This design comes from an exercise in tuning for small area, a short achievable clock period and few clock cycles on the open sky130 flow, not from production work.
The RTL was checked by simulation tests, not by an equivalence proof against the original design.
Some runs may be left out. An edit can pass the tests and still lose a function that they never use.

### Cell classes on the final placement, run 1

Scale bar: 100 um. Fill, decap, tap and diode cells in grey.
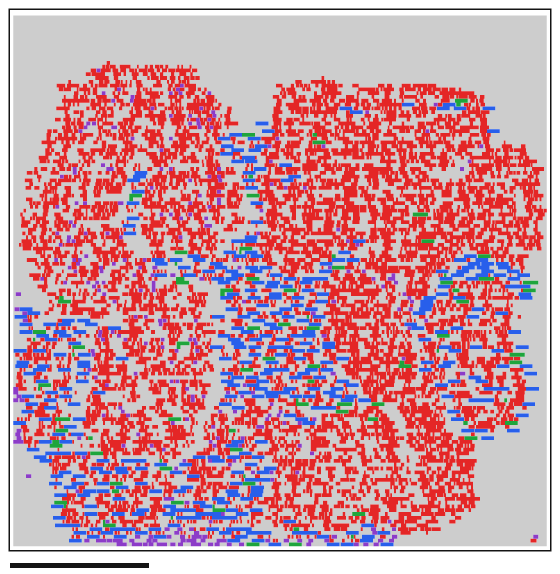
### Routed metal, one colour a layer, run 1

Only two layers are drawn.
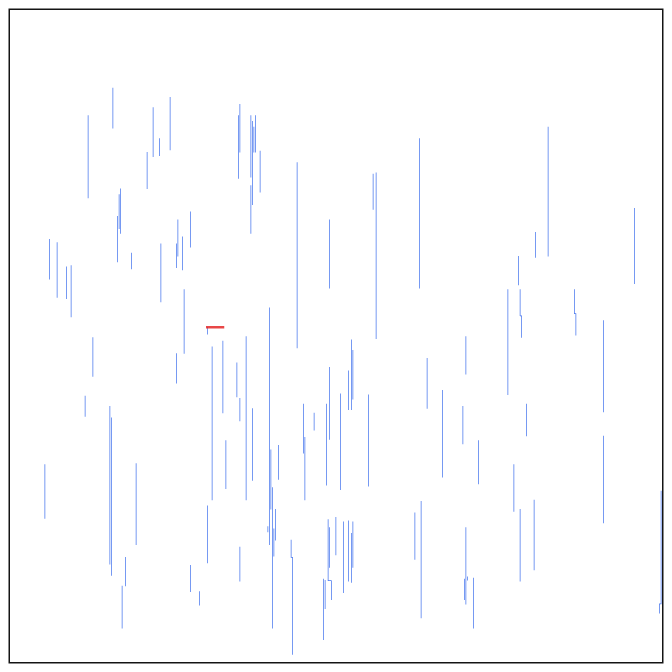
### Routing congestion, run 1

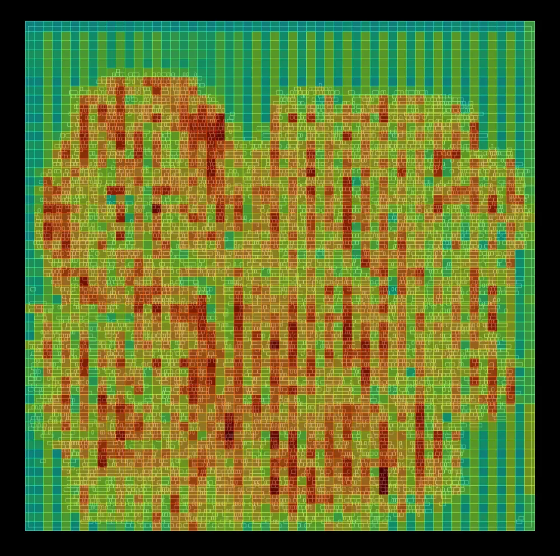
[flow/constraint.sdc]
create_clock -name core_clock -period 55.0 [get_ports {CLK}]
set_input_delay 11.0000 -clock core_clock [delete_from_list [all_inputs] [get_ports {CLK}]]
set_output_delay 11.0000 -clock core_clock [all_outputs]
set_load 0.01 [all_outputs]
[flow/run.sh]
#!/bin/bash
# synth_recipe.tcl (not shown) runs the flow's synth.tcl, then flattens the netlist and writes it again
# the make line also repeats each setting of config.mk as NAME=value (left out here)
make -C /OpenROAD-flow-scripts/flow DESIGN_CONFIG=/design/flow/config.mk WORK_HOME=/design/flow/orfs CLKGATE_MAP_FILE= SYNTH_SCRIPT=/design/flow/synth_recipe.tcl finish
[flow/config.mk]
export PLATFORM = sky130hd
export DESIGN_NAME = Bicubic
export DESIGN_NICKNAME = Bicubic
export VERILOG_FILES = /design/flow/design.v
export SDC_FILE = /design/flow/constraint.sdc
export NUM_CORES = 4
export LEC_CHECK = 0
export CAP_MARGIN = 20
export CORE_MARGIN = 2
export CORE_UTILIZATION = 40
export SLEW_MARGIN = 20
[flow/design.v]
module Bicubic #(parameter fraction_bits = 15) 
(
input CLK,
input RST,
input enable,
input [7:0] input_data,
output logic [13:0] iaddr,
output logic ird,
output logic we,
output logic [13:0] waddr,
output logic [7:0] output_data,
input [6:0] V0,
input [6:0] H0,
input [4:0] SW,
input [4:0] SH,
input [5:0] TW,
input [5:0] TH,
output logic DONE
);
localparam IDLE = 4'd0;
localparam UPDATE_Y = 4'd1;
localparam UPDATE_X = 4'd2;
localparam INIT_SELECT = 4'd3;
localparam SELECT = 4'd4;
localparam READ4 = 4'd5;
localparam READ16 = 4'd6;
localparam INTERPOLATE_V = 4'd7;
localparam INTERPOLATE_V2 = 4'd8;
localparam WRITE = 4'd9;
localparam FIHISH = 4'd10;
reg [3:0] currentState, nextState;
reg [5:0] cntx, cnty;
reg [fraction_bits - 1:0] new_x, new_y;
reg [6:0] ori_x, ori_y;
reg [6:0] new_x_integer, new_y_integer, last_y_integer;
reg [7:0] p_minus1, p_0, p_1, p_2, final_p;
reg [3:0] cnt;
reg [fraction_bits:0] point;
reg [7:0] pixelvalue [0:3];
reg [7:0] additional;
reg [7:0] temp [0:2];
reg [5:0] tw_minus1, th_minus1;
reg [4:0] sw_minus1, sh_minus1;
reg [5:0] denominator;
reg [fraction_bits + 9:0] numerator_x, numerator_y, numerator;
wire [fraction_bits + 4:0] motion;
wire x_flag, y_flag, shift_flag;
reg [2:0] times;
reg [13:0] addr;
integer i;
wire [fraction_bits + 10:0] dividend = {numerator[10:0], {fraction_bits{1'b0}}};
assign motion = dividend / denominator;
assign x_flag = new_x[fraction_bits - 1 : fraction_bits - 5] > 0;
assign y_flag = new_y[fraction_bits - 1 : fraction_bits - 5] > 0;
assign shift_flag = (last_y_integer != new_y_integer);
reg inter_enable;
wire valid;
wire [7:0] p_value;
cubic_interpolation #(.fraction_bits(fraction_bits + 1)) u_cubic_interpolation(.CLK(CLK), .RST(RST), .enable(inter_enable), .p_minus1(p_minus1), .p_0(p_0), .p_1(p_1), .p_2(p_2), .point(point), .valid(valid), .p(p_value));
always @(posedge CLK or posedge RST) begin
    if (RST) begin
        currentState <= IDLE;
    end
    else begin
        currentState <= nextState;
    end
end
always @(*) begin
    case (currentState)
        IDLE: nextState = (enable)? UPDATE_Y : IDLE;
        UPDATE_Y: nextState = UPDATE_X;
        UPDATE_X: nextState = (cnty == 0)? INIT_SELECT : SELECT;
        INIT_SELECT: nextState = (x_flag)? READ16 : READ4;
        SELECT: begin
            case ({x_flag, y_flag})
                2'b00: nextState = WRITE;
                2'b01: nextState = INTERPOLATE_V;
                2'b10: nextState = WRITE;
                2'b11: nextState = INTERPOLATE_V2;
            endcase
        end
        READ4: nextState = (cnt == 5)? WRITE : READ4;
        READ16: nextState = (valid && (times == 0))? WRITE : READ16;
        INTERPOLATE_V: nextState = (valid)? WRITE : INTERPOLATE_V;
        INTERPOLATE_V2: nextState = (cnt == 7)? WRITE : INTERPOLATE_V2;
        WRITE: nextState = ((cntx == (tw_minus1)) && (cnty == (th_minus1)))? FIHISH : UPDATE_Y;
        FIHISH: nextState = FIHISH;
        default: nextState = IDLE;
    endcase
end
always @(posedge CLK or posedge RST) begin
    if (RST) begin
        iaddr <= 0;
        ird <= 0;
        we <= 0;
        waddr <= 0;
        output_data <= 0;
        DONE <= 0;
        cntx <= 0;
        cnty <= 0;
        ori_x <= 0;
        ori_y <= 0;
        new_x <= 0;
        new_y <= 0;
        p_minus1 <= 0; 
        p_0 <= 0;
        p_1 <= 0;
        p_2 <= 0;
        cnt <= 0;
        final_p <= 0;
        point <= 0;
        new_x_integer <= 0;
        new_y_integer <= 0;
        numerator_x <= 0;
        numerator_y <= 0;
        tw_minus1 <= 0;
        th_minus1 <= 0;
        sw_minus1 <= 0;
        sh_minus1 <= 0;
        last_y_integer <= 0;
        inter_enable <= 0;
        numerator <= 0;
        denominator <= 0;
        times <= 0;
        addr <= 0;
        additional <= 0;
        for (i = 0; i < 4; i = i + 1) begin
            pixelvalue[i] <= 0;
        end
        for (i = 0; i < 3; i = i + 1) begin
            temp[i] <= 0;
        end
    end
    else begin
        case (currentState)
            IDLE: begin
                ori_x <= H0;
                ori_y <= V0;
                tw_minus1 <= TW - 1;
                th_minus1 <= TH - 1;
                sw_minus1 <= SW - 1;
                sh_minus1 <= SH - 1;
                DONE <= 0;
                cntx <= 0;
                cnty <= 0;
                numerator <= 0;
                denominator <= TH - 1;
            end
            UPDATE_Y: begin
                we <= 0;
                numerator <= numerator_x;
                denominator <= tw_minus1;
                new_y <= motion[fraction_bits - 1:0];
                new_y_integer <= ori_y + motion[fraction_bits + 4:fraction_bits];
                inter_enable <= 0;
                additional <= (valid)? p_value : input_data;
            end
            UPDATE_X: begin
                new_x <= motion[fraction_bits - 1:0];
                new_x_integer <= ori_x + motion[fraction_bits + 4:fraction_bits];
                if (shift_flag) begin
                    pixelvalue[0] <= pixelvalue[1];
                    pixelvalue[1] <= pixelvalue[2];
                    pixelvalue[2] <= pixelvalue[3];
                    pixelvalue[3] <= additional;
                end
            end
            INIT_SELECT: begin
                times <= 4;
            end
            SELECT: begin
                if (y_flag) begin
                    inter_enable <= 1;
                    p_minus1 <= pixelvalue[0];
                    p_0 <= pixelvalue[1];
                    p_1 <= pixelvalue[2];
                    p_2 <= pixelvalue[3];
                    point <= {new_y[fraction_bits - 1:0], 1'b0};
                end
                else begin
                    final_p <= pixelvalue[1];
                end
                if (x_flag) begin
                    iaddr <= (new_x_integer - 1) * 100 + (new_y_integer + 3);
                end
                else begin
                    iaddr <= new_x_integer * 100 + (new_y_integer + 3);
                end
            end
            WRITE: begin
                addr <= (cnty == th_minus1)? 0 : addr + TW;
                last_y_integer <= new_y_integer;
                we <= 1;
                waddr <= cntx + addr;
                output_data <= final_p;
                cntx <= (cnty == th_minus1)? cntx + 1 : cntx;
                cnty <= (cnty == th_minus1)? 0 : cnty + 1;
                numerator_y <= (cnty == th_minus1)? 0 : numerator_y + (sh_minus1);
                numerator_x <= (cnty == th_minus1)? numerator_x + (sw_minus1) : numerator_x;
                numerator <= (cnty == th_minus1)? 0 : numerator_y + (sh_minus1);
                denominator <= th_minus1;
                cnt <= 0;
            end
            READ4: begin
                ird <= 1;
                cnt <= cnt + 1;
                case (cnt)
                    0: iaddr <= new_x_integer * 100 + (new_y_integer - 1); 
                    1: iaddr <= new_x_integer * 100 + new_y_integer;
                    2: iaddr <= new_x_integer * 100 + (new_y_integer + 1);
                    3: iaddr <= new_x_integer * 100 + (new_y_integer + 2);
                endcase
                case (cnt)
                    2: pixelvalue[0] <= input_data; 
                    3: pixelvalue[1] <= input_data;
                    4: pixelvalue[2] <= input_data;
                    5: pixelvalue[3] <= input_data;
                endcase
                final_p <= pixelvalue[1];
            end
            READ16: begin
                ird <= 1;
                point <= {new_x[fraction_bits - 1:0], 1'b0};
                cnt <= (cnt == 6)? 0 : cnt + 1;
                case (cnt)
                    0: iaddr <= (new_x_integer - 1) * 100 + ((new_y_integer + 3) - times); 
                    1: iaddr <= new_x_integer * 100 + ((new_y_integer + 3) - times);
                    2: iaddr <= (new_x_integer + 1) * 100 + ((new_y_integer + 3) - times);
                    3: iaddr <= (new_x_integer + 2) * 100 + ((new_y_integer + 3) - times);
                endcase
                case (cnt)
                    2: p_minus1 <= input_data; 
                    3: p_0 <= input_data;
                    4: p_1 <= input_data;
                    5: p_2 <= input_data;
                endcase
                if (cnt == 4) begin
                    inter_enable <= 1;
                    times <= times - 1;
                end
                if (valid) begin
                    inter_enable <= 0;
                    pixelvalue[3 - times] <= p_value;
                end
                final_p <= pixelvalue[1];
            end
            INTERPOLATE_V: begin
                inter_enable <= (valid)? 0 : 1;
                final_p <= p_value;
            end
            INTERPOLATE_V2: begin
                cnt <= cnt + 1;
                case (cnt)
                    0: iaddr <= new_x_integer * 100 + (new_y_integer + 3);
                    1: iaddr <= (new_x_integer + 1) * 100 + (new_y_integer + 3);
                    2: iaddr <= (new_x_integer + 2) * 100 + (new_y_integer + 3);
                endcase
                case (cnt)
                    1: temp[0] <= input_data;
                    2: temp[1] <= input_data;
                    3: temp[2] <= input_data;
                endcase
                if (valid) begin
                    final_p <= p_value;
                    p_minus1 <= temp[0];
                    p_0 <= temp[1];
                    p_1 <= temp[2];
                    p_2 <= input_data;
                    point <= {new_x[fraction_bits - 1:0], 1'b0};
                end
            end
            FIHISH: begin
                DONE <= 1;
            end 
        endcase
    end
end
endmodule
module cubic_interpolation #(parameter fraction_bits = 16)
(
input CLK,
input RST,
input enable,
input [7:0] p_minus1,
input [7:0] p_0,
input [7:0] p_1,
input [7:0] p_2,
input [fraction_bits - 1:0] point,
output reg valid,
output reg [7:0] p
);
localparam CAL = 2'b01;
localparam FINISH = 2'b10;
reg [1:0] currentState, nextState;
wire signed [fraction_bits + 9:0] a, b, c, d;
wire signed [fraction_bits + 27:0] constx;
reg [1:0] inter_cnt;
reg signed [fraction_bits + 27:0] temp_p;
reg signed [fraction_bits + 9:0] const_temp;
reg flag;
wire [fraction_bits - 1:0] x_temp;
multiply u_multiply(.CLK(CLK), .RST(RST), .a(x_temp), .b(point), .ans(x_temp), .flag(flag));
signed_multiply u_signed_multiply(.CLK(CLK), .RST(RST), .a(const_temp), .b({1'b0, x_temp}), .ans(constx));
assign a = ((-p_minus1 + ({p_0, 1'b0} + p_0)) + (p_2 - ({p_1, 1'b0} + p_1))) << (fraction_bits - 1);
assign b = (({p_minus1, 1'b0} - ({p_0, 2'b0} + p_0)) + ({p_1, 2'b0} - p_2)) << (fraction_bits - 1);
assign c = (-p_minus1 + p_1) << (fraction_bits - 1);
assign d = {p_0, 1'b0} << (fraction_bits - 1);
always @(posedge CLK or posedge RST) begin
    if (RST) begin
        currentState <= CAL;
    end
    else begin
        currentState <= nextState;
    end
end
always @(*) begin
    case (currentState)
        CAL: nextState = (inter_cnt == 3)? FINISH : CAL;
        FINISH: nextState = CAL;
        default: nextState = CAL;
    endcase
end
always @(*) begin
    case (inter_cnt)
        0: const_temp = c;
        1: const_temp = b;
        default: const_temp = a;
    endcase
end
always @(posedge CLK or posedge RST) begin
    if (RST) begin
        inter_cnt <= 0;
        temp_p <= 0;
        flag <= 1;
    end
    else begin
        case (currentState)
            CAL: begin
                if (enable) begin
                    inter_cnt <= inter_cnt + 1;
                    flag <= 0;
                end
                temp_p <= (inter_cnt == 0)? d : temp_p + constx;
            end
            FINISH: begin
                flag <= 1;
            end 
        endcase
    end
end
wire [8:0] rounded = temp_p[fraction_bits+7:fraction_bits] + temp_p[fraction_bits - 1];
wire overflow = (|temp_p[fraction_bits + 26:fraction_bits + 8]) | rounded[8];
always @(*) begin
    valid = (currentState == FINISH);
    p = (temp_p[fraction_bits + 27])? 0 : (overflow)? 8'd255 : rounded[7:0];
end
endmodule
module multiply #(parameter MUL_WIDTH = 16, parameter MUL_RESULT = 32)
(
input                        CLK,
input                        RST,
input  [MUL_WIDTH-1:0]         a,
input  [MUL_WIDTH-1:0]         b,
input                       flag,
output [MUL_WIDTH-1:0]       ans
);
reg [MUL_RESULT-1:0]         add;
wire [MUL_WIDTH-1:0]   mul_a_reg;
wire [MUL_WIDTH-1:0]   mul_b_reg;
wire [16:0]   stored0, stored2, stored4, stored6, stored8, stored10, stored12, stored14;
wire [16:0]   stored1, stored3, stored5, stored7, stored9, stored11, stored13, stored15;
assign mul_a_reg = a ;
assign mul_b_reg = b ;
assign stored0 = mul_b_reg[0]? mul_a_reg : 0;
assign stored1 = mul_b_reg[1]? mul_a_reg : 0;
assign stored2 = mul_b_reg[2]? mul_a_reg : 0;
assign stored3 = mul_b_reg[3]? mul_a_reg : 0;
assign stored4 = mul_b_reg[4]? mul_a_reg : 0;
assign stored5 = mul_b_reg[5]? mul_a_reg : 0;
assign stored6 = mul_b_reg[6]? mul_a_reg : 0;
assign stored7 = mul_b_reg[7]? mul_a_reg : 0;
assign stored8 = mul_b_reg[8]? mul_a_reg : 0;
assign stored9 = mul_b_reg[9]? mul_a_reg : 0;
assign stored10 = mul_b_reg[10]? mul_a_reg : 0;
assign stored11 = mul_b_reg[11]? mul_a_reg : 0;
assign stored12 = mul_b_reg[12]? mul_a_reg : 0;
assign stored13 = mul_b_reg[13]? mul_a_reg : 0;
assign stored14 = mul_b_reg[14]? mul_a_reg : 0;
assign stored15 = mul_b_reg[15]? mul_a_reg : 0;
always @(posedge CLK or posedge RST) begin
	if (RST) begin		
		add <= 0;	
	end
	else begin
        add <= (((({stored1, 1'b0} + stored0) + {({stored3, 1'b0} + stored2), 2'b0}) + 
               {(({stored5, 1'b0} + stored4) + {({stored7, 1'b0} + stored6),2'b0}), 4'b0}) +
               {((({stored9, 1'b0} + stored8) + {({stored11, 1'b0} + stored10), 2'b0}) + 
               {(({stored13, 1'b0} + stored12) + {({stored15, 1'b0} + stored14),2'b0}), 4'b0}), 8'b0});
	end
end
assign ans = (flag)? b : add[31:16];
endmodule
module signed_multiply #(parameter MUL_WIDTH = 26, parameter MUL_RESULT = 43)
(
input                    CLK,
input                    RST,
input  [MUL_WIDTH-1:0]     a,
input  [16:0]              b,
output [MUL_RESULT:0]    ans
);
reg                             msb;
reg [MUL_RESULT-1:0]            add;
wire [MUL_WIDTH-2:0]      mul_a_reg;
wire [16:0]               mul_b_reg;
wire [MUL_WIDTH-2:0]          inv_a;
wire [MUL_RESULT-1:0]       inv_add;
wire [25:0]   stored0, stored2, stored4, stored6, stored8, stored10, stored12, stored14;
wire [25:0]   stored1, stored3, stored5, stored7, stored9, stored11, stored13, stored15;
assign inv_a = ~a[24:0] + 1;
assign mul_a_reg = (a[25] == 0)? a[24:0] : inv_a;
assign mul_b_reg = b;
assign stored0 = mul_b_reg[0]? mul_a_reg : 0;
assign stored1 = mul_b_reg[1]? mul_a_reg : 0;
assign stored2 = mul_b_reg[2]? mul_a_reg : 0;
assign stored3 = mul_b_reg[3]? mul_a_reg : 0;
assign stored4 = mul_b_reg[4]? mul_a_reg : 0;
assign stored5 = mul_b_reg[5]? mul_a_reg : 0;
assign stored6 = mul_b_reg[6]? mul_a_reg : 0;
assign stored7 = mul_b_reg[7]? mul_a_reg : 0;
assign stored8 = mul_b_reg[8]? mul_a_reg : 0;
assign stored9 = mul_b_reg[9]? mul_a_reg : 0;
assign stored10 = mul_b_reg[10]? mul_a_reg : 0;
assign stored11 = mul_b_reg[11]? mul_a_reg : 0;
assign stored12 = mul_b_reg[12]? mul_a_reg : 0;
assign stored13 = mul_b_reg[13]? mul_a_reg : 0;
assign stored14 = mul_b_reg[14]? mul_a_reg : 0;
assign stored15 = mul_b_reg[15]? mul_a_reg : 0;
always @(posedge CLK or posedge RST) begin
	if (RST) begin		
		msb<=0;
		add<=0;	
	end
	else begin
		msb <= a[25];
        if (a != 0) begin
            add <= (((({stored1, 1'b0} + stored0) + {({stored3, 1'b0} + stored2), 2'b0}) + 
                    {(({stored5, 1'b0} + stored4) + {({stored7, 1'b0} + stored6),2'b0}), 4'b0}) +
                    {((({stored9, 1'b0} + stored8) + {({stored11, 1'b0} + stored10), 2'b0}) + 
                    {(({stored13, 1'b0} + stored12) + {({stored15, 1'b0} + stored14),2'b0}), 4'b0}), 8'b0}) >> 16;
        end
        else begin
            add <= 0;
        end
	end
end
assign ans = (msb)? -add : add;
endmodule
==> summary.txt, run 1 <==
======================================================================================
Final number of setup-violating endpoints                                            0
Floorplan die width                                                             387 um
Endpoint arrival time on the critical path                                    51.92 ns
Placed wire-length estimate                                                  135000 um
Starting Density                                                                 40.4%
Multi-input combinational cell area                                         46000 um^2
Quantity of I/O buffers inserted on ports                                           85
Top cells by count, synth                                                 736 x sky130_fd_sc_hd__ha_1, 631 x sky130_fd_sc_hd__a21oi_1, 608 x sky130_fd_sc_hd__nor2_1, 551 x sky130_fd_sc_hd__nand2_1, 490 x sky130_fd_sc_hd__inv_1
Combined flip-flop and latch cell area                                      10400 um^2
Result of the run                                                         complete, no violations
Number of inserted filler cells in the final layout                              14.5k
Number of global-route vias before repair                                        51.8k
Clock buffers created by TritonCTS                                                  51
Non-clock inverter count                                                           495
Data buffer area share                                                           3.91%
Remaining routing DRC violations                                                     0
Critical path class                                                         reg -> reg
Area of all placed cells without fillers                                    65000 um^2
Top achievable clock speed                                                    19.5 MHz
Worst hold stages                                                                    1
Min Hold Slack                                                                0.470 ns
Syn_area_per_cell                                                            8.18 um^2
Critical path destination                                                 new_y[0]$_DFFE_PP0P_
Clock-cell share of area                                                         2.68%
Met1 Wirelength                                                               81800 um
Total detailed-routing wirelength                                            175000 um
Async set-reset flop share out of synthesis                                       100%
Max_cap viols                                                                        0
Wire length of the first global-routing pass                                 281000 um
Area leader, netlist                                                      sky130_fd_sc_hd__dfrtp_1
Mux share of post-synthesis cell area                                            2.56%
Number of placed I/O pins                                                           86
Number of nets in the layout                                                      8294
Core Area                                                                  146000 um^2
Final standard cell count with taps included and fillers excluded                 9250
DP Worst Slack                                                               -0.891 ns
Synth Register Bits                                                                414
Antenna Cells                                                                        3
Number of flip-flops in the largest register                                        44
Class of the tightest hold or removal check                                 reg -> reg
Layout cell share with drive strength beyond 1                                   8.04%
Kind of cell with the highest combined delay on the critical path         compound AO/OA/AOI/OAI gates
Met2 layer usage reported by global route                                        37.3%
Die ar.                                                                    150000 um^2
Final critical-path required period                                           51.39 ns
Pin count of the biggest net entering global routing                                94
Crit-path max cell delay                                                       0.59 ns
Seq/Total Area, Yosys                                                            17.6%
Count of nets left with antenna violations after detail routing                      0
Leading cell kind                                                         multi-input gates
Post-Synth Simple-Gate Area                                                      18.4%
Clock root buffer                                                         sky130_fd_sc_hd__clkbuf_16
Total gr overflow                                                                    0
Number of buffers and inverters on the critical path                                11
Period utilization                                                               93.4%
Number of standard cells after synthesis                                          7192
Endpoint kind of the worst setup timing path                                 flip-flop
Largest register by flop count                                            u_cubic_interpolation.temp_p
Die height                                                                      387 um
Critical path required time                                                   55.52 ns
Setup crit start                                                          denominator[2]$_DFFE_PP0P_
Iteration-0 DRC count of the detailed router                                      3532
Amount of wire on met2 after detailed routing                                 80600 um
Leading cell type in the layout, fill and taps excluded                   sky130_fd_sc_hd__ha_1
Top-area cell type share of the netlist area                                     17.5%
GRT Util Overall                                                                 22.6%
Dominant cell by count in the synthesized netlist                         sky130_fd_sc_hd__ha_1
Weighted congestion reported at the end of routability-driven placement          0.923
Reg-to-reg critical path startpoint                                       denominator[2]$_DFFE_PP0P_
Number of tap instances                                                           1917
Inst Count DP                                                                     9098
Most used routing layer in global routing                                         met2
Destination of the worst hold path                                        numerator_x[10]$_DFFE_PP0P_
Detailed Routing Iterations Pass 1                                                   6
Dominant combinational cell family by area after synthesis                compound AO/OA/AOI/OAI gates
Max stage delay cell, worst path                                          sky130_fd_sc_hd__or4_4
Crit path depth                                                                    257
Hold wc startpoint                                                        numerator_x[10]$_DFFE_PP0P_
Reg-to-Reg End                                                            new_y[0]$_DFFE_PP0P_
H-tree Lvls                                                                          2
Relative slew margins                                                            26.2%
CLK BUF                                                                             65
Number of antenna violations at the first check in global routing                    5
# resized after CTS                                                                  6
Max-slew violation count                                                             0
Top Registers                                                             u_cubic_interpolation.temp_p: 44 flops, pixelvalue: 32 flops, u_cubic_interpolation.u_signed_multiply.add: 26 flops
Instance area after placement                                               62400 um^2
Top library cells by usage in the layout, fill and taps aside             735 x sky130_fd_sc_hd__ha_1, 616 x sky130_fd_sc_hd__a21oi_1, 592 x sky130_fd_sc_hd__nor2_1
Met3 wirelength from detailed routing                                          8510 um
Top sig layer                                                                     met5
Slew at the pin closest to its max-slew limit                                  1.10 ns
Layout multi-input combinational cell count                                       6019
Xor/xnor cell area share of the yosys netlist                                    9.79%
Number of enable-type register cells in the synthesized netlist                      0
Kind of launch point of the worst setup path                                 flip-flop
FP Rows                                                                            140
======================================================================================
Testbench counts for the RTL of run 1, summed over its fixed seeds: cycles 647,935.
About 'Cell classes on the final placement':
red -> remaining logic cells  # cells 6514, share of their area 77%
blue -> registers  # cells 414, share of their area 17%
green -> clock drivers and dummy loads  # cells 93, share of their area 2.8%
purple -> remaining buffers and delay cells  # cells 309, share of their area 4.1%

About 'Routed metal, one colour a layer':
red -> M5  # wire length 9.20 um
blue -> M4  # wire length 3860 um

About 'Routing congestion':
Avg WL per Cell: 18.9 um
utilization of the core after routing: 44.6%
met1 Resource Use GR: 31.8%

### The metal 2 layer, run 1

Cells faint in the background.
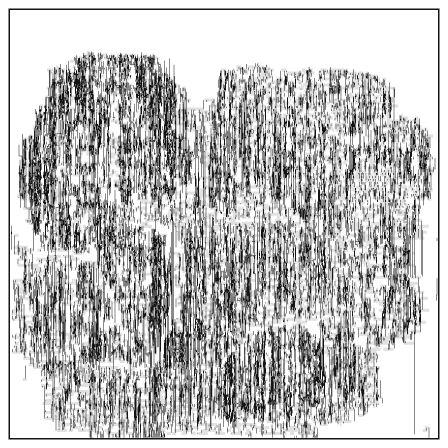

==> run 2: a larger rewrite; changed files in full <==
==> flow/design.v <==
module Bicubic #(parameter fraction_bits = 15)
(
input CLK,
input RST,
input enable,
input [7:0] input_data,
output logic [13:0] iaddr,
output logic ird,
output logic we,
output logic [13:0] waddr,
output logic [7:0] output_data,
input [6:0] V0,
input [6:0] H0,
input [4:0] SW,
input [4:0] SH,
input [5:0] TW,
input [5:0] TH,
output logic DONE
);
localparam JS_IDLE = 2'd0, JS_DIV = 2'd1, JS_RUN = 2'd2, JS_END = 2'd3;
reg [1:0] js;
reg [3:0] dcnt;
reg [5:0] rTW, rTW1, rTH1, rRows;    
reg [6:0] rH0, rV0m1;
reg [6:0] remx, remy;
reg [15:0] qx, qy;
wire eqS = qy[15];                   
wire [6:0] dvx = (dcnt == 0) ? remx : {remx[5:0], 1'b0};
wire [6:0] dvy = (dcnt == 0) ? remy : {remy[5:0], 1'b0};
wire [7:0] dsx = {1'b0, dvx} - {2'b0, rTW1};
wire [7:0] dsy = {1'b0, dvy} - {2'b0, rTH1};
wire start_run = (js == JS_DIV) && (dcnt == 4'd15);
always @(posedge CLK or posedge RST) begin
    if (RST) begin
        js <= JS_IDLE;
        dcnt <= 0;
    end else begin
        case (js)
            JS_IDLE: if (enable) begin js <= JS_DIV; dcnt <= 0; end
            JS_DIV: begin
                dcnt <= dcnt + 1'b1;
                if (dcnt == 4'd15) js <= JS_RUN;
            end
            default: ;
        endcase
    end
end
always @(posedge CLK) begin
    if (js == JS_IDLE) begin
        rTW <= TW;
        rTW1 <= TW - 1'b1;
        rTH1 <= TH - 1'b1;
        rRows <= {1'b0, SH} + 6'd2;
        rH0 <= H0;
        rV0m1 <= V0 - 1'b1;
        remx <= {2'b0, SW - 1'b1};
        remy <= {2'b0, SH - 1'b1};
    end else if (js == JS_DIV) begin
        if (!dsx[7]) begin remx <= dsx[6:0]; qx <= {qx[14:0], 1'b1}; end
        else begin remx <= dvx; qx <= {qx[14:0], 1'b0}; end
        if (!dsy[7]) begin remy <= dsy[6:0]; qy <= {qy[14:0], 1'b1}; end
        else begin remy <= dvy; qy <= {qy[14:0], 1'b0}; end
    end
end
reg tu_busy, tu_own;                 
reg [15:0] tu_tmp;
reg [14:0] tu_f;
wire pr_req, cs_req;
wire [14:0] pr_f, cs_f;
wire tu_gpr = !tu_busy && pr_req;
wire tu_gcs = !tu_busy && !pr_req && cs_req;
wire [14:0] tu_fin = tu_gpr ? pr_f : cs_f;
wire [15:0] tu_ma = tu_busy ? tu_tmp : {1'b0, tu_fin};
wire [14:0] tu_mb = tu_busy ? tu_f : tu_fin;
wire [30:0] tu_p = tu_ma * tu_mb;
wire [15:0] tu_t3 = tu_p[30:15];
always @(posedge CLK or posedge RST) begin
    if (RST) tu_busy <= 0;
    else tu_busy <= tu_gpr || tu_gcs;
end
always @(posedge CLK) begin
    if (!tu_busy) begin
        tu_tmp <= tu_p[29:14];
        tu_f <= tu_fin;
        tu_own <= tu_gcs;
    end
end
reg [6:0]  bX  [0:1][0:1];
reg        bxf [0:1][0:1];
reg        bval[0:1][0:1];
reg [14:0] bf  [0:1][0:1];
reg [15:0] bt2 [0:1][0:1];
reg [15:0] bt3 [0:1][0:1];
reg [13:0] brow[0:1];
reg [1:0]  bfull;
reg [19:0] QX; reg [5:0] RX;
wire [6:0] rxs = {1'b0, RX} + {1'b0, remx[5:0]};
wire [7:0] rxd = {1'b0, rxs} - {2'b0, rTW1};
wire       rxc = !rxd[7];
wire [19:0] QXn = QX + {4'b0, qx} + rxc;
wire [5:0] RXn = rxc ? rxd[5:0] : rxs[5:0];
localparam CS_OFF = 2'd0, CS_COL = 2'd1, CS_WT = 2'd2, CS_FIN = 2'd3;
reg [1:0] cs_st;
reg cs_b, cs_c;
reg [5:0] cs_i;
wire cs_valid = cs_i < rTW;
wire cs_xf = |QX[14:10];
assign cs_req = (cs_st == CS_COL) && !bfull[cs_b] && cs_valid && cs_xf;
assign cs_f = QX[14:0];
wire cs_colgo = (cs_st == CS_COL) && !bfull[cs_b] && (!(cs_valid && cs_xf) || tu_gcs);
wire cs_coldone = cs_colgo && !(cs_valid && cs_xf) || (cs_st == CS_WT);
wire fe_freebank;                    
wire fe_fb_cur;
always @(posedge CLK or posedge RST) begin
    if (RST) begin
        cs_st <= CS_OFF;
        bfull <= 2'b00;
    end else begin
        if (start_run) begin
            cs_st <= CS_COL;
            bfull <= 2'b00;
        end else begin
            case (cs_st)
                CS_COL: if (cs_colgo && cs_valid && cs_xf) cs_st <= CS_WT;
                        else if (cs_colgo && cs_c) cs_st <= CS_FIN;
                CS_WT:  cs_st <= cs_c ? CS_FIN : CS_COL;
                CS_FIN: cs_st <= cs_valid ? CS_COL : CS_OFF;
                default: ;
            endcase
            if (cs_st == CS_FIN) bfull[cs_b] <= 1'b1;
            if (fe_freebank) bfull[fe_fb_cur] <= 1'b0;
        end
    end
end
always @(posedge CLK) begin
    if (start_run) begin
        cs_b <= 0; cs_c <= 0; cs_i <= 0;
        QX <= 0; RX <= 0;
    end else begin
        if (cs_st == CS_COL && cs_colgo) begin
            bX[cs_b][cs_c] <= rH0 + {2'b0, QX[19:15]};
            bxf[cs_b][cs_c] <= cs_xf;
            bval[cs_b][cs_c] <= cs_valid;
            bf[cs_b][cs_c] <= cs_xf ? QX[14:0] : 15'd0;
            if (!(cs_valid && cs_xf)) begin
                bt2[cs_b][cs_c] <= 0;
                bt3[cs_b][cs_c] <= 0;
            end
        end
        if (tu_busy && tu_own) begin
            bt2[cs_b][cs_c] <= tu_tmp;
            bt3[cs_b][cs_c] <= tu_t3;
        end
        if (cs_coldone) begin
            QX <= QXn; RX <= RXn;
            cs_i <= cs_i + 1'b1;
            cs_c <= ~cs_c;
        end
        if (cs_st == CS_FIN) begin
            brow[cs_b] <= ({7'b0, bX[cs_b][0]} * 14'd100) - 14'd100 + {7'b0, rV0m1};
            cs_b <= ~cs_b;
        end
    end
end
localparam FE_OFF = 2'd0, FE_GRP = 2'd1, FE_ROW = 2'd2;
reg [1:0] fe_st;
reg fb;
reg [2:0] slot;
reg [5:0] rr;
reg [13:0] rowaddr, rdaddr;
reg [1:0] pend;
wire oe_pop;
assign fe_fb_cur = tg2_bank;
wire col1v = bval[fb][1];
wire samex = bX[fb][1] == bX[fb][0];
wire row_start = (fe_st == FE_ROW) && (slot == 0) && ((pend != 2'd2) || oe_pop);
wire slot_act = (fe_st == FE_ROW) && ((slot != 0) || row_start);
wire last_slot = slot_act && ((slot == 3'd4) || (slot == 3'd3 && !col1v));
wire s_read = slot_act && !(slot == 3'd4 && samex);
wire s_fire = slot_act && (slot == 3'd3 || slot == 3'd4);
wire lastrow = (rr == rRows);
reg tg1_sh, tg1_fire, tg1_c, tg1_alt, tg1_last, tg1_free, tg1_bank;
reg tg2_sh, tg2_fire, tg2_c, tg2_alt, tg2_last, tg2_free, tg2_bank;
always @(posedge CLK or posedge RST) begin
    if (RST) begin
        fe_st <= FE_OFF;
        pend <= 0;
        ird <= 0;
        tg1_sh <= 0; tg1_fire <= 0; tg2_sh <= 0; tg2_fire <= 0;
    end else begin
        if (start_run) begin
            fe_st <= FE_GRP;
            pend <= 0;
        end else begin
            case (fe_st)
                FE_GRP: if (bfull[fb]) fe_st <= FE_ROW;
                FE_ROW: if (last_slot && lastrow) fe_st <= FE_GRP;
                default: ;
            endcase
            pend <= pend + row_start - oe_pop;
        end
        ird <= s_read;
        tg1_sh <= s_read;
        tg1_fire <= s_fire;
        tg2_sh <= tg1_sh;
        tg2_fire <= tg1_fire;
    end
end
always @(posedge CLK) begin
    if (start_run) fb <= 0;
    if (fe_st == FE_GRP && bfull[fb]) begin
        rowaddr <= brow[fb];
        rr <= 0;
        slot <= 0;
    end
    if (slot_act) begin
        if (s_read) begin
            iaddr <= (slot == 0) ? rowaddr : rdaddr;
            rdaddr <= ((slot == 0) ? rowaddr : rdaddr) + 14'd100;
        end
        slot <= last_slot ? 3'd0 : slot + 1'b1;
        if (last_slot) begin
            rowaddr <= rowaddr + 1'b1;
            rr <= rr + 1'b1;
            if (lastrow) fb <= ~fb;
        end
    end
    tg1_c <= (slot == 3'd4);
    tg1_alt <= eqS && (rr == 6'd4);
    tg1_last <= last_slot;
    tg1_free <= last_slot && lastrow;
    tg1_bank <= fb;
    tg2_c <= tg1_c; tg2_alt <= tg1_alt; tg2_last <= tg1_last;
    tg2_free <= tg1_free; tg2_bank <= tg1_bank;
end
reg [7:0] sr [0:3];
wire [7:0] hp0 = tg2_sh ? sr[1] : sr[0];
wire [7:0] hp1 = tg2_sh ? sr[2] : sr[1];
wire [7:0] hp2 = tg2_sh ? sr[3] : sr[2];
wire [7:0] hp3 = tg2_sh ? input_data : sr[3];
always @(posedge CLK) begin
    if (tg2_sh) begin
        sr[0] <= sr[1]; sr[1] <= sr[2]; sr[2] <= sr[3]; sr[3] <= input_data;
    end
end
wire fire = tg2_fire;
assign fe_freebank = fire && tg2_free;
reg [19:0] QY; reg [5:0] RY;
reg [5:0] jp;
wire [6:0] rys = {1'b0, RY} + {1'b0, remy[5:0]};
wire [7:0] ryd = {1'b0, rys} - {2'b0, rTH1};
wire       ryc = !ryd[7];
wire [19:0] QYn = QY + {4'b0, qy} + ryc;
wire [5:0] RYn = ryc ? ryd[5:0] : rys[5:0];
reg pr_on, pr_wait, pvalid;
reg [14:0] pf; reg [15:0] pt2, pt3;
reg pstep, plast, pj0;
wire oe_load;
wire pr_free = !pvalid || oe_load;
wire pr_yf = |QY[14:10];
assign pr_req = pr_on && !pr_wait && pr_free && pr_yf;
assign pr_f = QY[14:0];
wire pr_go = pr_on && !pr_wait && pr_free && (!pr_yf || tu_gpr);
always @(posedge CLK or posedge RST) begin
    if (RST) begin
        pr_on <= 0; pr_wait <= 0; pvalid <= 0;
    end else begin
        if (start_run) begin
            pr_on <= 1; pr_wait <= 0; pvalid <= 0;
        end else begin
            if (pr_go) pr_wait <= pr_yf;
            else if (pr_wait) pr_wait <= 0;
            if (pr_go) pvalid <= !pr_yf;
            else if (pr_wait) pvalid <= 1;
            else if (oe_load) pvalid <= 0;
        end
    end
end
wire plast_n = (jp == rTH1);
always @(posedge CLK) begin
    if (start_run) begin
        QY <= 0; RY <= 0; jp <= 0;
    end else if (pr_go) begin
        pf <= pr_yf ? QY[14:0] : 15'd0;
        if (!pr_yf) begin pt2 <= 0; pt3 <= 0; end
        pstep <= !plast_n && (QYn[19:15] != QY[19:15]);
        plast <= plast_n;
        pj0 <= (jp == 0);
        if (plast_n) begin QY <= 0; RY <= 0; jp <= 0; end
        else begin QY <= QYn; RY <= RYn; jp <= jp + 1'b1; end
    end
    if (tu_busy && !tu_own) begin
        pt2 <= tu_tmp;
        pt3 <= tu_t3;
    end
end
reg [7:0] nH [0:1][0:1];             
reg [7:0] nA [0:1][0:1];
reg       nX [0:1][0:1];
reg [1:0] nvalid;
reg wptr, rptr;
reg [7:0] W [0:1][0:3];              
reg oe_on, rv, need_pop, oc;
reg [2:0] initcnt;
reg [5:0] oi0;
reg [11:0] rowbase;
reg [14:0] rf; reg [15:0] rt2, rt3;
reg rstep, rlast, rj0;
reg d1, d2;
wire olastc = ({1'b0, oi0} + 7'd1) < {1'b0, rTW};
wire issue = oe_on && rv && !fire;
wire last_issue = issue && (oc == olastc);
wire grp_end = last_issue && rlast;
wire all_end = grp_end && (({1'b0, oi0} + 7'd2) >= {1'b0, rTW});
wire head_v = nvalid[rptr];
wire step_now = last_issue && rstep;
wire pop_step = head_v && (need_pop || step_now);
wire pop_init = oe_on && head_v && (initcnt != 0) && !rv;
assign oe_pop = pop_step || pop_init;
wire need_pop_after = (need_pop || step_now) && !pop_step;
wire [2:0] initcnt_after = grp_end ? (all_end ? 3'd0 : 3'd4) : (initcnt - pop_init);
assign oe_load = oe_on && pvalid && (!rv || last_issue) && !need_pop_after &&
                 (initcnt_after == 0) && !grp_end;
wire ryf = |rf[14:10];
always @(posedge CLK or posedge RST) begin
    if (RST) begin
        oe_on <= 0; rv <= 0; need_pop <= 0; initcnt <= 0;
        nvalid <= 0; wptr <= 0; rptr <= 0;
        d1 <= 0; d2 <= 0; DONE <= 0;
    end else begin
        if (start_run) begin
            oe_on <= 1; rv <= 0; need_pop <= 0; initcnt <= 3'd4;
            nvalid <= 0; wptr <= 0; rptr <= 0;
        end else begin
            if (all_end) oe_on <= 0;
            initcnt <= initcnt_after;
            need_pop <= need_pop_after;
            if (oe_load) rv <= 1;
            else if (last_issue) rv <= 0;
            if (oe_pop) begin
                nvalid[rptr] <= 1'b0;
                rptr <= ~rptr;
            end
            if (kh && klast) begin
                nvalid[wptr] <= 1'b1;
                wptr <= ~wptr;
            end
        end
        d1 <= all_end;
        d2 <= d1;
        if (d2) DONE <= 1'b1;
    end
end
integer c;
always @(posedge CLK) begin
    if (start_run) begin
        oi0 <= 0; rowbase <= 0; oc <= 0;
    end
    if (issue) oc <= last_issue ? 1'b0 : ~oc;
    if (last_issue) begin
        if (rlast) begin
            oi0 <= oi0 + 6'd2;
            rowbase <= 0;
        end else
            rowbase <= rowbase + {6'b0, rTW};
    end
    if (oe_load) begin
        rf <= pf; rt2 <= pt2; rt3 <= pt3;
        rstep <= pstep; rlast <= plast; rj0 <= pj0;
    end
    if (oe_pop) begin
        for (c = 0; c < 2; c = c + 1) begin
            W[c][0] <= W[c][1];
            W[c][1] <= W[c][2];
            W[c][2] <= W[c][3];
            if (pop_init)
                W[c][3] <= nH[rptr][c];
            else if (nX[rptr][c])
                W[c][3] <= ryf ? nH[rptr][c] : nA[rptr][c];
            else
                W[c][3] <= rj0 ? W[c][3] : nH[rptr][c];
        end
    end
end
reg kv, kh;
reg kc, klast, kxf;
reg [7:0] kalt;
reg [11:0] kwa;
reg [7:0] kp0, kp1, kp2, kp3;
reg [14:0] kf; reg [15:0] kt2, kt3;
always @(posedge CLK or posedge RST) begin
    if (RST) begin
        kv <= 0; kh <= 0; we <= 0;
    end else begin
        kv <= issue;
        kh <= fire;
        we <= kv;
    end
end
always @(posedge CLK) begin
    if (fire) begin
        kp0 <= hp0; kp1 <= hp1; kp2 <= hp2; kp3 <= hp3;
        kf <= bf[tg2_bank][tg2_c];
        kt2 <= bt2[tg2_bank][tg2_c];
        kt3 <= bt3[tg2_bank][tg2_c];
        kc <= tg2_c;
        klast <= tg2_last;
        kxf <= bxf[tg2_bank][tg2_c];
        kalt <= tg2_alt ? hp2 : hp0;
    end else if (issue) begin
        kp0 <= W[oc][0]; kp1 <= W[oc][1]; kp2 <= W[oc][2]; kp3 <= W[oc][3];
        kf <= rf; kt2 <= rt2; kt3 <= rt3;
        kwa <= rowbase + {6'b0, oi0} + {11'b0, oc};
    end
end
wire [7:0] kres;
cubic_kernel u_kernel(.pm1(kp0), .p0(kp1), .p1(kp2), .p2(kp3), .f(kf), .t2(kt2), .t3(kt3), .q(kres));
always @(posedge CLK) begin
    if (kv) begin
        output_data <= kres;
        waddr <= {2'b0, kwa};
    end
    if (kh) begin
        nH[wptr][kc] <= kres;
        nA[wptr][kc] <= kalt;
        nX[wptr][kc] <= kxf;
    end
end
endmodule
module cubic_kernel (
input [7:0] pm1, p0, p1, p2,
input [14:0] f,
input [15:0] t2, t3,
output [7:0] q
);
wire signed [9:0] sm1 = {2'b0, pm1};
wire signed [9:0] s0 = {2'b0, p0};
wire signed [9:0] s1 = {2'b0, p1};
wire signed [9:0] s2 = {2'b0, p2};
wire signed [15:0] sf = {1'b0, f};
wire signed [16:0] st2 = {1'b0, t2};
wire signed [16:0] st3 = {1'b0, t3};
wire signed [9:0] c = s1 - sm1;
wire [10:0] kbw = {2'b0, pm1, 1'b0} - ({1'b0, p0, 2'b0} + {3'b0, p0}) + {1'b0, p1, 2'b0} - {3'b0, p2};
wire signed [10:0] kb = (kbw == 11'h400) ? 11'd0 : kbw;
wire signed [11:0] ka = s2 - sm1 + 12'sd3 * (s0 - s1);
wire signed [27:0] prb = kb * st2;
wire signed [28:0] pra = ka * st3;
wire signed [27:0] prb1 = prb + prb[27];
wire signed [28:0] pra1 = pra + pra[28];
wire signed [26:0] tb = prb1[27:1];
wire signed [27:0] ta = pra1[28:1];
wire signed [25:0] pc = c * sf;
wire signed [29:0] sp0 = {6'b0, p0, 16'b0};
wire signed [29:0] S = sp0 + pc + tb + ta;
wire [8:0] rnd = {1'b0, S[23:16]} + S[15];
assign q = S[29] ? 8'd0 : ((|S[28:24]) | rnd[8]) ? 8'd255 : rnd[7:0];
endmodule
### The metal 2 layer, run 2

Cells faint in the background.
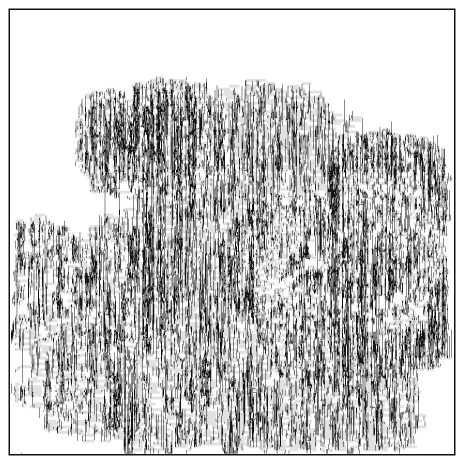
share of all routed wire = 48%
wire length on this layer = 79.6 mm
nets with wire on the layer = 6524

### Full-chip view from the flow's report step, run 2

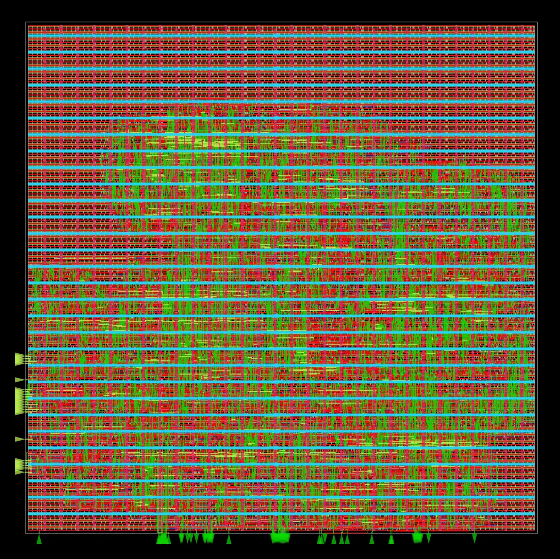
floorplan die width: 422 um
number of placed I/O pins: 86
final standard cell count with taps included and fillers excluded: 8831
area of all placed cells without fillers: 76900 um^2

==> run 2 against run 1 <==
Register-to-register slack gained 36 ns. Clock skew grew 0.043 ns. Still clean on timing, DRC and antenna. First-iteration DRC count shrank 20%. Fmax grew to 3.3 times the previous value. Setup slack gained 36 ns. Critical path type unchanged. Highest routed layer is now met4. Synthesized cell count shrank 11%. Wire length shrank 5.8%.
==> summary.txt, run 2 <==
================================================================================
Remaining routing DRC violations                                               0   unchanged
Seq/Total Area, Yosys                                                      37.7%   +20 points
Critical path class                                                   reg -> reg
Layout multi-input combinational cell count                                 4226   -30%
Amount of wire on met2 after detailed routing                           79600 um   -1.3%
Starting Density                                                           40.2%   -0.11 points
Critical path required time                                             55.34 ns   -0.18 ns
FP Rows                                                                      153   +9.3%
Post-Synth Simple-Gate Area                                                11.4%   -7.0 points
Max stage delay cell, worst path                                    sky130_fd_sc_hd__a211oi_2
Top achievable clock speed                                              63.4 MHz   +230%
Detailed Routing Iterations Pass 1                                             6   unchanged
H-tree Lvls                                                                    3   +1
Met3 wirelength from detailed routing                                    6810 um   -20%
Max-slew violation count                                                       0   unchanged
Dominant combinational cell family by area after synthesis           adder cells
Layout cell share with drive strength beyond 1                             7.41%   -0.63 points
Number of enable-type register cells in the synthesized netlist              744   +744
Total detailed-routing wirelength                                      165000 um   -5.8%
Number of antenna violations at the first check in global routing              4   -1
Total gr overflow                                                              0   unchanged
Leading cell type in the layout, fill and taps excluded             sky130_fd_sc_hd__inv_1
Dominant cell by count in the synthesized netlist                   sky130_fd_sc_hd__inv_1
Top sig layer                                                               met4
Inst Count DP                                                               8647   -5.0%
Final critical-path required period                                     15.76 ns   -35.63 ns
Top area cells in the synthesized netlist                           sky130_fd_sc_hd__edfxtp_1 32%, sky130_fd_sc_hd__fa_1 18%, sky130_fd_sc_hd__ha_1 10%, sky130_fd_sc_hd__inv_1 5.4%, sky130_fd_sc_hd__dfxtp_1 4.3%
Period utilization                                                         28.7%   -65 points
Number of standard cells after synthesis                                    6376   -11%
Instance area after placement                                         73500 um^2   +18%
Wire length of the first global-routing pass                           264000 um   -6.1%
Area leader, netlist                                                sky130_fd_sc_hd__edfxtp_1
Combined flip-flop and latch cell area                                26300 um^2   +150%
Utilization of the core after routing                                      44.3%   -0.31 points
Setup crit start                                                    kp1[0]$_DFFE_PP_
Pin count of the biggest net entering global routing                          79   -16%
Top-area cell type share of the netlist area                               32.0%   +14 points
Class of the tightest hold or removal check                           reg -> reg
Kind of cell with the highest combined delay on the critical path   compound AO/OA/AOI/OAI gates
Crit-path max cell delay                                                 0.77 ns   +0.18 ns
Result of the run                                                   complete, no violations
Number of tap instances                                                     2325   +21%
Reg-to-reg critical path startpoint                                 kp1[0]$_DFFE_PP_
Die ar.                                                              178000 um^2   +19%
Avg WL per Cell                                                          18.6 um   -1.3%
Number of inserted filler cells in the final layout                        16.2k   +11%
Crit path depth                                                               61   -76%
Count of nets left with antenna violations after detail routing                0   unchanged
Destination of the worst hold path                                  tg2_bank$_DFF_P_
Multi-input combinational cell area                                   39100 um^2   -15%
Endpoint kind of the worst setup timing path                           flip-flop
Clock buffers created by TritonCTS                                            96   +88%
Number of buffers and inverters on the critical path                           9   -2
Leading cell kind                                                   multi-input gates
Number of nets in the layout                                                7665   -7.6%
Endpoint arrival time on the critical path                              16.11 ns   -35.81 ns
Antenna Cells                                                                  1   -2
Max_cap viols                                                                  0   unchanged
Relative slew margins                                                      24.8%   -1.5 points
Final number of setup-violating endpoints                                      0   unchanged
Met1 Wirelength                                                         75300 um   -8.0%
Hold wc startpoint                                                  tg1_bank$_DFF_P_
Min Hold Slack                                                          0.326 ns   -0.145 ns
Placed wire-length estimate                                            126000 um   -6.6%
Async set-reset flop share out of synthesis                                4.07%   -96 points
Critical path destination                                           output_data[6]$_DFFE_PP_
CLK BUF                                                                      119   +83%
# resized after CTS                                                            0   -6
Core Area                                                            174000 um^2   +19%
Clock root buffer                                                   sky130_fd_sc_hd__clkbuf_16
Top Registers                                                       W: 64 flops, bt2: 64 flops, bt3: 64 flops
DP Worst Slack                                                          38.98 ns   +39.87 ns
Non-clock inverter count                                                    1005   +100%
Worst hold stages                                                              0   -1
Reg-to-Reg End                                                      output_data[6]$_DFFE_PP_
Quantity of I/O buffers inserted on ports                                     83   -2.4%
Data buffer area share                                                     1.84%   -2.1 points
Number of global-route vias before repair                                  47.1k   -9.2%
Most used routing layer in global routing                                   met2
Top library cells by usage in the layout, fill and taps aside       1000 x sky130_fd_sc_hd__inv_1, 744 x sky130_fd_sc_hd__edfxtp_1, 622 x sky130_fd_sc_hd__fa_1
Via count                                                                  45.2k
Kind of launch point of the worst setup path                           flip-flop
================================================================================
Testbench counts for the RTL of run 2, summed over its fixed seeds: cycles 91,141.
### Routing congestion, run 2

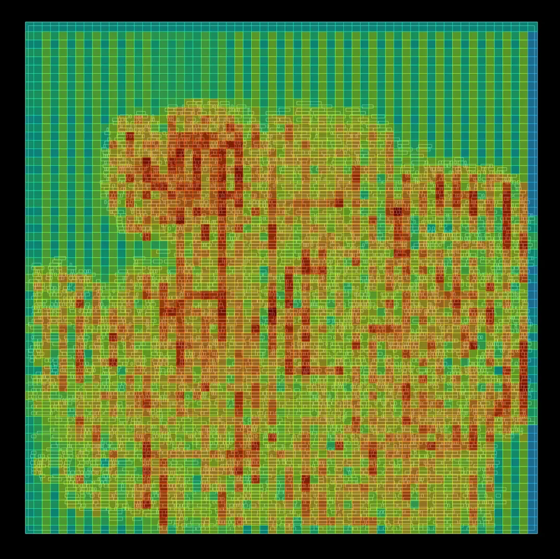
met1 Resource Use GR: 26.0%
GRT Util Overall: 18.7%
met2 layer usage reported by global route: 31.4%

### Met3 routing, run 2

Scale bar: 100 um. Cells faint in the background.
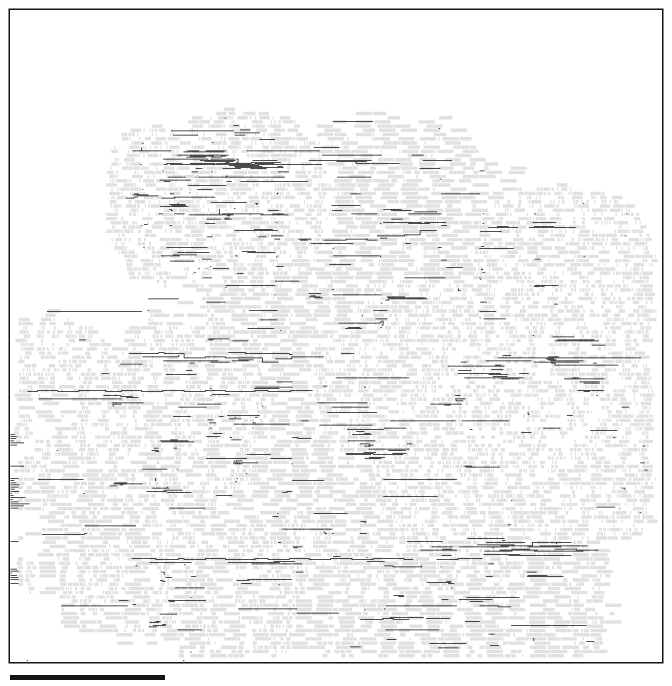
share of all routed wire = 4.1%
main direction = horizontal

### Routed metal, one colour a layer, run 2

Only two layers are drawn.
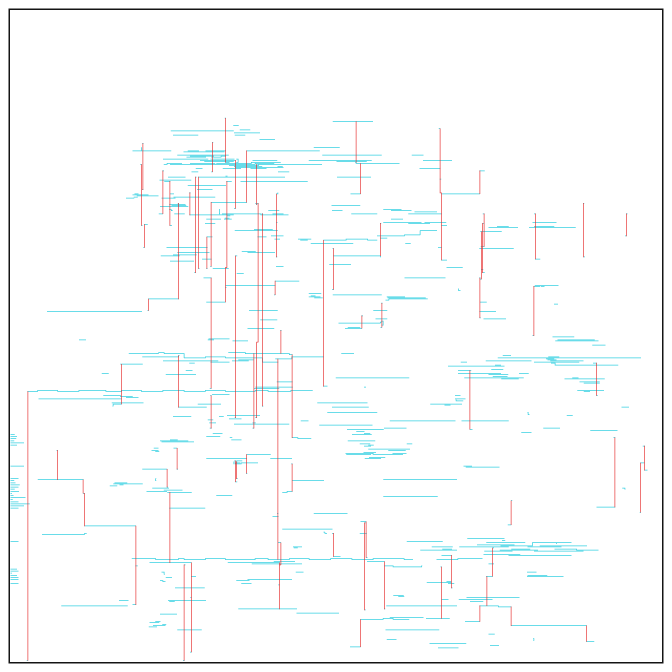

## Run 3: large edit since run 2, in outline
flow/design.v: 458 -> 1851 lines; modules unchanged: 0
  Bicubic: edited, 429 -> 409 lines
  cubic_kernel: edited, 29 -> 989 lines
  tmul: new, 445 lines
  kfa: new, 4 lines
  kha: new, 4 lines
==> module Bicubic as of run 3 <==
module Bicubic #(parameter fraction_bits = 15)
(
input CLK,
input RST,
input enable,
input [7:0] input_data,
output logic [13:0] iaddr,
output logic ird,
output logic we,
output logic [13:0] waddr,
output logic [7:0] output_data,
input [6:0] V0,
input [6:0] H0,
input [4:0] SW,
input [4:0] SH,
input [5:0] TW,
input [5:0] TH,
output logic DONE
);
localparam JS_IDLE = 2'd0, JS_DIV = 2'd1, JS_RUN = 2'd2, JS_END = 2'd3;
reg [1:0] js;
reg [3:0] dcnt;
reg [5:0] rTW, rTW1, rTH1, rRows;    
reg [6:0] rH0, rV0m1;
reg [6:0] remx, remy;
reg [15:0] qx, qy;
wire eqS = qy[15];                   
wire [6:0] dvx = (dcnt == 0) ? remx : {remx[5:0], 1'b0};
wire [6:0] dvy = (dcnt == 0) ? remy : {remy[5:0], 1'b0};
wire [7:0] dsx = {1'b0, dvx} - {2'b0, rTW1};
wire [7:0] dsy = {1'b0, dvy} - {2'b0, rTH1};
wire start_run = (js == JS_DIV) && (dcnt == 4'd15);
always @(posedge CLK or posedge RST) begin
    if (RST) begin
        js <= JS_IDLE;
        dcnt <= 0;
    end else begin
        case (js)
            JS_IDLE: if (enable) begin js <= JS_DIV; dcnt <= 0; end
            JS_DIV: begin
                dcnt <= dcnt + 1'b1;
                if (dcnt == 4'd15) js <= JS_RUN;
            end
            default: ;
        endcase
    end
end
always @(posedge CLK) begin
    if (js == JS_IDLE) begin
        rTW <= TW;
        rTW1 <= TW - 1'b1;
        rTH1 <= TH - 1'b1;
        rRows <= {1'b0, SH} + 6'd2;
        rH0 <= H0;
        rV0m1 <= V0 - 1'b1;
        remx <= {2'b0, SW - 1'b1};
        remy <= {2'b0, SH - 1'b1};
    end else if (js == JS_DIV) begin
        if (!dsx[7]) begin remx <= dsx[6:0]; qx <= {qx[14:0], 1'b1}; end
        else begin remx <= dvx; qx <= {qx[14:0], 1'b0}; end
        if (!dsy[7]) begin remy <= dsy[6:0]; qy <= {qy[14:0], 1'b1}; end
        else begin remy <= dvy; qy <= {qy[14:0], 1'b0}; end
    end
end
reg tu_busy, tu_own;                 
reg [15:0] tu_tmp;
reg [14:0] tu_f;
wire pr_req, cs_req;
wire [14:0] pr_f, cs_f;
wire tu_gpr = !tu_busy && pr_req;
wire tu_gcs = !tu_busy && !pr_req && cs_req;
wire [14:0] tu_fin = tu_gpr ? pr_f : cs_f;
wire [15:0] tu_ma = tu_busy ? tu_tmp : {1'b0, tu_fin};
wire [14:0] tu_mb = tu_busy ? tu_f : tu_fin;
wire [30:0] tu_p;
tmul u_tmul(.a(tu_ma), .b(tu_mb), .p(tu_p));
wire [15:0] tu_t3 = tu_p[30:15];
always @(posedge CLK or posedge RST) begin
    if (RST) tu_busy <= 0;
    else tu_busy <= tu_gpr || tu_gcs;
end
always @(posedge CLK) begin
    if (!tu_busy) begin
        tu_tmp <= tu_p[29:14];
        tu_f <= tu_fin;
        tu_own <= tu_gcs;
    end
end
reg [6:0]  bX0 [0:1];                
reg        bdx [0:1];                
reg        bv1 [0:1];                
reg [14:0] bf  [0:1][0:1];           
reg [15:0] bt2 [0:1][0:1];
reg [15:0] bt3 [0:1][0:1];
reg [1:0]  bfull;
reg [19:0] QX; reg [5:0] RX;
wire [6:0] rxs = {1'b0, RX} + {1'b0, remx[5:0]};
wire [7:0] rxd = {1'b0, rxs} - {2'b0, rTW1};
wire       rxc = !rxd[7];
wire [19:0] QXn = QX + {4'b0, qx} + rxc;
wire [5:0] RXn = rxc ? rxd[5:0] : rxs[5:0];
localparam CS_OFF = 2'd0, CS_COL = 2'd1, CS_WT = 2'd2, CS_FIN = 2'd3;
reg [1:0] cs_st;
reg cs_b, cs_c;
reg [5:0] cs_i;
wire cs_valid = cs_i < rTW;
wire cs_xf = |QX[14:10];
wire [6:0] cs_X = rH0 + {2'b0, QX[19:15]};
assign cs_req = (cs_st == CS_COL) && !bfull[cs_b] && cs_valid && cs_xf;
assign cs_f = QX[14:0];
wire cs_colgo = (cs_st == CS_COL) && !bfull[cs_b] && (!(cs_valid && cs_xf) || tu_gcs);
wire cs_coldone = cs_colgo && !(cs_valid && cs_xf) || (cs_st == CS_WT);
wire fe_freebank;                    
wire fe_fb_cur;
always @(posedge CLK or posedge RST) begin
    if (RST) begin
        cs_st <= CS_OFF;
        bfull <= 2'b00;
    end else begin
        if (start_run) begin
            cs_st <= CS_COL;
            bfull <= 2'b00;
        end else begin
            case (cs_st)
                CS_COL: if (cs_colgo && cs_valid && cs_xf) cs_st <= CS_WT;
                        else if (cs_colgo && cs_c) cs_st <= CS_FIN;
                CS_WT:  cs_st <= cs_c ? CS_FIN : CS_COL;
                CS_FIN: cs_st <= cs_valid ? CS_COL : CS_OFF;
                default: ;
            endcase
            if (cs_st == CS_FIN) bfull[cs_b] <= 1'b1;
            if (fe_freebank) bfull[fe_fb_cur] <= 1'b0;
        end
    end
end
always @(posedge CLK) begin
    if (start_run) begin
        cs_b <= 0; cs_c <= 0; cs_i <= 0;
        QX <= 0; RX <= 0;
    end else begin
        if (cs_st == CS_COL && cs_colgo) begin
            if (!cs_c) bX0[cs_b] <= cs_X;
            else begin
                bdx[cs_b] <= cs_X != bX0[cs_b];
                bv1[cs_b] <= cs_valid;
            end
            bf[cs_b][cs_c] <= cs_xf ? QX[14:0] : 15'd0;
            if (!(cs_valid && cs_xf)) begin
                bt2[cs_b][cs_c] <= 0;
                bt3[cs_b][cs_c] <= 0;
            end
        end
        if (tu_busy && tu_own) begin
            bt2[cs_b][cs_c] <= tu_tmp;
            bt3[cs_b][cs_c] <= tu_t3;
        end
        if (cs_coldone) begin
            QX <= QXn; RX <= RXn;
            cs_i <= cs_i + 1'b1;
            cs_c <= ~cs_c;
        end
        if (cs_st == CS_FIN) cs_b <= ~cs_b;
    end
end
localparam FE_OFF = 2'd0, FE_GRP = 2'd1, FE_ROW = 2'd2;
reg [1:0] fe_st;
reg fb;
reg [2:0] slot;
reg [5:0] rr;
reg [13:0] rowaddr, rdaddr;
reg [1:0] pend;
wire oe_pop;
assign fe_fb_cur = tg3_bank;
wire col1v = bv1[fb];
wire samex = !bdx[fb];
wire [13:0] grprow = ({7'b0, bX0[fb]} * 14'd100) - 14'd100 + {7'b0, rV0m1};
wire row_start = (fe_st == FE_ROW) && (slot == 0) && ((pend != 2'd2) || oe_pop);
wire slot_act = (fe_st == FE_ROW) && ((slot != 0) || row_start);
wire last_slot = slot_act && ((slot == 3'd4) || (slot == 3'd3 && !col1v));
wire s_read = slot_act && !(slot == 3'd4 && samex);
wire s_fire = slot_act && (slot == 3'd3 || slot == 3'd4);
wire lastrow = (rr == rRows);
reg tg1_sh, tg1_fire, tg1_c, tg1_alt, tg1_last, tg1_free, tg1_bank;
reg tg2_sh, tg2_fire, tg2_c, tg2_alt, tg2_last, tg2_free, tg2_bank;
reg tg3_fire, tg3_c, tg3_alt, tg3_last, tg3_free, tg3_bank;
always @(posedge CLK or posedge RST) begin
    if (RST) begin
        fe_st <= FE_OFF;
        pend <= 0;
        ird <= 0;
        tg1_sh <= 0; tg1_fire <= 0; tg2_sh <= 0; tg2_fire <= 0; tg3_fire <= 0;
    end else begin
        if (start_run) begin
            fe_st <= FE_GRP;
            pend <= 0;
        end else begin
            case (fe_st)
                FE_GRP: if (bfull[fb]) fe_st <= FE_ROW;
                FE_ROW: if (last_slot && lastrow) fe_st <= FE_GRP;
                default: ;
            endcase
            pend <= pend + row_start - oe_pop;
        end
        ird <= s_read;
        tg1_sh <= s_read;
        tg1_fire <= s_fire;
        tg2_sh <= tg1_sh;
        tg2_fire <= tg1_fire;
        tg3_fire <= tg2_fire;
    end
end
always @(posedge CLK) begin
    if (start_run) fb <= 0;
    if (fe_st == FE_GRP && bfull[fb]) begin
        rowaddr <= grprow;
        rr <= 0;
        slot <= 0;
    end
    if (slot_act) begin
        if (s_read) begin
            iaddr <= (slot == 0) ? rowaddr : rdaddr;
            rdaddr <= ((slot == 0) ? rowaddr : rdaddr) + 14'd100;
        end
        slot <= last_slot ? 3'd0 : slot + 1'b1;
        if (last_slot) begin
            rowaddr <= rowaddr + 1'b1;
            rr <= rr + 1'b1;
            if (lastrow) fb <= ~fb;
        end
    end
    tg1_c <= (slot == 3'd4);
    tg1_alt <= eqS && (rr == 6'd4);
    tg1_last <= last_slot;
    tg1_free <= last_slot && lastrow;
    tg1_bank <= fb;
    tg2_c <= tg1_c; tg2_alt <= tg1_alt; tg2_last <= tg1_last;
    tg2_free <= tg1_free; tg2_bank <= tg1_bank;
    tg3_c <= tg2_c; tg3_alt <= tg2_alt; tg3_last <= tg2_last;
    tg3_free <= tg2_free; tg3_bank <= tg2_bank;
end
reg [7:0] sr [0:3];
always @(posedge CLK) begin
    if (tg2_sh) begin
        sr[0] <= sr[1]; sr[1] <= sr[2]; sr[2] <= sr[3]; sr[3] <= input_data;
    end
end
wire fire = tg3_fire;
assign fe_freebank = fire && tg3_free;
reg [19:0] QY; reg [5:0] RY;
reg [5:0] jp;
wire [6:0] rys = {1'b0, RY} + {1'b0, remy[5:0]};
wire [7:0] ryd = {1'b0, rys} - {2'b0, rTH1};
wire       ryc = !ryd[7];
wire [19:0] QYn = QY + {4'b0, qy} + ryc;
wire [5:0] RYn = ryc ? ryd[5:0] : rys[5:0];
reg pr_on, pr_wait, pvalid;
reg [14:0] pf; reg [15:0] pt2, pt3;
reg pstep, plast, pj0;
wire oe_load;
wire pr_free = !pvalid || oe_load;
wire pr_yf = |QY[14:10];
assign pr_req = pr_on && !pr_wait && pr_free && pr_yf;
assign pr_f = QY[14:0];
wire pr_go = pr_on && !pr_wait && pr_free && (!pr_yf || tu_gpr);
always @(posedge CLK or posedge RST) begin
    if (RST) begin
        pr_on <= 0; pr_wait <= 0; pvalid <= 0;
    end else begin
        if (start_run) begin
            pr_on <= 1; pr_wait <= 0; pvalid <= 0;
        end else begin
            if (pr_go) pr_wait <= pr_yf;
            else if (pr_wait) pr_wait <= 0;
            if (pr_go) pvalid <= !pr_yf;
            else if (pr_wait) pvalid <= 1;
            else if (oe_load) pvalid <= 0;
        end
    end
end
wire plast_n = (jp == rTH1);
always @(posedge CLK) begin
    if (start_run) begin
        QY <= 0; RY <= 0; jp <= 0;
    end else if (pr_go) begin
        pf <= pr_yf ? QY[14:0] : 15'd0;
        if (!pr_yf) begin pt2 <= 0; pt3 <= 0; end
        pstep <= !plast_n && (QYn[19:15] != QY[19:15]);
        plast <= plast_n;
        pj0 <= (jp == 0);
        if (plast_n) begin QY <= 0; RY <= 0; jp <= 0; end
        else begin QY <= QYn; RY <= RYn; jp <= jp + 1'b1; end
    end
    if (tu_busy && !tu_own) begin
        pt2 <= tu_tmp;
        pt3 <= tu_t3;
    end
end
reg [7:0] nH [0:1][0:1];             
reg [7:0] nA [0:1][0:1];
reg       nX [0:1][0:1];
reg [1:0] nvalid;
reg wptr, rptr;
reg [7:0] W [0:1][0:3];              
reg oe_on, rv, need_pop, oc;
reg [2:0] initcnt;
reg [5:0] oi0;
reg [11:0] rowbase;
reg [14:0] rf; reg [15:0] rt2, rt3;
reg rstep, rlast, rj0;
reg d1;
wire olastc = ({1'b0, oi0} + 7'd1) < {1'b0, rTW};
wire issue = oe_on && rv && !fire;
wire last_issue = issue && (oc == olastc);
wire grp_end = last_issue && rlast;
wire all_end = grp_end && (({1'b0, oi0} + 7'd2) >= {1'b0, rTW});
wire head_v = nvalid[rptr];
wire step_now = last_issue && rstep;
wire pop_step = head_v && (need_pop || step_now);
wire pop_init = oe_on && head_v && (initcnt != 0) && !rv;
assign oe_pop = pop_step || pop_init;
wire need_pop_after = (need_pop || step_now) && !pop_step;
wire [2:0] initcnt_after = grp_end ? (all_end ? 3'd0 : 3'd4) : (initcnt - pop_init);
assign oe_load = oe_on && pvalid && (!rv || last_issue) && !need_pop_after &&
                 (initcnt_after == 0) && !grp_end;
wire ryf = |rf[14:10];
always @(posedge CLK or posedge RST) begin
    if (RST) begin
        oe_on <= 0; rv <= 0; need_pop <= 0; initcnt <= 0;
        nvalid <= 0; wptr <= 0; rptr <= 0;
        d1 <= 0; DONE <= 0;
    end else begin
        if (start_run) begin
            oe_on <= 1; rv <= 0; need_pop <= 0; initcnt <= 3'd4;
            nvalid <= 0; wptr <= 0; rptr <= 0;
        end else begin
            if (all_end) oe_on <= 0;
            initcnt <= initcnt_after;
            need_pop <= need_pop_after;
            if (oe_load) rv <= 1;
            else if (last_issue) rv <= 0;
            if (oe_pop) begin
                nvalid[rptr] <= 1'b0;
                rptr <= ~rptr;
            end
            if (fire && tg3_last) begin
                nvalid[wptr] <= 1'b1;
                wptr <= ~wptr;
            end
        end
        d1 <= all_end;
        if (d1) DONE <= 1'b1;
    end
end
integer c;
always @(posedge CLK) begin
    if (start_run) begin
        oi0 <= 0; rowbase <= 0; oc <= 0;
    end
    if (issue) oc <= last_issue ? 1'b0 : ~oc;
    if (last_issue) begin
        if (rlast) begin
            oi0 <= oi0 + 6'd2;
            rowbase <= 0;
        end else
            rowbase <= rowbase + {6'b0, rTW};
    end
    if (oe_load) begin
        rf <= pf; rt2 <= pt2; rt3 <= pt3;
        rstep <= pstep; rlast <= plast; rj0 <= pj0;
    end
    if (oe_pop) begin
        for (c = 0; c < 2; c = c + 1) begin
            W[c][0] <= W[c][1];
            W[c][1] <= W[c][2];
            W[c][2] <= W[c][3];
            if (pop_init)
                W[c][3] <= nH[rptr][c];
            else if (nX[rptr][c])
                W[c][3] <= ryf ? nH[rptr][c] : nA[rptr][c];
            else
                W[c][3] <= rj0 ? W[c][3] : nH[rptr][c];
        end
    end
end
wire [7:0] kp0 = fire ? sr[0] : W[oc][0];
wire [7:0] kp1 = fire ? sr[1] : W[oc][1];
wire [7:0] kp2 = fire ? sr[2] : W[oc][2];
wire [7:0] kp3 = fire ? sr[3] : W[oc][3];
wire [14:0] kf = fire ? bf[tg3_bank][tg3_c] : rf;
wire [15:0] kt2 = fire ? bt2[tg3_bank][tg3_c] : rt2;
wire [15:0] kt3 = fire ? bt3[tg3_bank][tg3_c] : rt3;
wire [7:0] kres;
cubic_kernel u_kernel(.pm1(kp0), .p0(kp1), .p1(kp2), .p2(kp3), .f(kf), .t2(kt2), .t3(kt3), .q(kres));
always @(posedge CLK or posedge RST) begin
    if (RST) we <= 0;
    else we <= issue;
end
always @(posedge CLK) begin
    if (issue) begin
        output_data <= kres;
        waddr <= {2'b0, rowbase + {6'b0, oi0} + {11'b0, oc}};
    end
    if (fire) begin
        nH[wptr][tg3_c] <= kres;
        nA[wptr][tg3_c] <= tg3_alt ? sr[2] : sr[0];
        nX[wptr][tg3_c] <= |kf[14:10];
    end
end
endmodule
==> module kha as of run 3 <==
module kha (input a, input b, output s, output co);
assign s = a ^ b;
assign co = a & b;
endmodule
==> module kfa as of run 3 <==
module kfa (input a, input b, input c, output s, output co);
assign s = a ^ b ^ c;
assign co = (a & b) | (c & (a ^ b));
endmodule
--- a/flow/config.mk
+++ b/flow/config.mk
@@ -10,2 +10,4 @@
 export CORE_UTILIZATION = 40
 export SLEW_MARGIN = 20
+export SYNTH_HIERARCHICAL = 1
+export SYNTH_MINIMUM_KEEP_SIZE = 0
### Routed metal, one colour a layer, run 3

Only two layers are drawn.
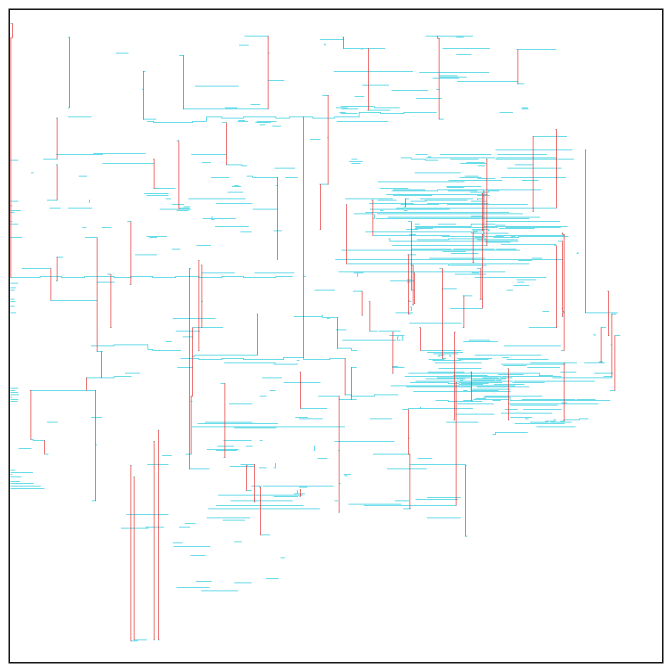
cyan -> M3  # wire length 8960 um
red -> M4  # wire length 3420 um

### The metal 2 layer, run 3

Cells faint in the background.
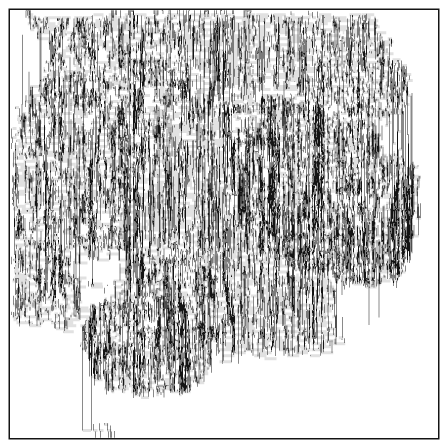
main direction = vertical
wire length on this layer = 71.5 mm
longest straight run = 141 um
share of all routed wire = 47%
nets with wire on the layer = 5194

### Full-chip view from the flow's report step, run 3

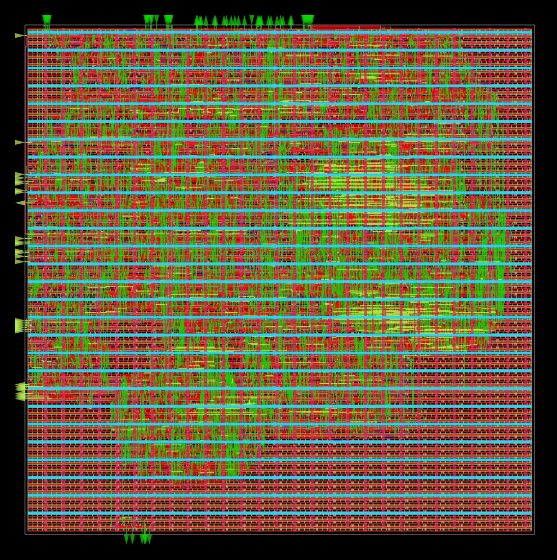
area of all placed cells without fillers: 65500 um^2
utilization of the core after routing: 44.4%

### Routing congestion, run 3

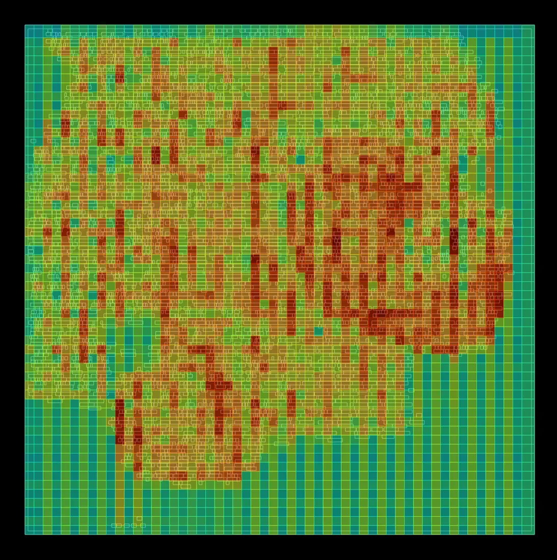
met2 layer usage reported by global route: 32.8%
GRT Util Overall: 20.2%

==> run 3 against run 2 <==
Sequential share of layout area fell by 0.22 points. Critical path type is now reg -> out. Global-route usage rose by 1.5 points. Final area fell by 15%. Wire length fell by 8.0%. Die area fell by 15%.
==> summary.txt, run 3 <==
================================================================================
Layout multi-input combinational cell count                                 3568   -16%
Placed wire-length estimate                                            113000 um   -10%
Critical path destination                                               iaddr[3]
Amount of wire on met2 after detailed routing                           71500 um   -10%
Instance area after placement                                         62700 um^2   -15%
Met1 Resource Use GR                                                       28.1%   +2.1 points
Leading cell kind                                                   multi-input gates
FP Rows                                                                      141   -7.8%
Final number of setup-violating endpoints                                      0   unchanged
CLK BUF                                                                      106   -11%
Quantity of I/O buffers inserted on ports                                     83   unchanged
Relative slew margins                                                      29.3%   +4.5 points
Reg-to-Reg End                                                      nH[1][3]$_DFFE_PP_
Number of tap instances                                                     1930   -17%
Kind of cell with the highest combined delay on the critical path   buffers and inverters
Non-clock inverter count                                                     266   -74%
Remaining routing DRC violations                                               0   unchanged
Result of the run                                                   complete, no violations
Top library cells by usage in the layout, fill and taps aside       699 x sky130_fd_sc_hd__fa_1, 697 x sky130_fd_sc_hd__and2_1, 630 x sky130_fd_sc_hd__edfxtp_1
Number of standard cells after synthesis                                    4822   -24%
Critical path required time                                             44.00 ns   -11.34 ns
DP Worst Slack                                                          42.48 ns   +3.50 ns
Final critical-path required period                                     12.70 ns   -3.07 ns
Final standard cell count with taps included and fillers excluded           6896   -22%
Setup crit start                                                    iaddr[3]$_DFFE_PP_
Met3 wirelength from detailed routing                                    8960 um   +32%
Max FO, Critical Path                                                          1
Total gr overflow                                                              0   unchanged
Number of inserted filler cells in the final layout                        13.4k   -17%
Number of global-route vias before repair                                  39.5k   -16%
Number of post-CTS setup repair buffers                                        0
Floorplan die width                                                       389 um   -7.8%
Worst hold stages                                                              0   unchanged
Core Area                                                            147000 um^2   -15%
Critical path class                                                   reg -> out
Number of antenna violations at the first check in global routing              4   unchanged
Most used routing layer in global routing                                   met2
Inst Count DP                                                               6732   -22%
Wire length of the first global-routing pass                           235000 um   -11%
Clock root buffer                                                   sky130_fd_sc_hd__clkbuf_16
H-tree Lvls                                                                    3   unchanged
Multi-input combinational cell area                                   35400 um^2   -9.4%
Number of nets in the layout                                                5934   -23%
Kind of launch point of the worst setup path                           flip-flop
Top sig layer                                                               met4
Count of nets left with antenna violations after detail routing                0   unchanged
Clock buffers created by TritonCTS                                            86   -10%
Data buffer area share                                                     2.36%   +0.52 points
Top Registers                                                       W: 64 flops, bt2: 64 flops, bt3: 64 flops
Reg-to-reg critical path startpoint                                 oc$_SDFFCE_PP0P_
Max_cap viols                                                                  0   unchanged
Number of buffers and inverters on the critical path                           1   -8
Hold wc startpoint                                                  tg1_last$_DFF_P_
Class of the tightest hold or removal check                           reg -> reg
Endpoint kind of the worst setup timing path                        primary output
Crit path depth                                                                1   -98%
Layout cell share with drive strength beyond 1                             9.79%   +2.4 points
Leading cell type in the layout, fill and taps excluded             sky130_fd_sc_hd__fa_1
Pin count of the biggest net entering global routing                          74   -6.3%
Combined flip-flop and latch cell area                                22300 um^2   -15%
Number of placed I/O pins                                                     86   unchanged
Crit-path max cell delay                                                 0.59 ns   -0.18 ns
Min Hold Slack                                                          0.324 ns   -0.00110 ns
Destination of the worst hold path                                  tg2_last$_DFF_P_
Antenna Cells                                                                  3   +2
Max stage delay cell, worst path                                    sky130_fd_sc_hd__clkdlybuf4s50_1
Top achievable clock speed                                              78.8 MHz   +24%
Endpoint arrival time on the critical path                               1.70 ns   -14.41 ns
Starting Density                                                           40.2%   about the same
Total detailed-routing wirelength                                      151000 um   -8.0%
Fraction of met3 tracks used by global routing                             3.67%
Die ar.                                                              151000 um^2   -15%
# resized after CTS                                                            0   unchanged
Period utilization                                                         23.1%   -5.6 points
Met1 Wirelength                                                         67600 um   -10%
Detailed Routing Iterations Pass 1                                             5   -1
================================================================================
Testbench counts for the RTL of run 3, summed over its fixed seeds: cycles 90,839.
### Met3 routing, run 3

Scale bar: 100 um. Cells faint in the background.
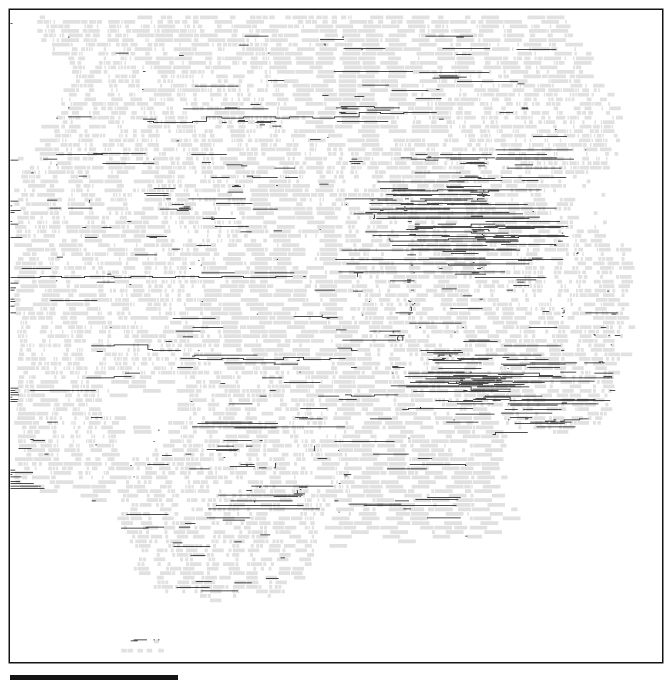

## Run 4: what changed since run 3
--- a/flow/design.v
+++ b/flow/design.v
@@ -19,3 +19,3 @@
 );
-localparam JS_IDLE = 2'd0, JS_DIV = 2'd1, JS_RUN = 2'd2, JS_END = 2'd3;
+localparam JS_IDLE = 2'd0, JS_DIV = 2'd1, JS_RUN = 2'd2;
 reg [1:0] js;
@@ -64,14 +64,24 @@
 end
+reg [19:0] QX; reg [5:0] RX;
+wire [6:0] rxs = {1'b0, RX} + {1'b0, remx[5:0]};
+wire [7:0] rxd = {1'b0, rxs} - {2'b0, rTW1};
+wire       rxc = !rxd[7];
+wire [19:0] QXn = QX + {4'b0, qx} + rxc;
+wire [5:0] RXn = rxc ? rxd[5:0] : rxs[5:0];
+reg [19:0] QY; reg [5:0] RY;
+reg [5:0] jp;
+wire [6:0] rys = {1'b0, RY} + {1'b0, remy[5:0]};
+wire [7:0] ryd = {1'b0, rys} - {2'b0, rTH1};
+wire       ryc = !ryd[7];
+wire [19:0] QYn = QY + {4'b0, qy} + ryc;
+wire [5:0] RYn = ryc ? ryd[5:0] : rys[5:0];
 reg tu_busy, tu_own;                 
 reg [15:0] tu_tmp;
-reg [14:0] tu_f;
-wire pr_req, cs_req;
-wire [14:0] pr_f, cs_f;
-wire tu_gpr = !tu_busy && pr_req;
-wire tu_gcs = !tu_busy && !pr_req && cs_req;
-wire [14:0] tu_fin = tu_gpr ? pr_f : cs_f;
-wire [15:0] tu_ma = tu_busy ? tu_tmp : {1'b0, tu_fin};
-wire [14:0] tu_mb = tu_busy ? tu_f : tu_fin;
+wire cs_req, pr_req, tu_rel;
+wire tu_gcs = !tu_busy && cs_req;
+wire tu_gpr = !tu_busy && !cs_req && pr_req;
+wire [14:0] tu_fr = (tu_busy ? tu_own : tu_gcs) ? QX[14:0] : QY[14:0];
+wire [15:0] tu_ma = tu_busy ? tu_tmp : {1'b0, tu_fr};
 wire [30:0] tu_p;
-tmul u_tmul(.a(tu_ma), .b(tu_mb), .p(tu_p));
+tmul u_tmul(.a(tu_ma), .b(tu_fr), .p(tu_p));
 wire [15:0] tu_t3 = tu_p[30:15];
@@ -79,8 +89,8 @@
     if (RST) tu_busy <= 0;
-    else tu_busy <= tu_gpr || tu_gcs;
+    else if (tu_gcs || tu_gpr) tu_busy <= 1;
+    else if (tu_busy && (tu_own || tu_rel)) tu_busy <= 0;
 end
 always @(posedge CLK) begin
-    if (!tu_busy) begin
+    if (tu_gcs || tu_gpr) begin
         tu_tmp <= tu_p[29:14];
-        tu_f <= tu_fin;
         tu_own <= tu_gcs;
@@ -95,8 +105,2 @@
 reg [1:0]  bfull;
-reg [19:0] QX; reg [5:0] RX;
-wire [6:0] rxs = {1'b0, RX} + {1'b0, remx[5:0]};
-wire [7:0] rxd = {1'b0, rxs} - {2'b0, rTW1};
-wire       rxc = !rxd[7];
-wire [19:0] QXn = QX + {4'b0, qx} + rxc;
-wire [5:0] RXn = rxc ? rxd[5:0] : rxs[5:0];
 localparam CS_OFF = 2'd0, CS_COL = 2'd1, CS_WT = 2'd2, CS_FIN = 2'd3;
@@ -109,3 +113,2 @@
 assign cs_req = (cs_st == CS_COL) && !bfull[cs_b] && cs_valid && cs_xf;
-assign cs_f = QX[14:0];
 wire cs_colgo = (cs_st == CS_COL) && !bfull[cs_b] && (!(cs_valid && cs_xf) || tu_gcs);
@@ -152,3 +155,3 @@
         end
-        if (tu_busy && tu_own) begin
+        if (cs_st == CS_WT) begin
             bt2[cs_b][cs_c] <= tu_tmp;
@@ -169,4 +172,4 @@
 reg [5:0] rr;
-reg [13:0] rowaddr, rdaddr;
-reg [1:0] pend;
+reg [13:0] rowaddr;
+reg [2:0] pend;
 wire oe_pop;
@@ -176,3 +179,3 @@
 wire [13:0] grprow = ({7'b0, bX0[fb]} * 14'd100) - 14'd100 + {7'b0, rV0m1};
-wire row_start = (fe_st == FE_ROW) && (slot == 0) && ((pend != 2'd2) || oe_pop);
+wire row_start = (fe_st == FE_ROW) && (slot == 0) && (!pend[2] || oe_pop);
 wire slot_act = (fe_st == FE_ROW) && ((slot != 0) || row_start);
@@ -219,6 +222,3 @@
     if (slot_act) begin
-        if (s_read) begin
-            iaddr <= (slot == 0) ? rowaddr : rdaddr;
-            rdaddr <= ((slot == 0) ? rowaddr : rdaddr) + 14'd100;
-        end
+        if (s_read) iaddr <= ((slot == 0) ? rowaddr : iaddr + 14'd100);
         slot <= last_slot ? 3'd0 : slot + 1'b1;
@@ -248,61 +248,11 @@
 assign fe_freebank = fire && tg3_free;
-reg [19:0] QY; reg [5:0] RY;
-reg [5:0] jp;
-wire [6:0] rys = {1'b0, RY} + {1'b0, remy[5:0]};
-wire [7:0] ryd = {1'b0, rys} - {2'b0, rTH1};
-wire       ryc = !ryd[7];
-wire [19:0] QYn = QY + {4'b0, qy} + ryc;
-wire [5:0] RYn = ryc ? ryd[5:0] : rys[5:0];
-reg pr_on, pr_wait, pvalid;
-reg [14:0] pf; reg [15:0] pt2, pt3;
-reg pstep, plast, pj0;
-wire oe_load;
-wire pr_free = !pvalid || oe_load;
-wire pr_yf = |QY[14:10];
-assign pr_req = pr_on && !pr_wait && pr_free && pr_yf;
-assign pr_f = QY[14:0];
-wire pr_go = pr_on && !pr_wait && pr_free && (!pr_yf || tu_gpr);
-always @(posedge CLK or posedge RST) begin
-    if (RST) begin
-        pr_on <= 0; pr_wait <= 0; pvalid <= 0;
-    end else begin
-        if (start_run) begin
-            pr_on <= 1; pr_wait <= 0; pvalid <= 0;
-        end else begin
-            if (pr_go) pr_wait <= pr_yf;
-            else if (pr_wait) pr_wait <= 0;
-            if (pr_go) pvalid <= !pr_yf;
-            else if (pr_wait) pvalid <= 1;
-            else if (oe_load) pvalid <= 0;
-        end
-    end
-end
-wire plast_n = (jp == rTH1);
-always @(posedge CLK) begin
-    if (start_run) begin
-        QY <= 0; RY <= 0; jp <= 0;
-    end else if (pr_go) begin
-        pf <= pr_yf ? QY[14:0] : 15'd0;
-        if (!pr_yf) begin pt2 <= 0; pt3 <= 0; end
-        pstep <= !plast_n && (QYn[19:15] != QY[19:15]);
-        plast <= plast_n;
-        pj0 <= (jp == 0);
-        if (plast_n) begin QY <= 0; RY <= 0; jp <= 0; end
-        else begin QY <= QYn; RY <= RYn; jp <= jp + 1'b1; end
-    end
-    if (tu_busy && !tu_own) begin
-        pt2 <= tu_tmp;
-        pt3 <= tu_t3;
-    end
-end
-reg [7:0] nH [0:1][0:1];             
-reg [7:0] nA [0:1][0:1];
-reg       nX [0:1][0:1];
-reg [1:0] nvalid;
-reg wptr, rptr;
+reg [7:0] nH [0:3][0:1];             
+reg [7:0] nA [0:3][0:1];
+reg       nX [0:3][0:1];
+reg [3:0] nvalid;
+reg [1:0] wptr, rptr;
 reg [7:0] W [0:1][0:3];              
-reg oe_on, rv, need_pop, oc;
+reg oe_on, pr_on, rv, need_pop, oc, gfirst;
 reg [2:0] initcnt;
 reg [5:0] oi0;
-reg [11:0] rowbase;
 reg [14:0] rf; reg [15:0] rt2, rt3;
@@ -310,4 +260,13 @@
 reg d1;
+wire g_yf = |QY[14:10];
+wire g_last = (jp == rTH1);
+wire g_step = !g_last && (QYn[19:15] != QY[19:15]);
+wire g_tready = tu_busy && !tu_own;
+assign pr_req = pr_on && g_yf && !tu_busy;
+wire pvalid = pr_on && (!g_yf || g_tready);
 wire olastc = ({1'b0, oi0} + 7'd1) < {1'b0, rTW};
-wire issue = oe_on && rv && !fire;
+wire ryf = |rf[14:10];
+wire fxf = |bf[tg3_bank][tg3_c][14:10];
+wire fire_k = fire && fxf;           
+wire issue = oe_on && rv && !(fire_k && ryf);
 wire last_issue = issue && (oc == olastc);
@@ -322,8 +281,8 @@
 wire [2:0] initcnt_after = grp_end ? (all_end ? 3'd0 : 3'd4) : (initcnt - pop_init);
-assign oe_load = oe_on && pvalid && (!rv || last_issue) && !need_pop_after &&
-                 (initcnt_after == 0) && !grp_end;
-wire ryf = |rf[14:10];
+wire oe_load = oe_on && pvalid && (!rv || last_issue) && !need_pop_after &&
+               (initcnt_after == 0) && !grp_end;
+assign tu_rel = oe_load || cs_req;
 always @(posedge CLK or posedge RST) begin
     if (RST) begin
-        oe_on <= 0; rv <= 0; need_pop <= 0; initcnt <= 0;
+        oe_on <= 0; pr_on <= 0; rv <= 0; need_pop <= 0; initcnt <= 0;
         nvalid <= 0; wptr <= 0; rptr <= 0;
@@ -332,6 +291,6 @@
         if (start_run) begin
-            oe_on <= 1; rv <= 0; need_pop <= 0; initcnt <= 3'd4;
+            oe_on <= 1; pr_on <= 1; rv <= 0; need_pop <= 0; initcnt <= 3'd4;
             nvalid <= 0; wptr <= 0; rptr <= 0;
         end else begin
-            if (all_end) oe_on <= 0;
+            if (all_end) begin oe_on <= 0; pr_on <= 0; end
             initcnt <= initcnt_after;
@@ -342,3 +301,3 @@
                 nvalid[rptr] <= 1'b0;
-                rptr <= ~rptr;
+                rptr <= rptr + 1'b1;
             end
@@ -346,3 +305,3 @@
                 nvalid[wptr] <= 1'b1;
-                wptr <= ~wptr;
+                wptr <= wptr + 1'b1;
             end
@@ -356,15 +315,20 @@
     if (start_run) begin
-        oi0 <= 0; rowbase <= 0; oc <= 0;
+        oi0 <= 0; oc <= 0; gfirst <= 1;
+        QY <= 0; RY <= 0; jp <= 0;
     end
-    if (issue) oc <= last_issue ? 1'b0 : ~oc;
-    if (last_issue) begin
-        if (rlast) begin
-            oi0 <= oi0 + 6'd2;
-            rowbase <= 0;
-        end else
-            rowbase <= rowbase + {6'b0, rTW};
+    if (issue) begin
+        oc <= last_issue ? 1'b0 : ~oc;
+        gfirst <= 0;
+    end
+    if (grp_end) begin
+        oi0 <= oi0 + 6'd2;
+        gfirst <= 1;
     end
     if (oe_load) begin
-        rf <= pf; rt2 <= pt2; rt3 <= pt3;
-        rstep <= pstep; rlast <= plast; rj0 <= pj0;
+        rf <= g_yf ? QY[14:0] : 15'd0;
+        rt2 <= g_yf ? tu_tmp : 16'd0;
+        rt3 <= g_yf ? tu_t3 : 16'd0;
+        rstep <= g_step; rlast <= g_last; rj0 <= (jp == 0);
+        if (g_last) begin QY <= 0; RY <= 0; jp <= 0; end
+        else begin QY <= QYn; RY <= RYn; jp <= jp + 1'b1; end
     end
@@ -384,9 +348,9 @@
 end
-wire [7:0] kp0 = fire ? sr[0] : W[oc][0];
-wire [7:0] kp1 = fire ? sr[1] : W[oc][1];
-wire [7:0] kp2 = fire ? sr[2] : W[oc][2];
-wire [7:0] kp3 = fire ? sr[3] : W[oc][3];
-wire [14:0] kf = fire ? bf[tg3_bank][tg3_c] : rf;
-wire [15:0] kt2 = fire ? bt2[tg3_bank][tg3_c] : rt2;
-wire [15:0] kt3 = fire ? bt3[tg3_bank][tg3_c] : rt3;
+wire [7:0] kp0 = fire_k ? sr[0] : W[oc][0];
+wire [7:0] kp1 = fire_k ? sr[1] : W[oc][1];
+wire [7:0] kp2 = fire_k ? sr[2] : W[oc][2];
+wire [7:0] kp3 = fire_k ? sr[3] : W[oc][3];
+wire [14:0] kf = fire_k ? bf[tg3_bank][tg3_c] : rf;
+wire [15:0] kt2 = fire_k ? bt2[tg3_bank][tg3_c] : rt2;
+wire [15:0] kt3 = fire_k ? bt3[tg3_bank][tg3_c] : rt3;
 wire [7:0] kres;
@@ -399,9 +363,11 @@
     if (issue) begin
-        output_data <= kres;
-        waddr <= {2'b0, rowbase + {6'b0, oi0} + {11'b0, oc}};
+        output_data <= ryf ? kres : W[oc][1];
+        waddr <= gfirst ? {8'b0, oi0} :
+                 oc ? waddr + 1'b1 :
+                 waddr + {8'b0, rTW} - {13'b0, olastc};
     end
     if (fire) begin
-        nH[wptr][tg3_c] <= kres;
+        nH[wptr][tg3_c] <= fxf ? kres : sr[1];
         nA[wptr][tg3_c] <= tg3_alt ? sr[2] : sr[0];
-        nX[wptr][tg3_c] <= |kf[14:10];
+        nX[wptr][tg3_c] <= fxf;
     end
--- a/flow/config.mk
+++ b/flow/config.mk
@@ -9,3 +9,3 @@
 export CORE_MARGIN = 2
-export CORE_UTILIZATION = 40
+export CORE_UTILIZATION = 65
 export SLEW_MARGIN = 20
### Met3 routing, run 4

Scale bar: 100 um. Cells faint in the background.
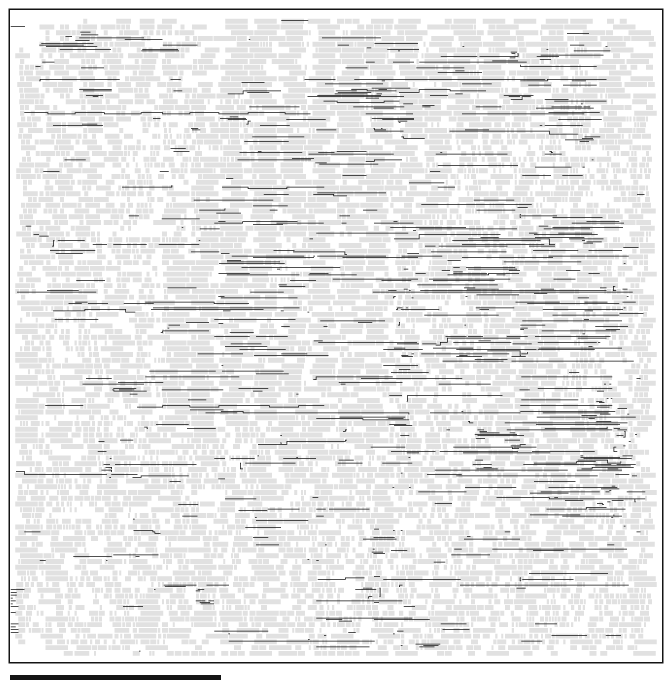
main direction = horizontal
longest straight run = 123 um
nets with wire on the layer = 461

### Routing congestion, run 4

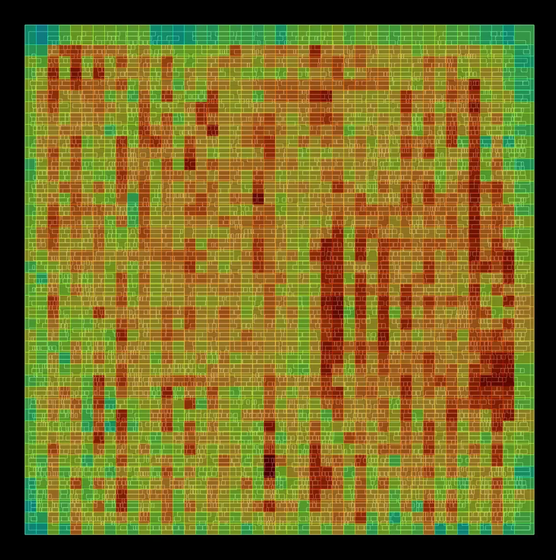
GRT Util Overall: 32.0%
met2 layer usage reported by global route: 50.2%
fraction of met3 tracks used by global routing: 4.16%

### Routed metal, one colour a layer, run 4

Only two layers are drawn.
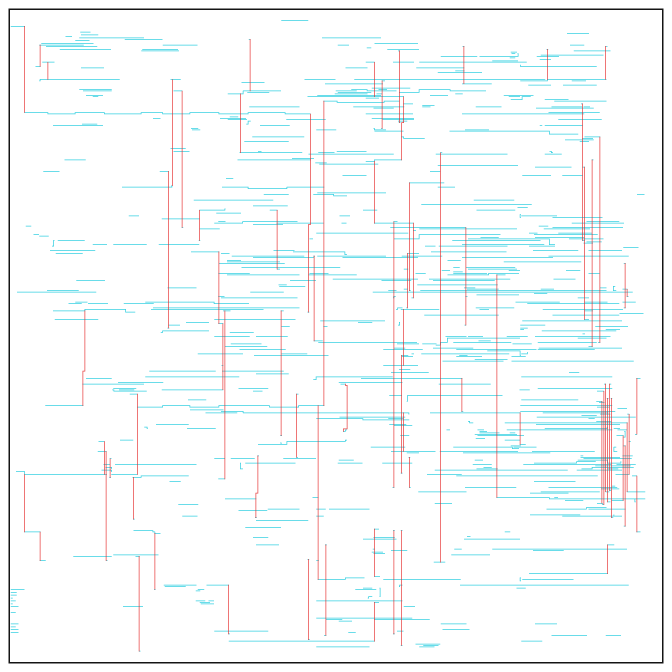
cyan -> M3  # wire length 10300 um
red -> M4  # wire length 3290 um

### Cell classes on the final placement, run 4

Scale bar: 100 um. Fill, decap, tap and diode cells in grey.
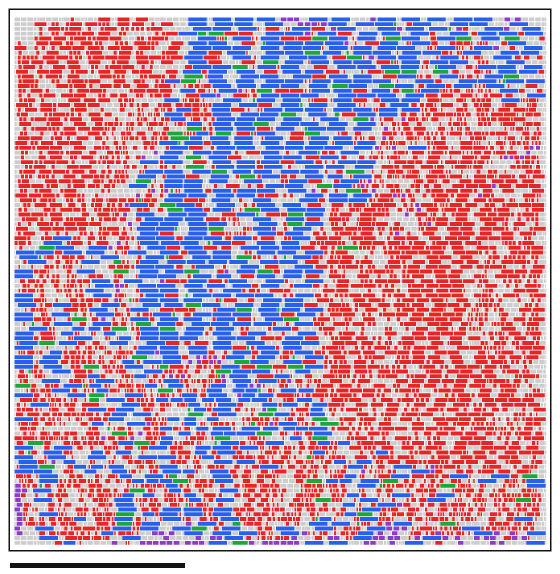
blue -> registers  # cells 773, share of their area 35%
purple -> remaining buffers and delay cells  # cells 158, share of their area 2.2%
green -> clock drivers and dummy loads  # cells 145, share of their area 4.0%
red -> remaining logic cells  # cells 3928, share of their area 59%

==> run 4 against run 3 <==
Wire length fell by 1.8%. Final cell count down 9.4%. Clock skew increased by 0.019 ns. Worst hold slack gained 0.0033 ns. Clock-buffer cell count rose by 13. Largest cell class unchanged. Sequential share of layout area is 0.14 points higher. Register-to-register slack got worse by 2.3 ns. Synthesized area increased by 1.6%. Critical path depth grew 42. First-iteration DRC count increased by 38%.
==> summary.txt, run 4 <==
================================================================================
Result of the run                                                   complete, no violations
Placed wire-length estimate                                            113000 um   -0.20%
Flop-to-flop setup slack                                                40.42 ns
Count of nets left with antenna violations after detail routing                0   unchanged
Iteration-0 DRC count of the detailed router                                3656
Max-slew violation count                                                       0
Die ar.                                                               95300 um^2   -37%
Top sig layer                                                               met4
Number of tap instances                                                     1243   -36%
Setup crit start                                                    tg3_bank$_DFF_P_
Met1 Wirelength                                                         66100 um   -2.1%
Most prevalent standard cell on the critical path                   sky130_fd_sc_hd__fa_1
Sequential cell area share                                                 34.2%
Crit path depth                                                               43   +42
Critical path destination                                           nH[6][6]$_DFFE_PP_
Layout cell share with drive strength beyond 1                             8.99%   -0.80 points
Number of buffers and inverters on the critical path                           5   +4
Setup ws final                                                          40.42 ns
Number of global-route vias before repair                                  39.2k   -0.83%
DP Worst Slack                                                          40.46 ns   -2.02 ns
Destination of the worst hold path                                  tg3_free$_DFF_P_
Max stage delay cell, worst path                                    sky130_fd_sc_hd__a21oi_1
Number of placed I/O pins                                                     86   unchanged
Netlist area before placement                                         60300 um^2
Multi-input combinational cell area                                   36400 um^2   +2.7%
Kind of launch point of the worst setup path                           flip-flop
Synth-to-layout area growth                                                8.02%
Amount of wire on met2 after detailed routing                           69000 um   -3.4%
TritonCTS clock tree                                                         yes
Starting Density                                                           65.7%   +25 points
Period utilization                                                         26.5%   +3.4 points
Endpoint arrival time on the critical path                              14.92 ns   +13.22 ns
Floorplan die width                                                       309 um   -21%
Met3 wirelength from detailed routing                                   10300 um   +15%
Combined flip-flop and latch cell area                                22300 um^2   -0.19%
Number of nets in the layout                                                6008   +1.2%
Number of cells on the worst reg-to-reg path                                  43
Antenna Cells                                                                  1   -2
Clock-cell share of area                                                   3.94%
Clock buffers created by TritonCTS                                            80   -7.0%
Number of standard cells after synthesis                                    4901   +1.6%
Pin count of the biggest net entering global routing                          73   -1.4%
Quantity of I/O buffers inserted on ports                                     85   +2.4%
Non-clock inverter count                                                     256   -3.8%
Relative slew margins                                                      29.1%   -0.23 points
Total detailed-routing wirelength                                      149000 um   -1.8%
Utilization of the core after routing                                      71.0%   +27 points
CLK BUF                                                                      119   +12%
Top library cells by usage in the layout, fill and taps aside       700 x sky130_fd_sc_hd__and2_1, 698 x sky130_fd_sc_hd__fa_1, 659 x sky130_fd_sc_hd__edfxtp_1
FP Rows                                                                      111   -21%
Top achievable clock speed                                              68.6 MHz   -13%
Critical path required time                                             55.33 ns   +11.33 ns
Final standard cell count with taps included and fillers excluded           6248   -9.4%
Remaining routing DRC violations                                               0   unchanged
Leading cell type in the layout, fill and taps excluded             sky130_fd_sc_hd__and2_1
Data buffer area share                                                     2.15%   -0.21 points
Kind of cell with the highest combined delay on the critical path    adder cells
Number of post-CTS setup repair buffers                                        0   unchanged
Met1 Resource Use GR                                                       47.9%   +20 points
Fin Setup TNS                                                               0 ns
Min Hold Slack                                                          0.328 ns   +0.00328 ns
Number of buffers inserted by hold repair at cts                               0
Number of buffers other than clock buffers in the final layout               158
Final number of setup-violating endpoints                                      0   unchanged
Number of inserted filler cells in the final layout                         6547   -51%
Class of the tightest hold or removal check                           reg -> reg
Clock root buffer                                                   sky130_fd_sc_hd__clkbuf_16
Crit-path max cell delay                                                 0.84 ns   +0.25 ns
Avg WL per Cell                                                          23.8 um
Final critical-path required period                                     14.58 ns   +1.88 ns
Total gr overflow                                                              0   unchanged
Instance area after placement                                         62600 um^2   -0.20%
Maximum buffer depth of the clock tree                                         3
Worst hold stages                                                              0   unchanged
Area of all placed cells without fillers                              65200 um^2   -0.59%
Most used routing layer in global routing                                   met2
Number of antenna violations at the first check in global routing              1   -3
Reg-to-Reg End                                                      nH[6][6]$_DFFE_PP_
Max_cap viols                                                                  0   unchanged
Critical path class                                                   reg -> reg
Inst Count DP                                                               6102   -9.4%
Core Area                                                             91800 um^2   -38%
Share of the final layout cell area in multi-input gates                   55.9%
Total number of clock tree sinks                                             773
Leading cell kind                                                   multi-input gates
Max FO, Critical Path                                                         72   +71
Detailed Routing Iterations Pass 1                                             7   +2
Endpoint kind of the worst setup timing path                           flip-flop
# resized after CTS                                                            0   unchanged
Hold wc startpoint                                                  tg2_free$_DFF_P_
Flip-flop and latch count                                                    773
Via-to-Cell Ratio                                                           6.07
Slew at the pin closest to its max-slew limit                            1.06 ns
Number of hold-slack violations in the final timing report                     0
Via count                                                                  37.9k
Wire length of the first global-routing pass                           230000 um   -2.3%
Total number of yosys warnings                                                 9
Layout multi-input combinational cell count                                 3672   +2.9%
Reg-to-reg critical path startpoint                                 tg3_bank$_DFF_P_
H-tree Lvls                                                                    3   unchanged
================================================================================
Testbench counts for the RTL of run 4, summed over its fixed seeds: cycles 87,406.
### Full-chip view from the flow's report step, run 4

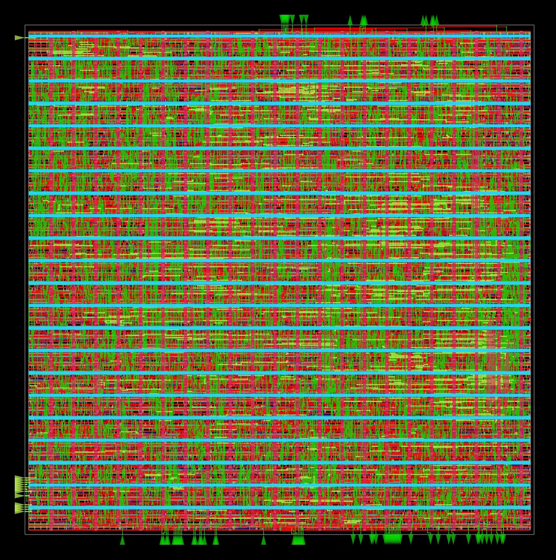

## Run 5: what changed since run 4
--- a/flow/config.mk
+++ b/flow/config.mk
@@ -9,3 +9,3 @@
 export CORE_MARGIN = 2
-export CORE_UTILIZATION = 65
+export CORE_UTILIZATION = 40
 export SLEW_MARGIN = 20
### Full-chip view from the flow's report step, run 5

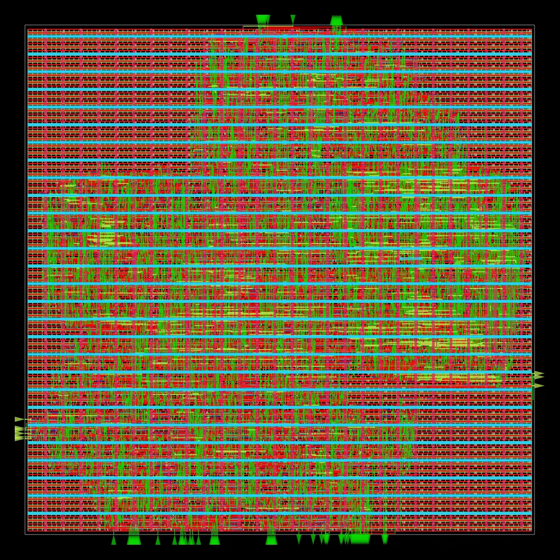
Die ar.: 154000 um^2
area of all placed cells without fillers: 66200 um^2
FP Rows: 142

### Routing congestion, run 5

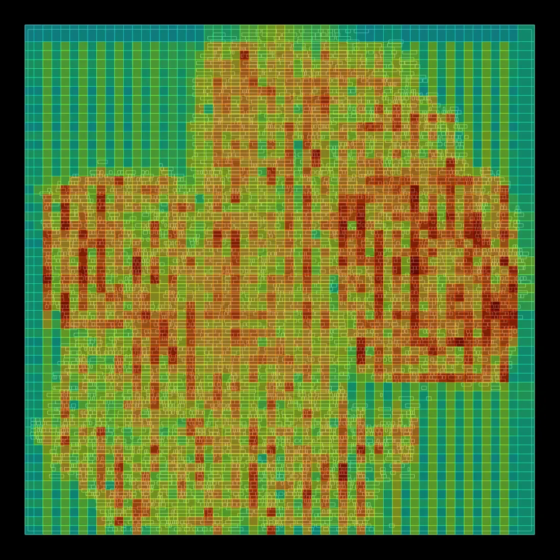
met2 layer usage reported by global route: 32.7%
met1 Resource Use GR: 28.9%
most used routing layer in global routing: met2

==> run 5 against run 4 <==
Still clean. Synthesized area is the same. Synthesized cell count stayed put. First-iteration DRC count shrank 27%. Setup slack improved by 0.098 ns. Worst hold slack got worse by 0.0091 ns. Register-to-register slack gained 0.098 ns. Largest cell class unchanged.
==> summary.txt, run 5 <==
================================================================================
Setup ws final                                                          40.52 ns   +0.0982 ns
Wire length of the first global-routing pass                           239000 um   +4.1%
Most prevalent standard cell on the critical path                   sky130_fd_sc_hd__fa_1
Fraction of met3 tracks used by global routing                             2.96%   -1.2 points
Data buffer area share                                                     2.12%   -0.026 points
Combined flip-flop and latch cell area                                22300 um^2   about the same
Via count                                                                  37.7k   -0.58%
DP Worst Slack                                                          40.45 ns   -0.00660 ns
Kind of cell with the highest combined delay on the critical path    adder cells
Max stage delay cell, worst path                                    sky130_fd_sc_hd__a21oi_1
Flip-flop and latch count                                                    773   unchanged
Reg-to-Reg End                                                      nH[2][4]$_DFFE_PP_
Kind of launch point of the worst setup path                           flip-flop
Non-clock inverter count                                                     256   unchanged
Clock buffers created by TritonCTS                                            79   -1.3%
Number of inserted filler cells in the final layout                        13.6k   +110%
Netlist area before placement                                         60300 um^2   unchanged
H-tree Lvls                                                                    3   unchanged
Quantity of I/O buffers inserted on ports                                     85   unchanged
Endpoint kind of the worst setup timing path                           flip-flop
Critical path required time                                             55.37 ns   +0.04 ns
Number of standard cells after synthesis                                    4901   unchanged
Synth-to-layout area growth                                                9.74%
Clock-cell share of area                                                   3.93%   -0.011 points
Iteration-0 DRC count of the detailed router                                2651   -27%
Number of global-route vias before repair                                  39.6k   +1.2%
Fin Setup TNS                                                               0 ns   unchanged
Number of buffers inserted by hold repair at cts                               0   unchanged
Critical path class                                                   reg -> reg
Slew at the pin closest to its max-slew limit                            1.18 ns   +0.113 ns
Class of the tightest hold or removal check                           reg -> reg
Result of the run                                                   complete, no violations
Flop-to-flop setup slack                                                40.52 ns   +0.10 ns
Max FO, Critical Path                                                         65   -9.7%
Relative slew margins                                                      21.0%   -8.1 points
Endpoint arrival time on the critical path                              14.85 ns   -0.07 ns
Avg WL per Cell                                                          22.3 um   -6.5%
Max-slew violation count                                                       0   unchanged
Met1 Wirelength                                                         71100 um   +7.5%
Top library cells by usage in the layout, fill and taps aside       700 x sky130_fd_sc_hd__and2_1, 698 x sky130_fd_sc_hd__fa_1, 659 x sky130_fd_sc_hd__edfxtp_1
Max_cap viols                                                                  0   unchanged
Clock root buffer                                                   sky130_fd_sc_hd__clkbuf_16
Reg-to-reg critical path startpoint                                 tg3_c$_DFF_P_
Setup crit start                                                    tg3_c$_DFF_P_
Final critical-path required period                                     14.48 ns   -0.0982 ns
Layout multi-input combinational cell count                                 3672   unchanged
Top sig layer                                                               met5
Number of hold-slack violations in the final timing report                     0   unchanged
Amount of wire on met2 after detailed routing                           72300 um   +4.7%
TritonCTS clock tree                                                         yes
Count of nets left with antenna violations after detail routing                0   unchanged
================================================================================
### Met3 routing, run 5

Scale bar: 100 um. Cells faint in the background.
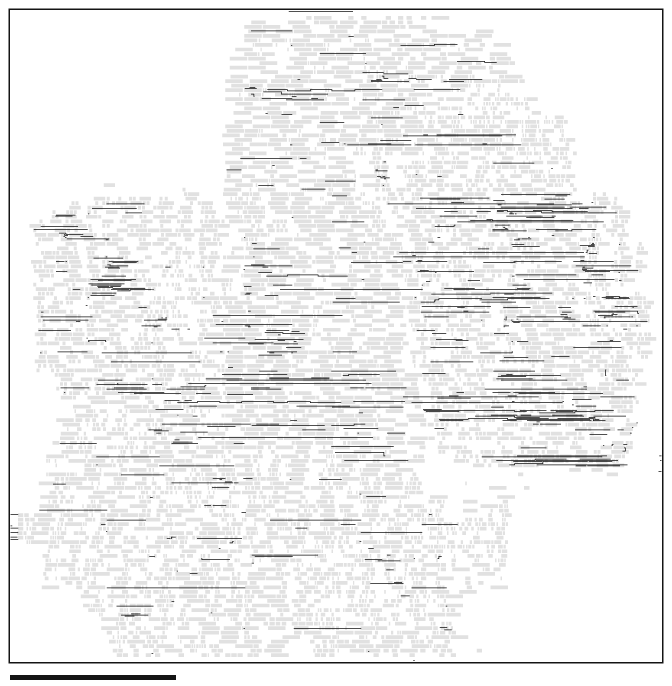
nets with wire on the layer = 342
wire length on this layer = 8670 um
main direction = horizontal
longest straight run = 115 um

### Cell classes on the final placement, run 5

Scale bar: 100 um. Fill, decap, tap and diode cells in grey.
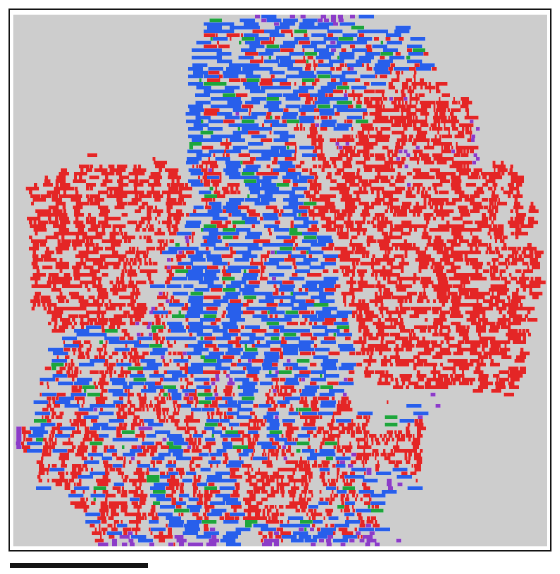
Core Area: 150000 um^2
utilization of the core after routing: 44.2%

### Routed metal, one colour a layer, run 5

Only two layers are drawn.
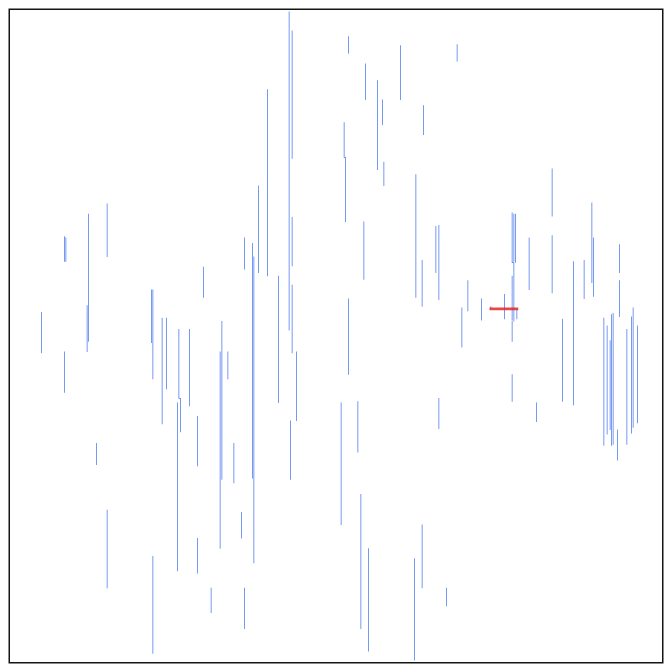

## Run 6: what changed since run 5
--- a/flow/design.v
+++ b/flow/design.v
@@ -187,3 +187,3 @@
 reg tg2_sh, tg2_fire, tg2_c, tg2_alt, tg2_last, tg2_free, tg2_bank;
-reg tg3_fire, tg3_c, tg3_alt, tg3_last, tg3_free, tg3_bank;
+reg tg3_fire, tg3_c, tg3_alt, tg3_last, tg3_free, tg3_bank, tg3_xf;
 always @(posedge CLK or posedge RST) begin
@@ -239,2 +239,3 @@
     tg3_free <= tg2_free; tg3_bank <= tg2_bank;
+    tg3_xf <= |bf[tg2_bank][tg2_c][14:10];
 end
@@ -267,4 +268,4 @@
 wire olastc = ({1'b0, oi0} + 7'd1) < {1'b0, rTW};
-wire ryf = |rf[14:10];
-wire fxf = |bf[tg3_bank][tg3_c][14:10];
+reg ryf;                             
+wire fxf = tg3_xf;
 wire fire_k = fire && fxf;           
@@ -328,2 +329,3 @@
         rf <= g_yf ? QY[14:0] : 15'd0;
+        ryf <= g_yf;
         rt2 <= g_yf ? tu_tmp : 16'd0;
### Routed metal, one colour a layer, run 6

Only two layers are drawn.
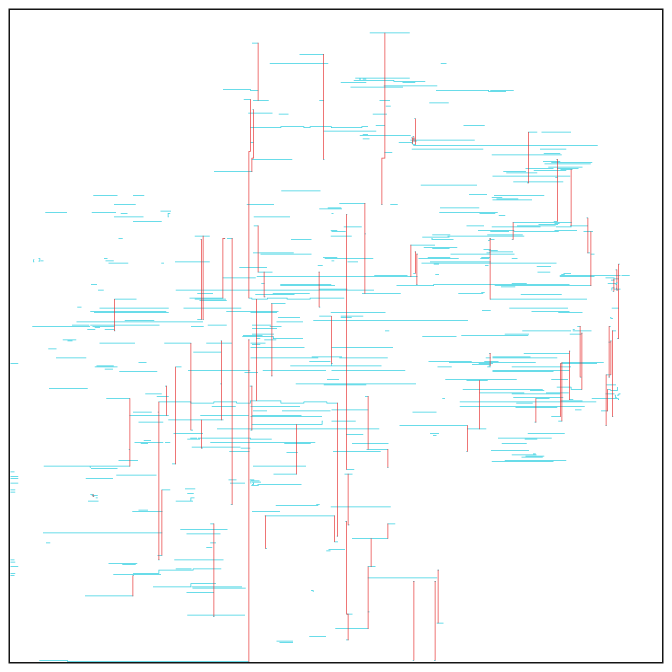
GRT Util Overall: 20.3%
via count: 37.9k
Avg WL per Cell: 22.0 um
total detailed-routing wirelength: 154000 um

### Met3 routing, run 6

Scale bar: 100 um. Cells faint in the background.
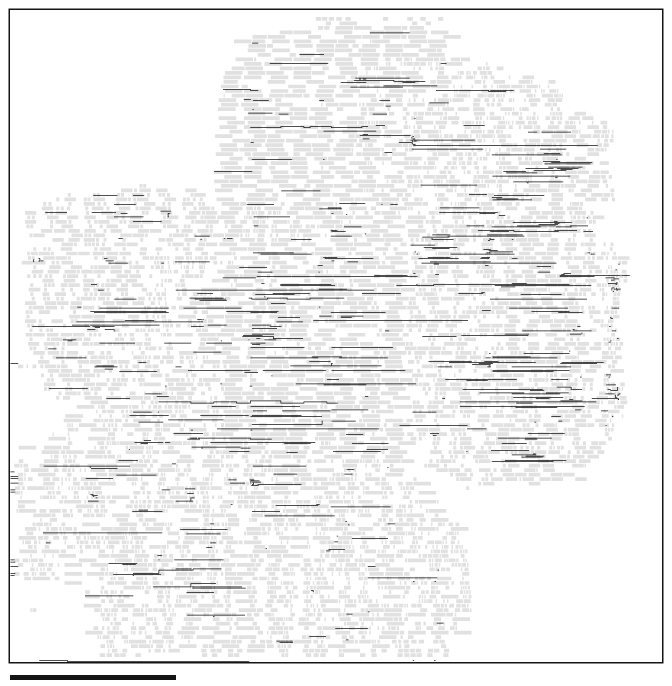
fraction of met3 tracks used by global routing: 2.41%

==> run 6 against run 5 <==
Register-to-register slack better by 1.3 ns. Core utilization about the same. Via count is 0.53% higher. Critical path depth is 3 lower. Wire length shrank 1.3%. Global-route usage shrank 0.17 points. Final area increased by 0.16%. Sequential share of layout area is essentially flat. Fmax up 10%. Synthesized cell count about the same. Die area up 0.29%.
==> summary.txt, run 6 <==
======================================================================================
Met3 wirelength from detailed routing                                          8200 um
Number of buffers inserted by hold repair at cts                                     0   unchanged
Min Hold Slack                                                                0.326 ns
Number of global-route vias before repair                                        40.1k   +1.2%
Number of post-CTS setup repair buffers                                              0
Top library cells by usage in the layout, fill and taps aside             736 x sky130_fd_sc_hd__and2_1, 698 x sky130_fd_sc_hd__fa_1, 660 x sky130_fd_sc_hd__edfxtp_1
Share of the final layout cell area in multi-input gates                         55.1%
Fin Setup TNS                                                                     0 ns   unchanged
Amount of wire on met2 after detailed routing                                 73100 um   +1.1%
Top achievable clock speed                                                    76.1 MHz
Wire length of the first global-routing pass                                 240000 um   +0.25%
Hold wc startpoint                                                        tg2_last$_DFF_P_
Total number of clock tree sinks                                                   775
Weighted congestion reported at the end of routability-driven placement          0.889
Met2 layer usage reported by global route                                        33.4%   +0.69 points
Remaining routing DRC violations                                                     0
Antenna Cells                                                                        2
Worst hold stages                                                                    0
Clock buffers created by TritonCTS                                                  78   -1.3%
Critical path destination                                                 nH[5][6]$_DFFE_PP_
Setup ws final                                                                41.86 ns   +1.34 ns
Kind of launch point of the worst setup path                                 flip-flop
Most prevalent standard cell on the critical path                         sky130_fd_sc_hd__fa_1
Endpoint kind of the worst setup timing path                                 flip-flop
Layout multi-input combinational cell count                                       3670   -0.054%
Max-slew violation count                                                             0   unchanged
Number of nets in the layout                                                      6013
Placed wire-length estimate                                                  116000 um
Register clock-pin slew on the reported worst setup and hold paths             0.06 ns
Data buffer area share                                                           2.14%   +0.023 points
Number of buffers other than clock buffers in the final layout                     161
Setup crit start                                                          oc$_SDFFCE_PP0P_
Utilization of the core after routing                                            44.2%   about the same
Instance area after placement                                               63800 um^2
Period utilization                                                               23.9%
Number of cells on the worst reg-to-reg path                                        40
Number of antenna violations at the first check in global routing                    7
Syn_area_per_cell                                                            12.3 um^2
Floorplan die width                                                             393 um
Class of the tightest hold or removal check                                 reg -> reg
Synth-to-layout area growth                                                      9.60%
Layout cell share with drive strength beyond 1                                   10.2%
Max_cap viols                                                                        0   unchanged
Most used routing layer in global routing                                         met2
TritonCTS clock tree                                                               yes
CLK BUF                                                                             98
Area of all placed cells without fillers                                    66300 um^2   +0.16%
Number of placed I/O pins                                                           86
Slew at the pin closest to its max-slew limit                                  1.09 ns   -0.0852 ns
Final number of setup-violating endpoints                                            0
RSZ-0062 raised after global routing                                             false
Crit-path max cell delay                                                       0.71 ns
Leading cell kind                                                         multi-input gates
Relative slew margins                                                            27.2%   +6.2 points
Core Area                                                                  150000 um^2   +0.12%
Reg-to-reg critical path startpoint                                       oc$_SDFFCE_PP0P_
Max stage delay cell, worst path                                          sky130_fd_sc_hd__xnor2_1
Max FO, Critical Path                                                               31   -52%
Count of nets left with antenna violations after detail routing                      0   unchanged
Via-to-Cell Ratio                                                                 5.39
H-tree Lvls                                                                          3   unchanged
Total number of yosys warnings                                                       9
Final critical-path required period                                           13.14 ns   -1.34 ns
Detailed Routing Iterations Pass 1                                                   5
Flip-flop and latch count                                                          775   +0.26%
Combined flip-flop and latch cell area                                      22300 um^2   +0.23%
Number of tap instances                                                           2016
DP Worst Slack                                                                41.97 ns   +1.51 ns
Leading cell type in the layout, fill and taps excluded                   sky130_fd_sc_hd__and2_1
Quantity of I/O buffers inserted on ports                                           85   unchanged
Clock latency at the later pin of the worst-skew pair                          0.66 ns
Number of buffers and inverters on the critical path                                 5
Clock root buffer                                                         sky130_fd_sc_hd__clkbuf_16
Netlist area before placement                                               60500 um^2   +0.29%
Number of hold-slack violations in the final timing report                           0   unchanged
Non-clock inverter count                                                           260   +1.6%
Number of inserted filler cells in the final layout                              13.8k   +2.1%
Final standard cell count with taps included and fillers excluded                 7025
Maximum buffer depth of the clock tree                                               3
Crit path depth                                                                     40
Endpoint arrival time on the critical path                                    13.49 ns   -1.36 ns
Number of standard cells after synthesis                                          4903   +0.041%
Result of the run                                                         complete, no violations
Kind of cell with the highest combined delay on the critical path          adder cells
Die ar.                                                                    154000 um^2   +0.29%
Die height                                                                      393 um
Iteration-0 DRC count of the detailed router                                      2873   +8.4%
Met1 Wirelength                                                               70000 um   -1.5%
Destination of the worst hold path                                        tg3_last$_DFF_P_
Critical path class                                                         reg -> reg
Met1 Resource Use GR                                                             28.8%   -0.070 points
Starting Density                                                                 40.3%
Sequential cell area share                                                       33.7%
Inst Count DP                                                                     6882
Multi-input combinational cell area                                         36500 um^2
Top sig layer                                                                     met4
Pin count of the biggest net entering global routing                                58
Flop-to-flop setup slack                                                      41.86 ns   +1.34 ns
Clock-cell share of area                                                         3.84%   -0.093 points
# resized after CTS                                                                  0
Total gr overflow                                                                    0
FP Rows                                                                            142   unchanged
Reg-to-Reg End                                                            nH[5][6]$_DFFE_PP_
Final worst clock skew                                                       0.0294 ns
Critical path required time                                                   55.35 ns   -0.02 ns
======================================================================================
Testbench counts for the RTL of run 6, summed over its fixed seeds: cycles 87,406.
### The metal 2 layer, run 6

Cells faint in the background.
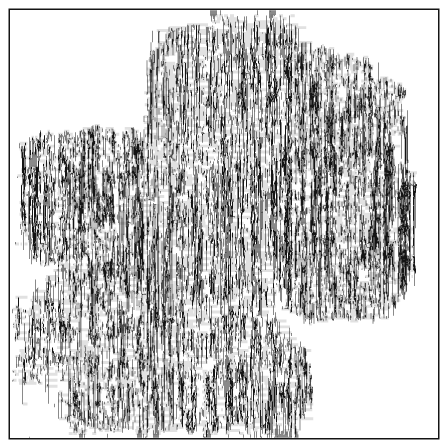
main direction = vertical
wire length on this layer = 73.1 mm
longest straight run = 146 um
nets with wire on the layer = 5183

### Cell classes on the final placement, run 6

Scale bar: 100 um. Fill, decap, tap and diode cells in grey.
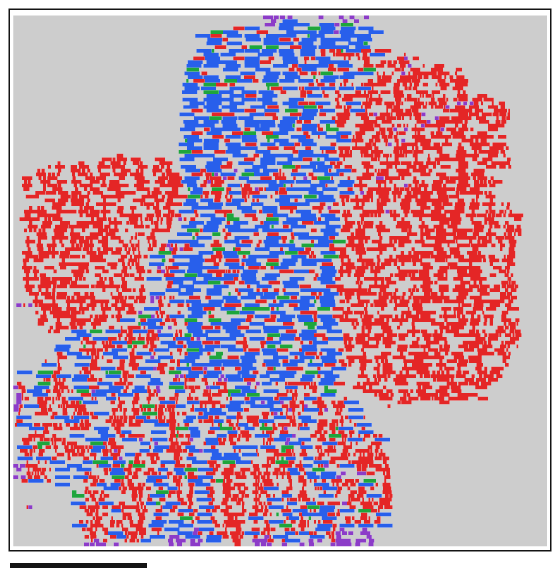
green -> clock drivers and dummy loads  # cells 141, share of their area 4.0%
purple -> remaining buffers and delay cells  # cells 161, share of their area 2.2%
red -> remaining logic cells  # cells 3930, share of their area 59%
blue -> registers  # cells 775, share of their area 35%

-- static timing again, ports no longer ideal --
How much do the figures lean on ideal ports? The routed layouts below were timed once more, with nothing changed but the port constraints. Step 1 (the two cells are an assumption about what drives the block):
set clk [get_ports {CLK}]
set_driving_cell -lib_cell sky130_fd_sc_hd__clkbuf_16 $clk
set_driving_cell -lib_cell sky130_fd_sc_hd__buf_2 [delete_from_list [all_inputs] $clk]
Step 2 adds t to the input delays and takes it off the output delays; t is the mean of the earliest and latest rising clock arrival at the registers after step 1. Input paths then give back, and output paths get back, about the clock's delay inside the block. a / b / c = ideal / step 1 / step 2; a / b = the first two.
run	t, ns	setup WS [ns]	worst hold slack (ns)
run 1	0.723	3.606 / 3.606 / 3.606	0.470 / 0.470 / 0.470
run 2	0.772	39.236 / 39.236 / 39.236	0.326 / 0.326 / 0.326
run 3	0.724	42.302 / 42.237 / 42.474	0.324 / 0.324 / 0.324
run 4	0.719	40.419 / 40.419 / 40.419	0.328 / 0.328 / 0.328
run 5	0.714	40.517 / 40.517 / 40.517	0.319 / 0.319 / 0.319
run 6	0.716	41.862 / 41.862 / 41.862	0.326 / 0.326 / 0.326
After both steps every run listed still meets setup and hold.
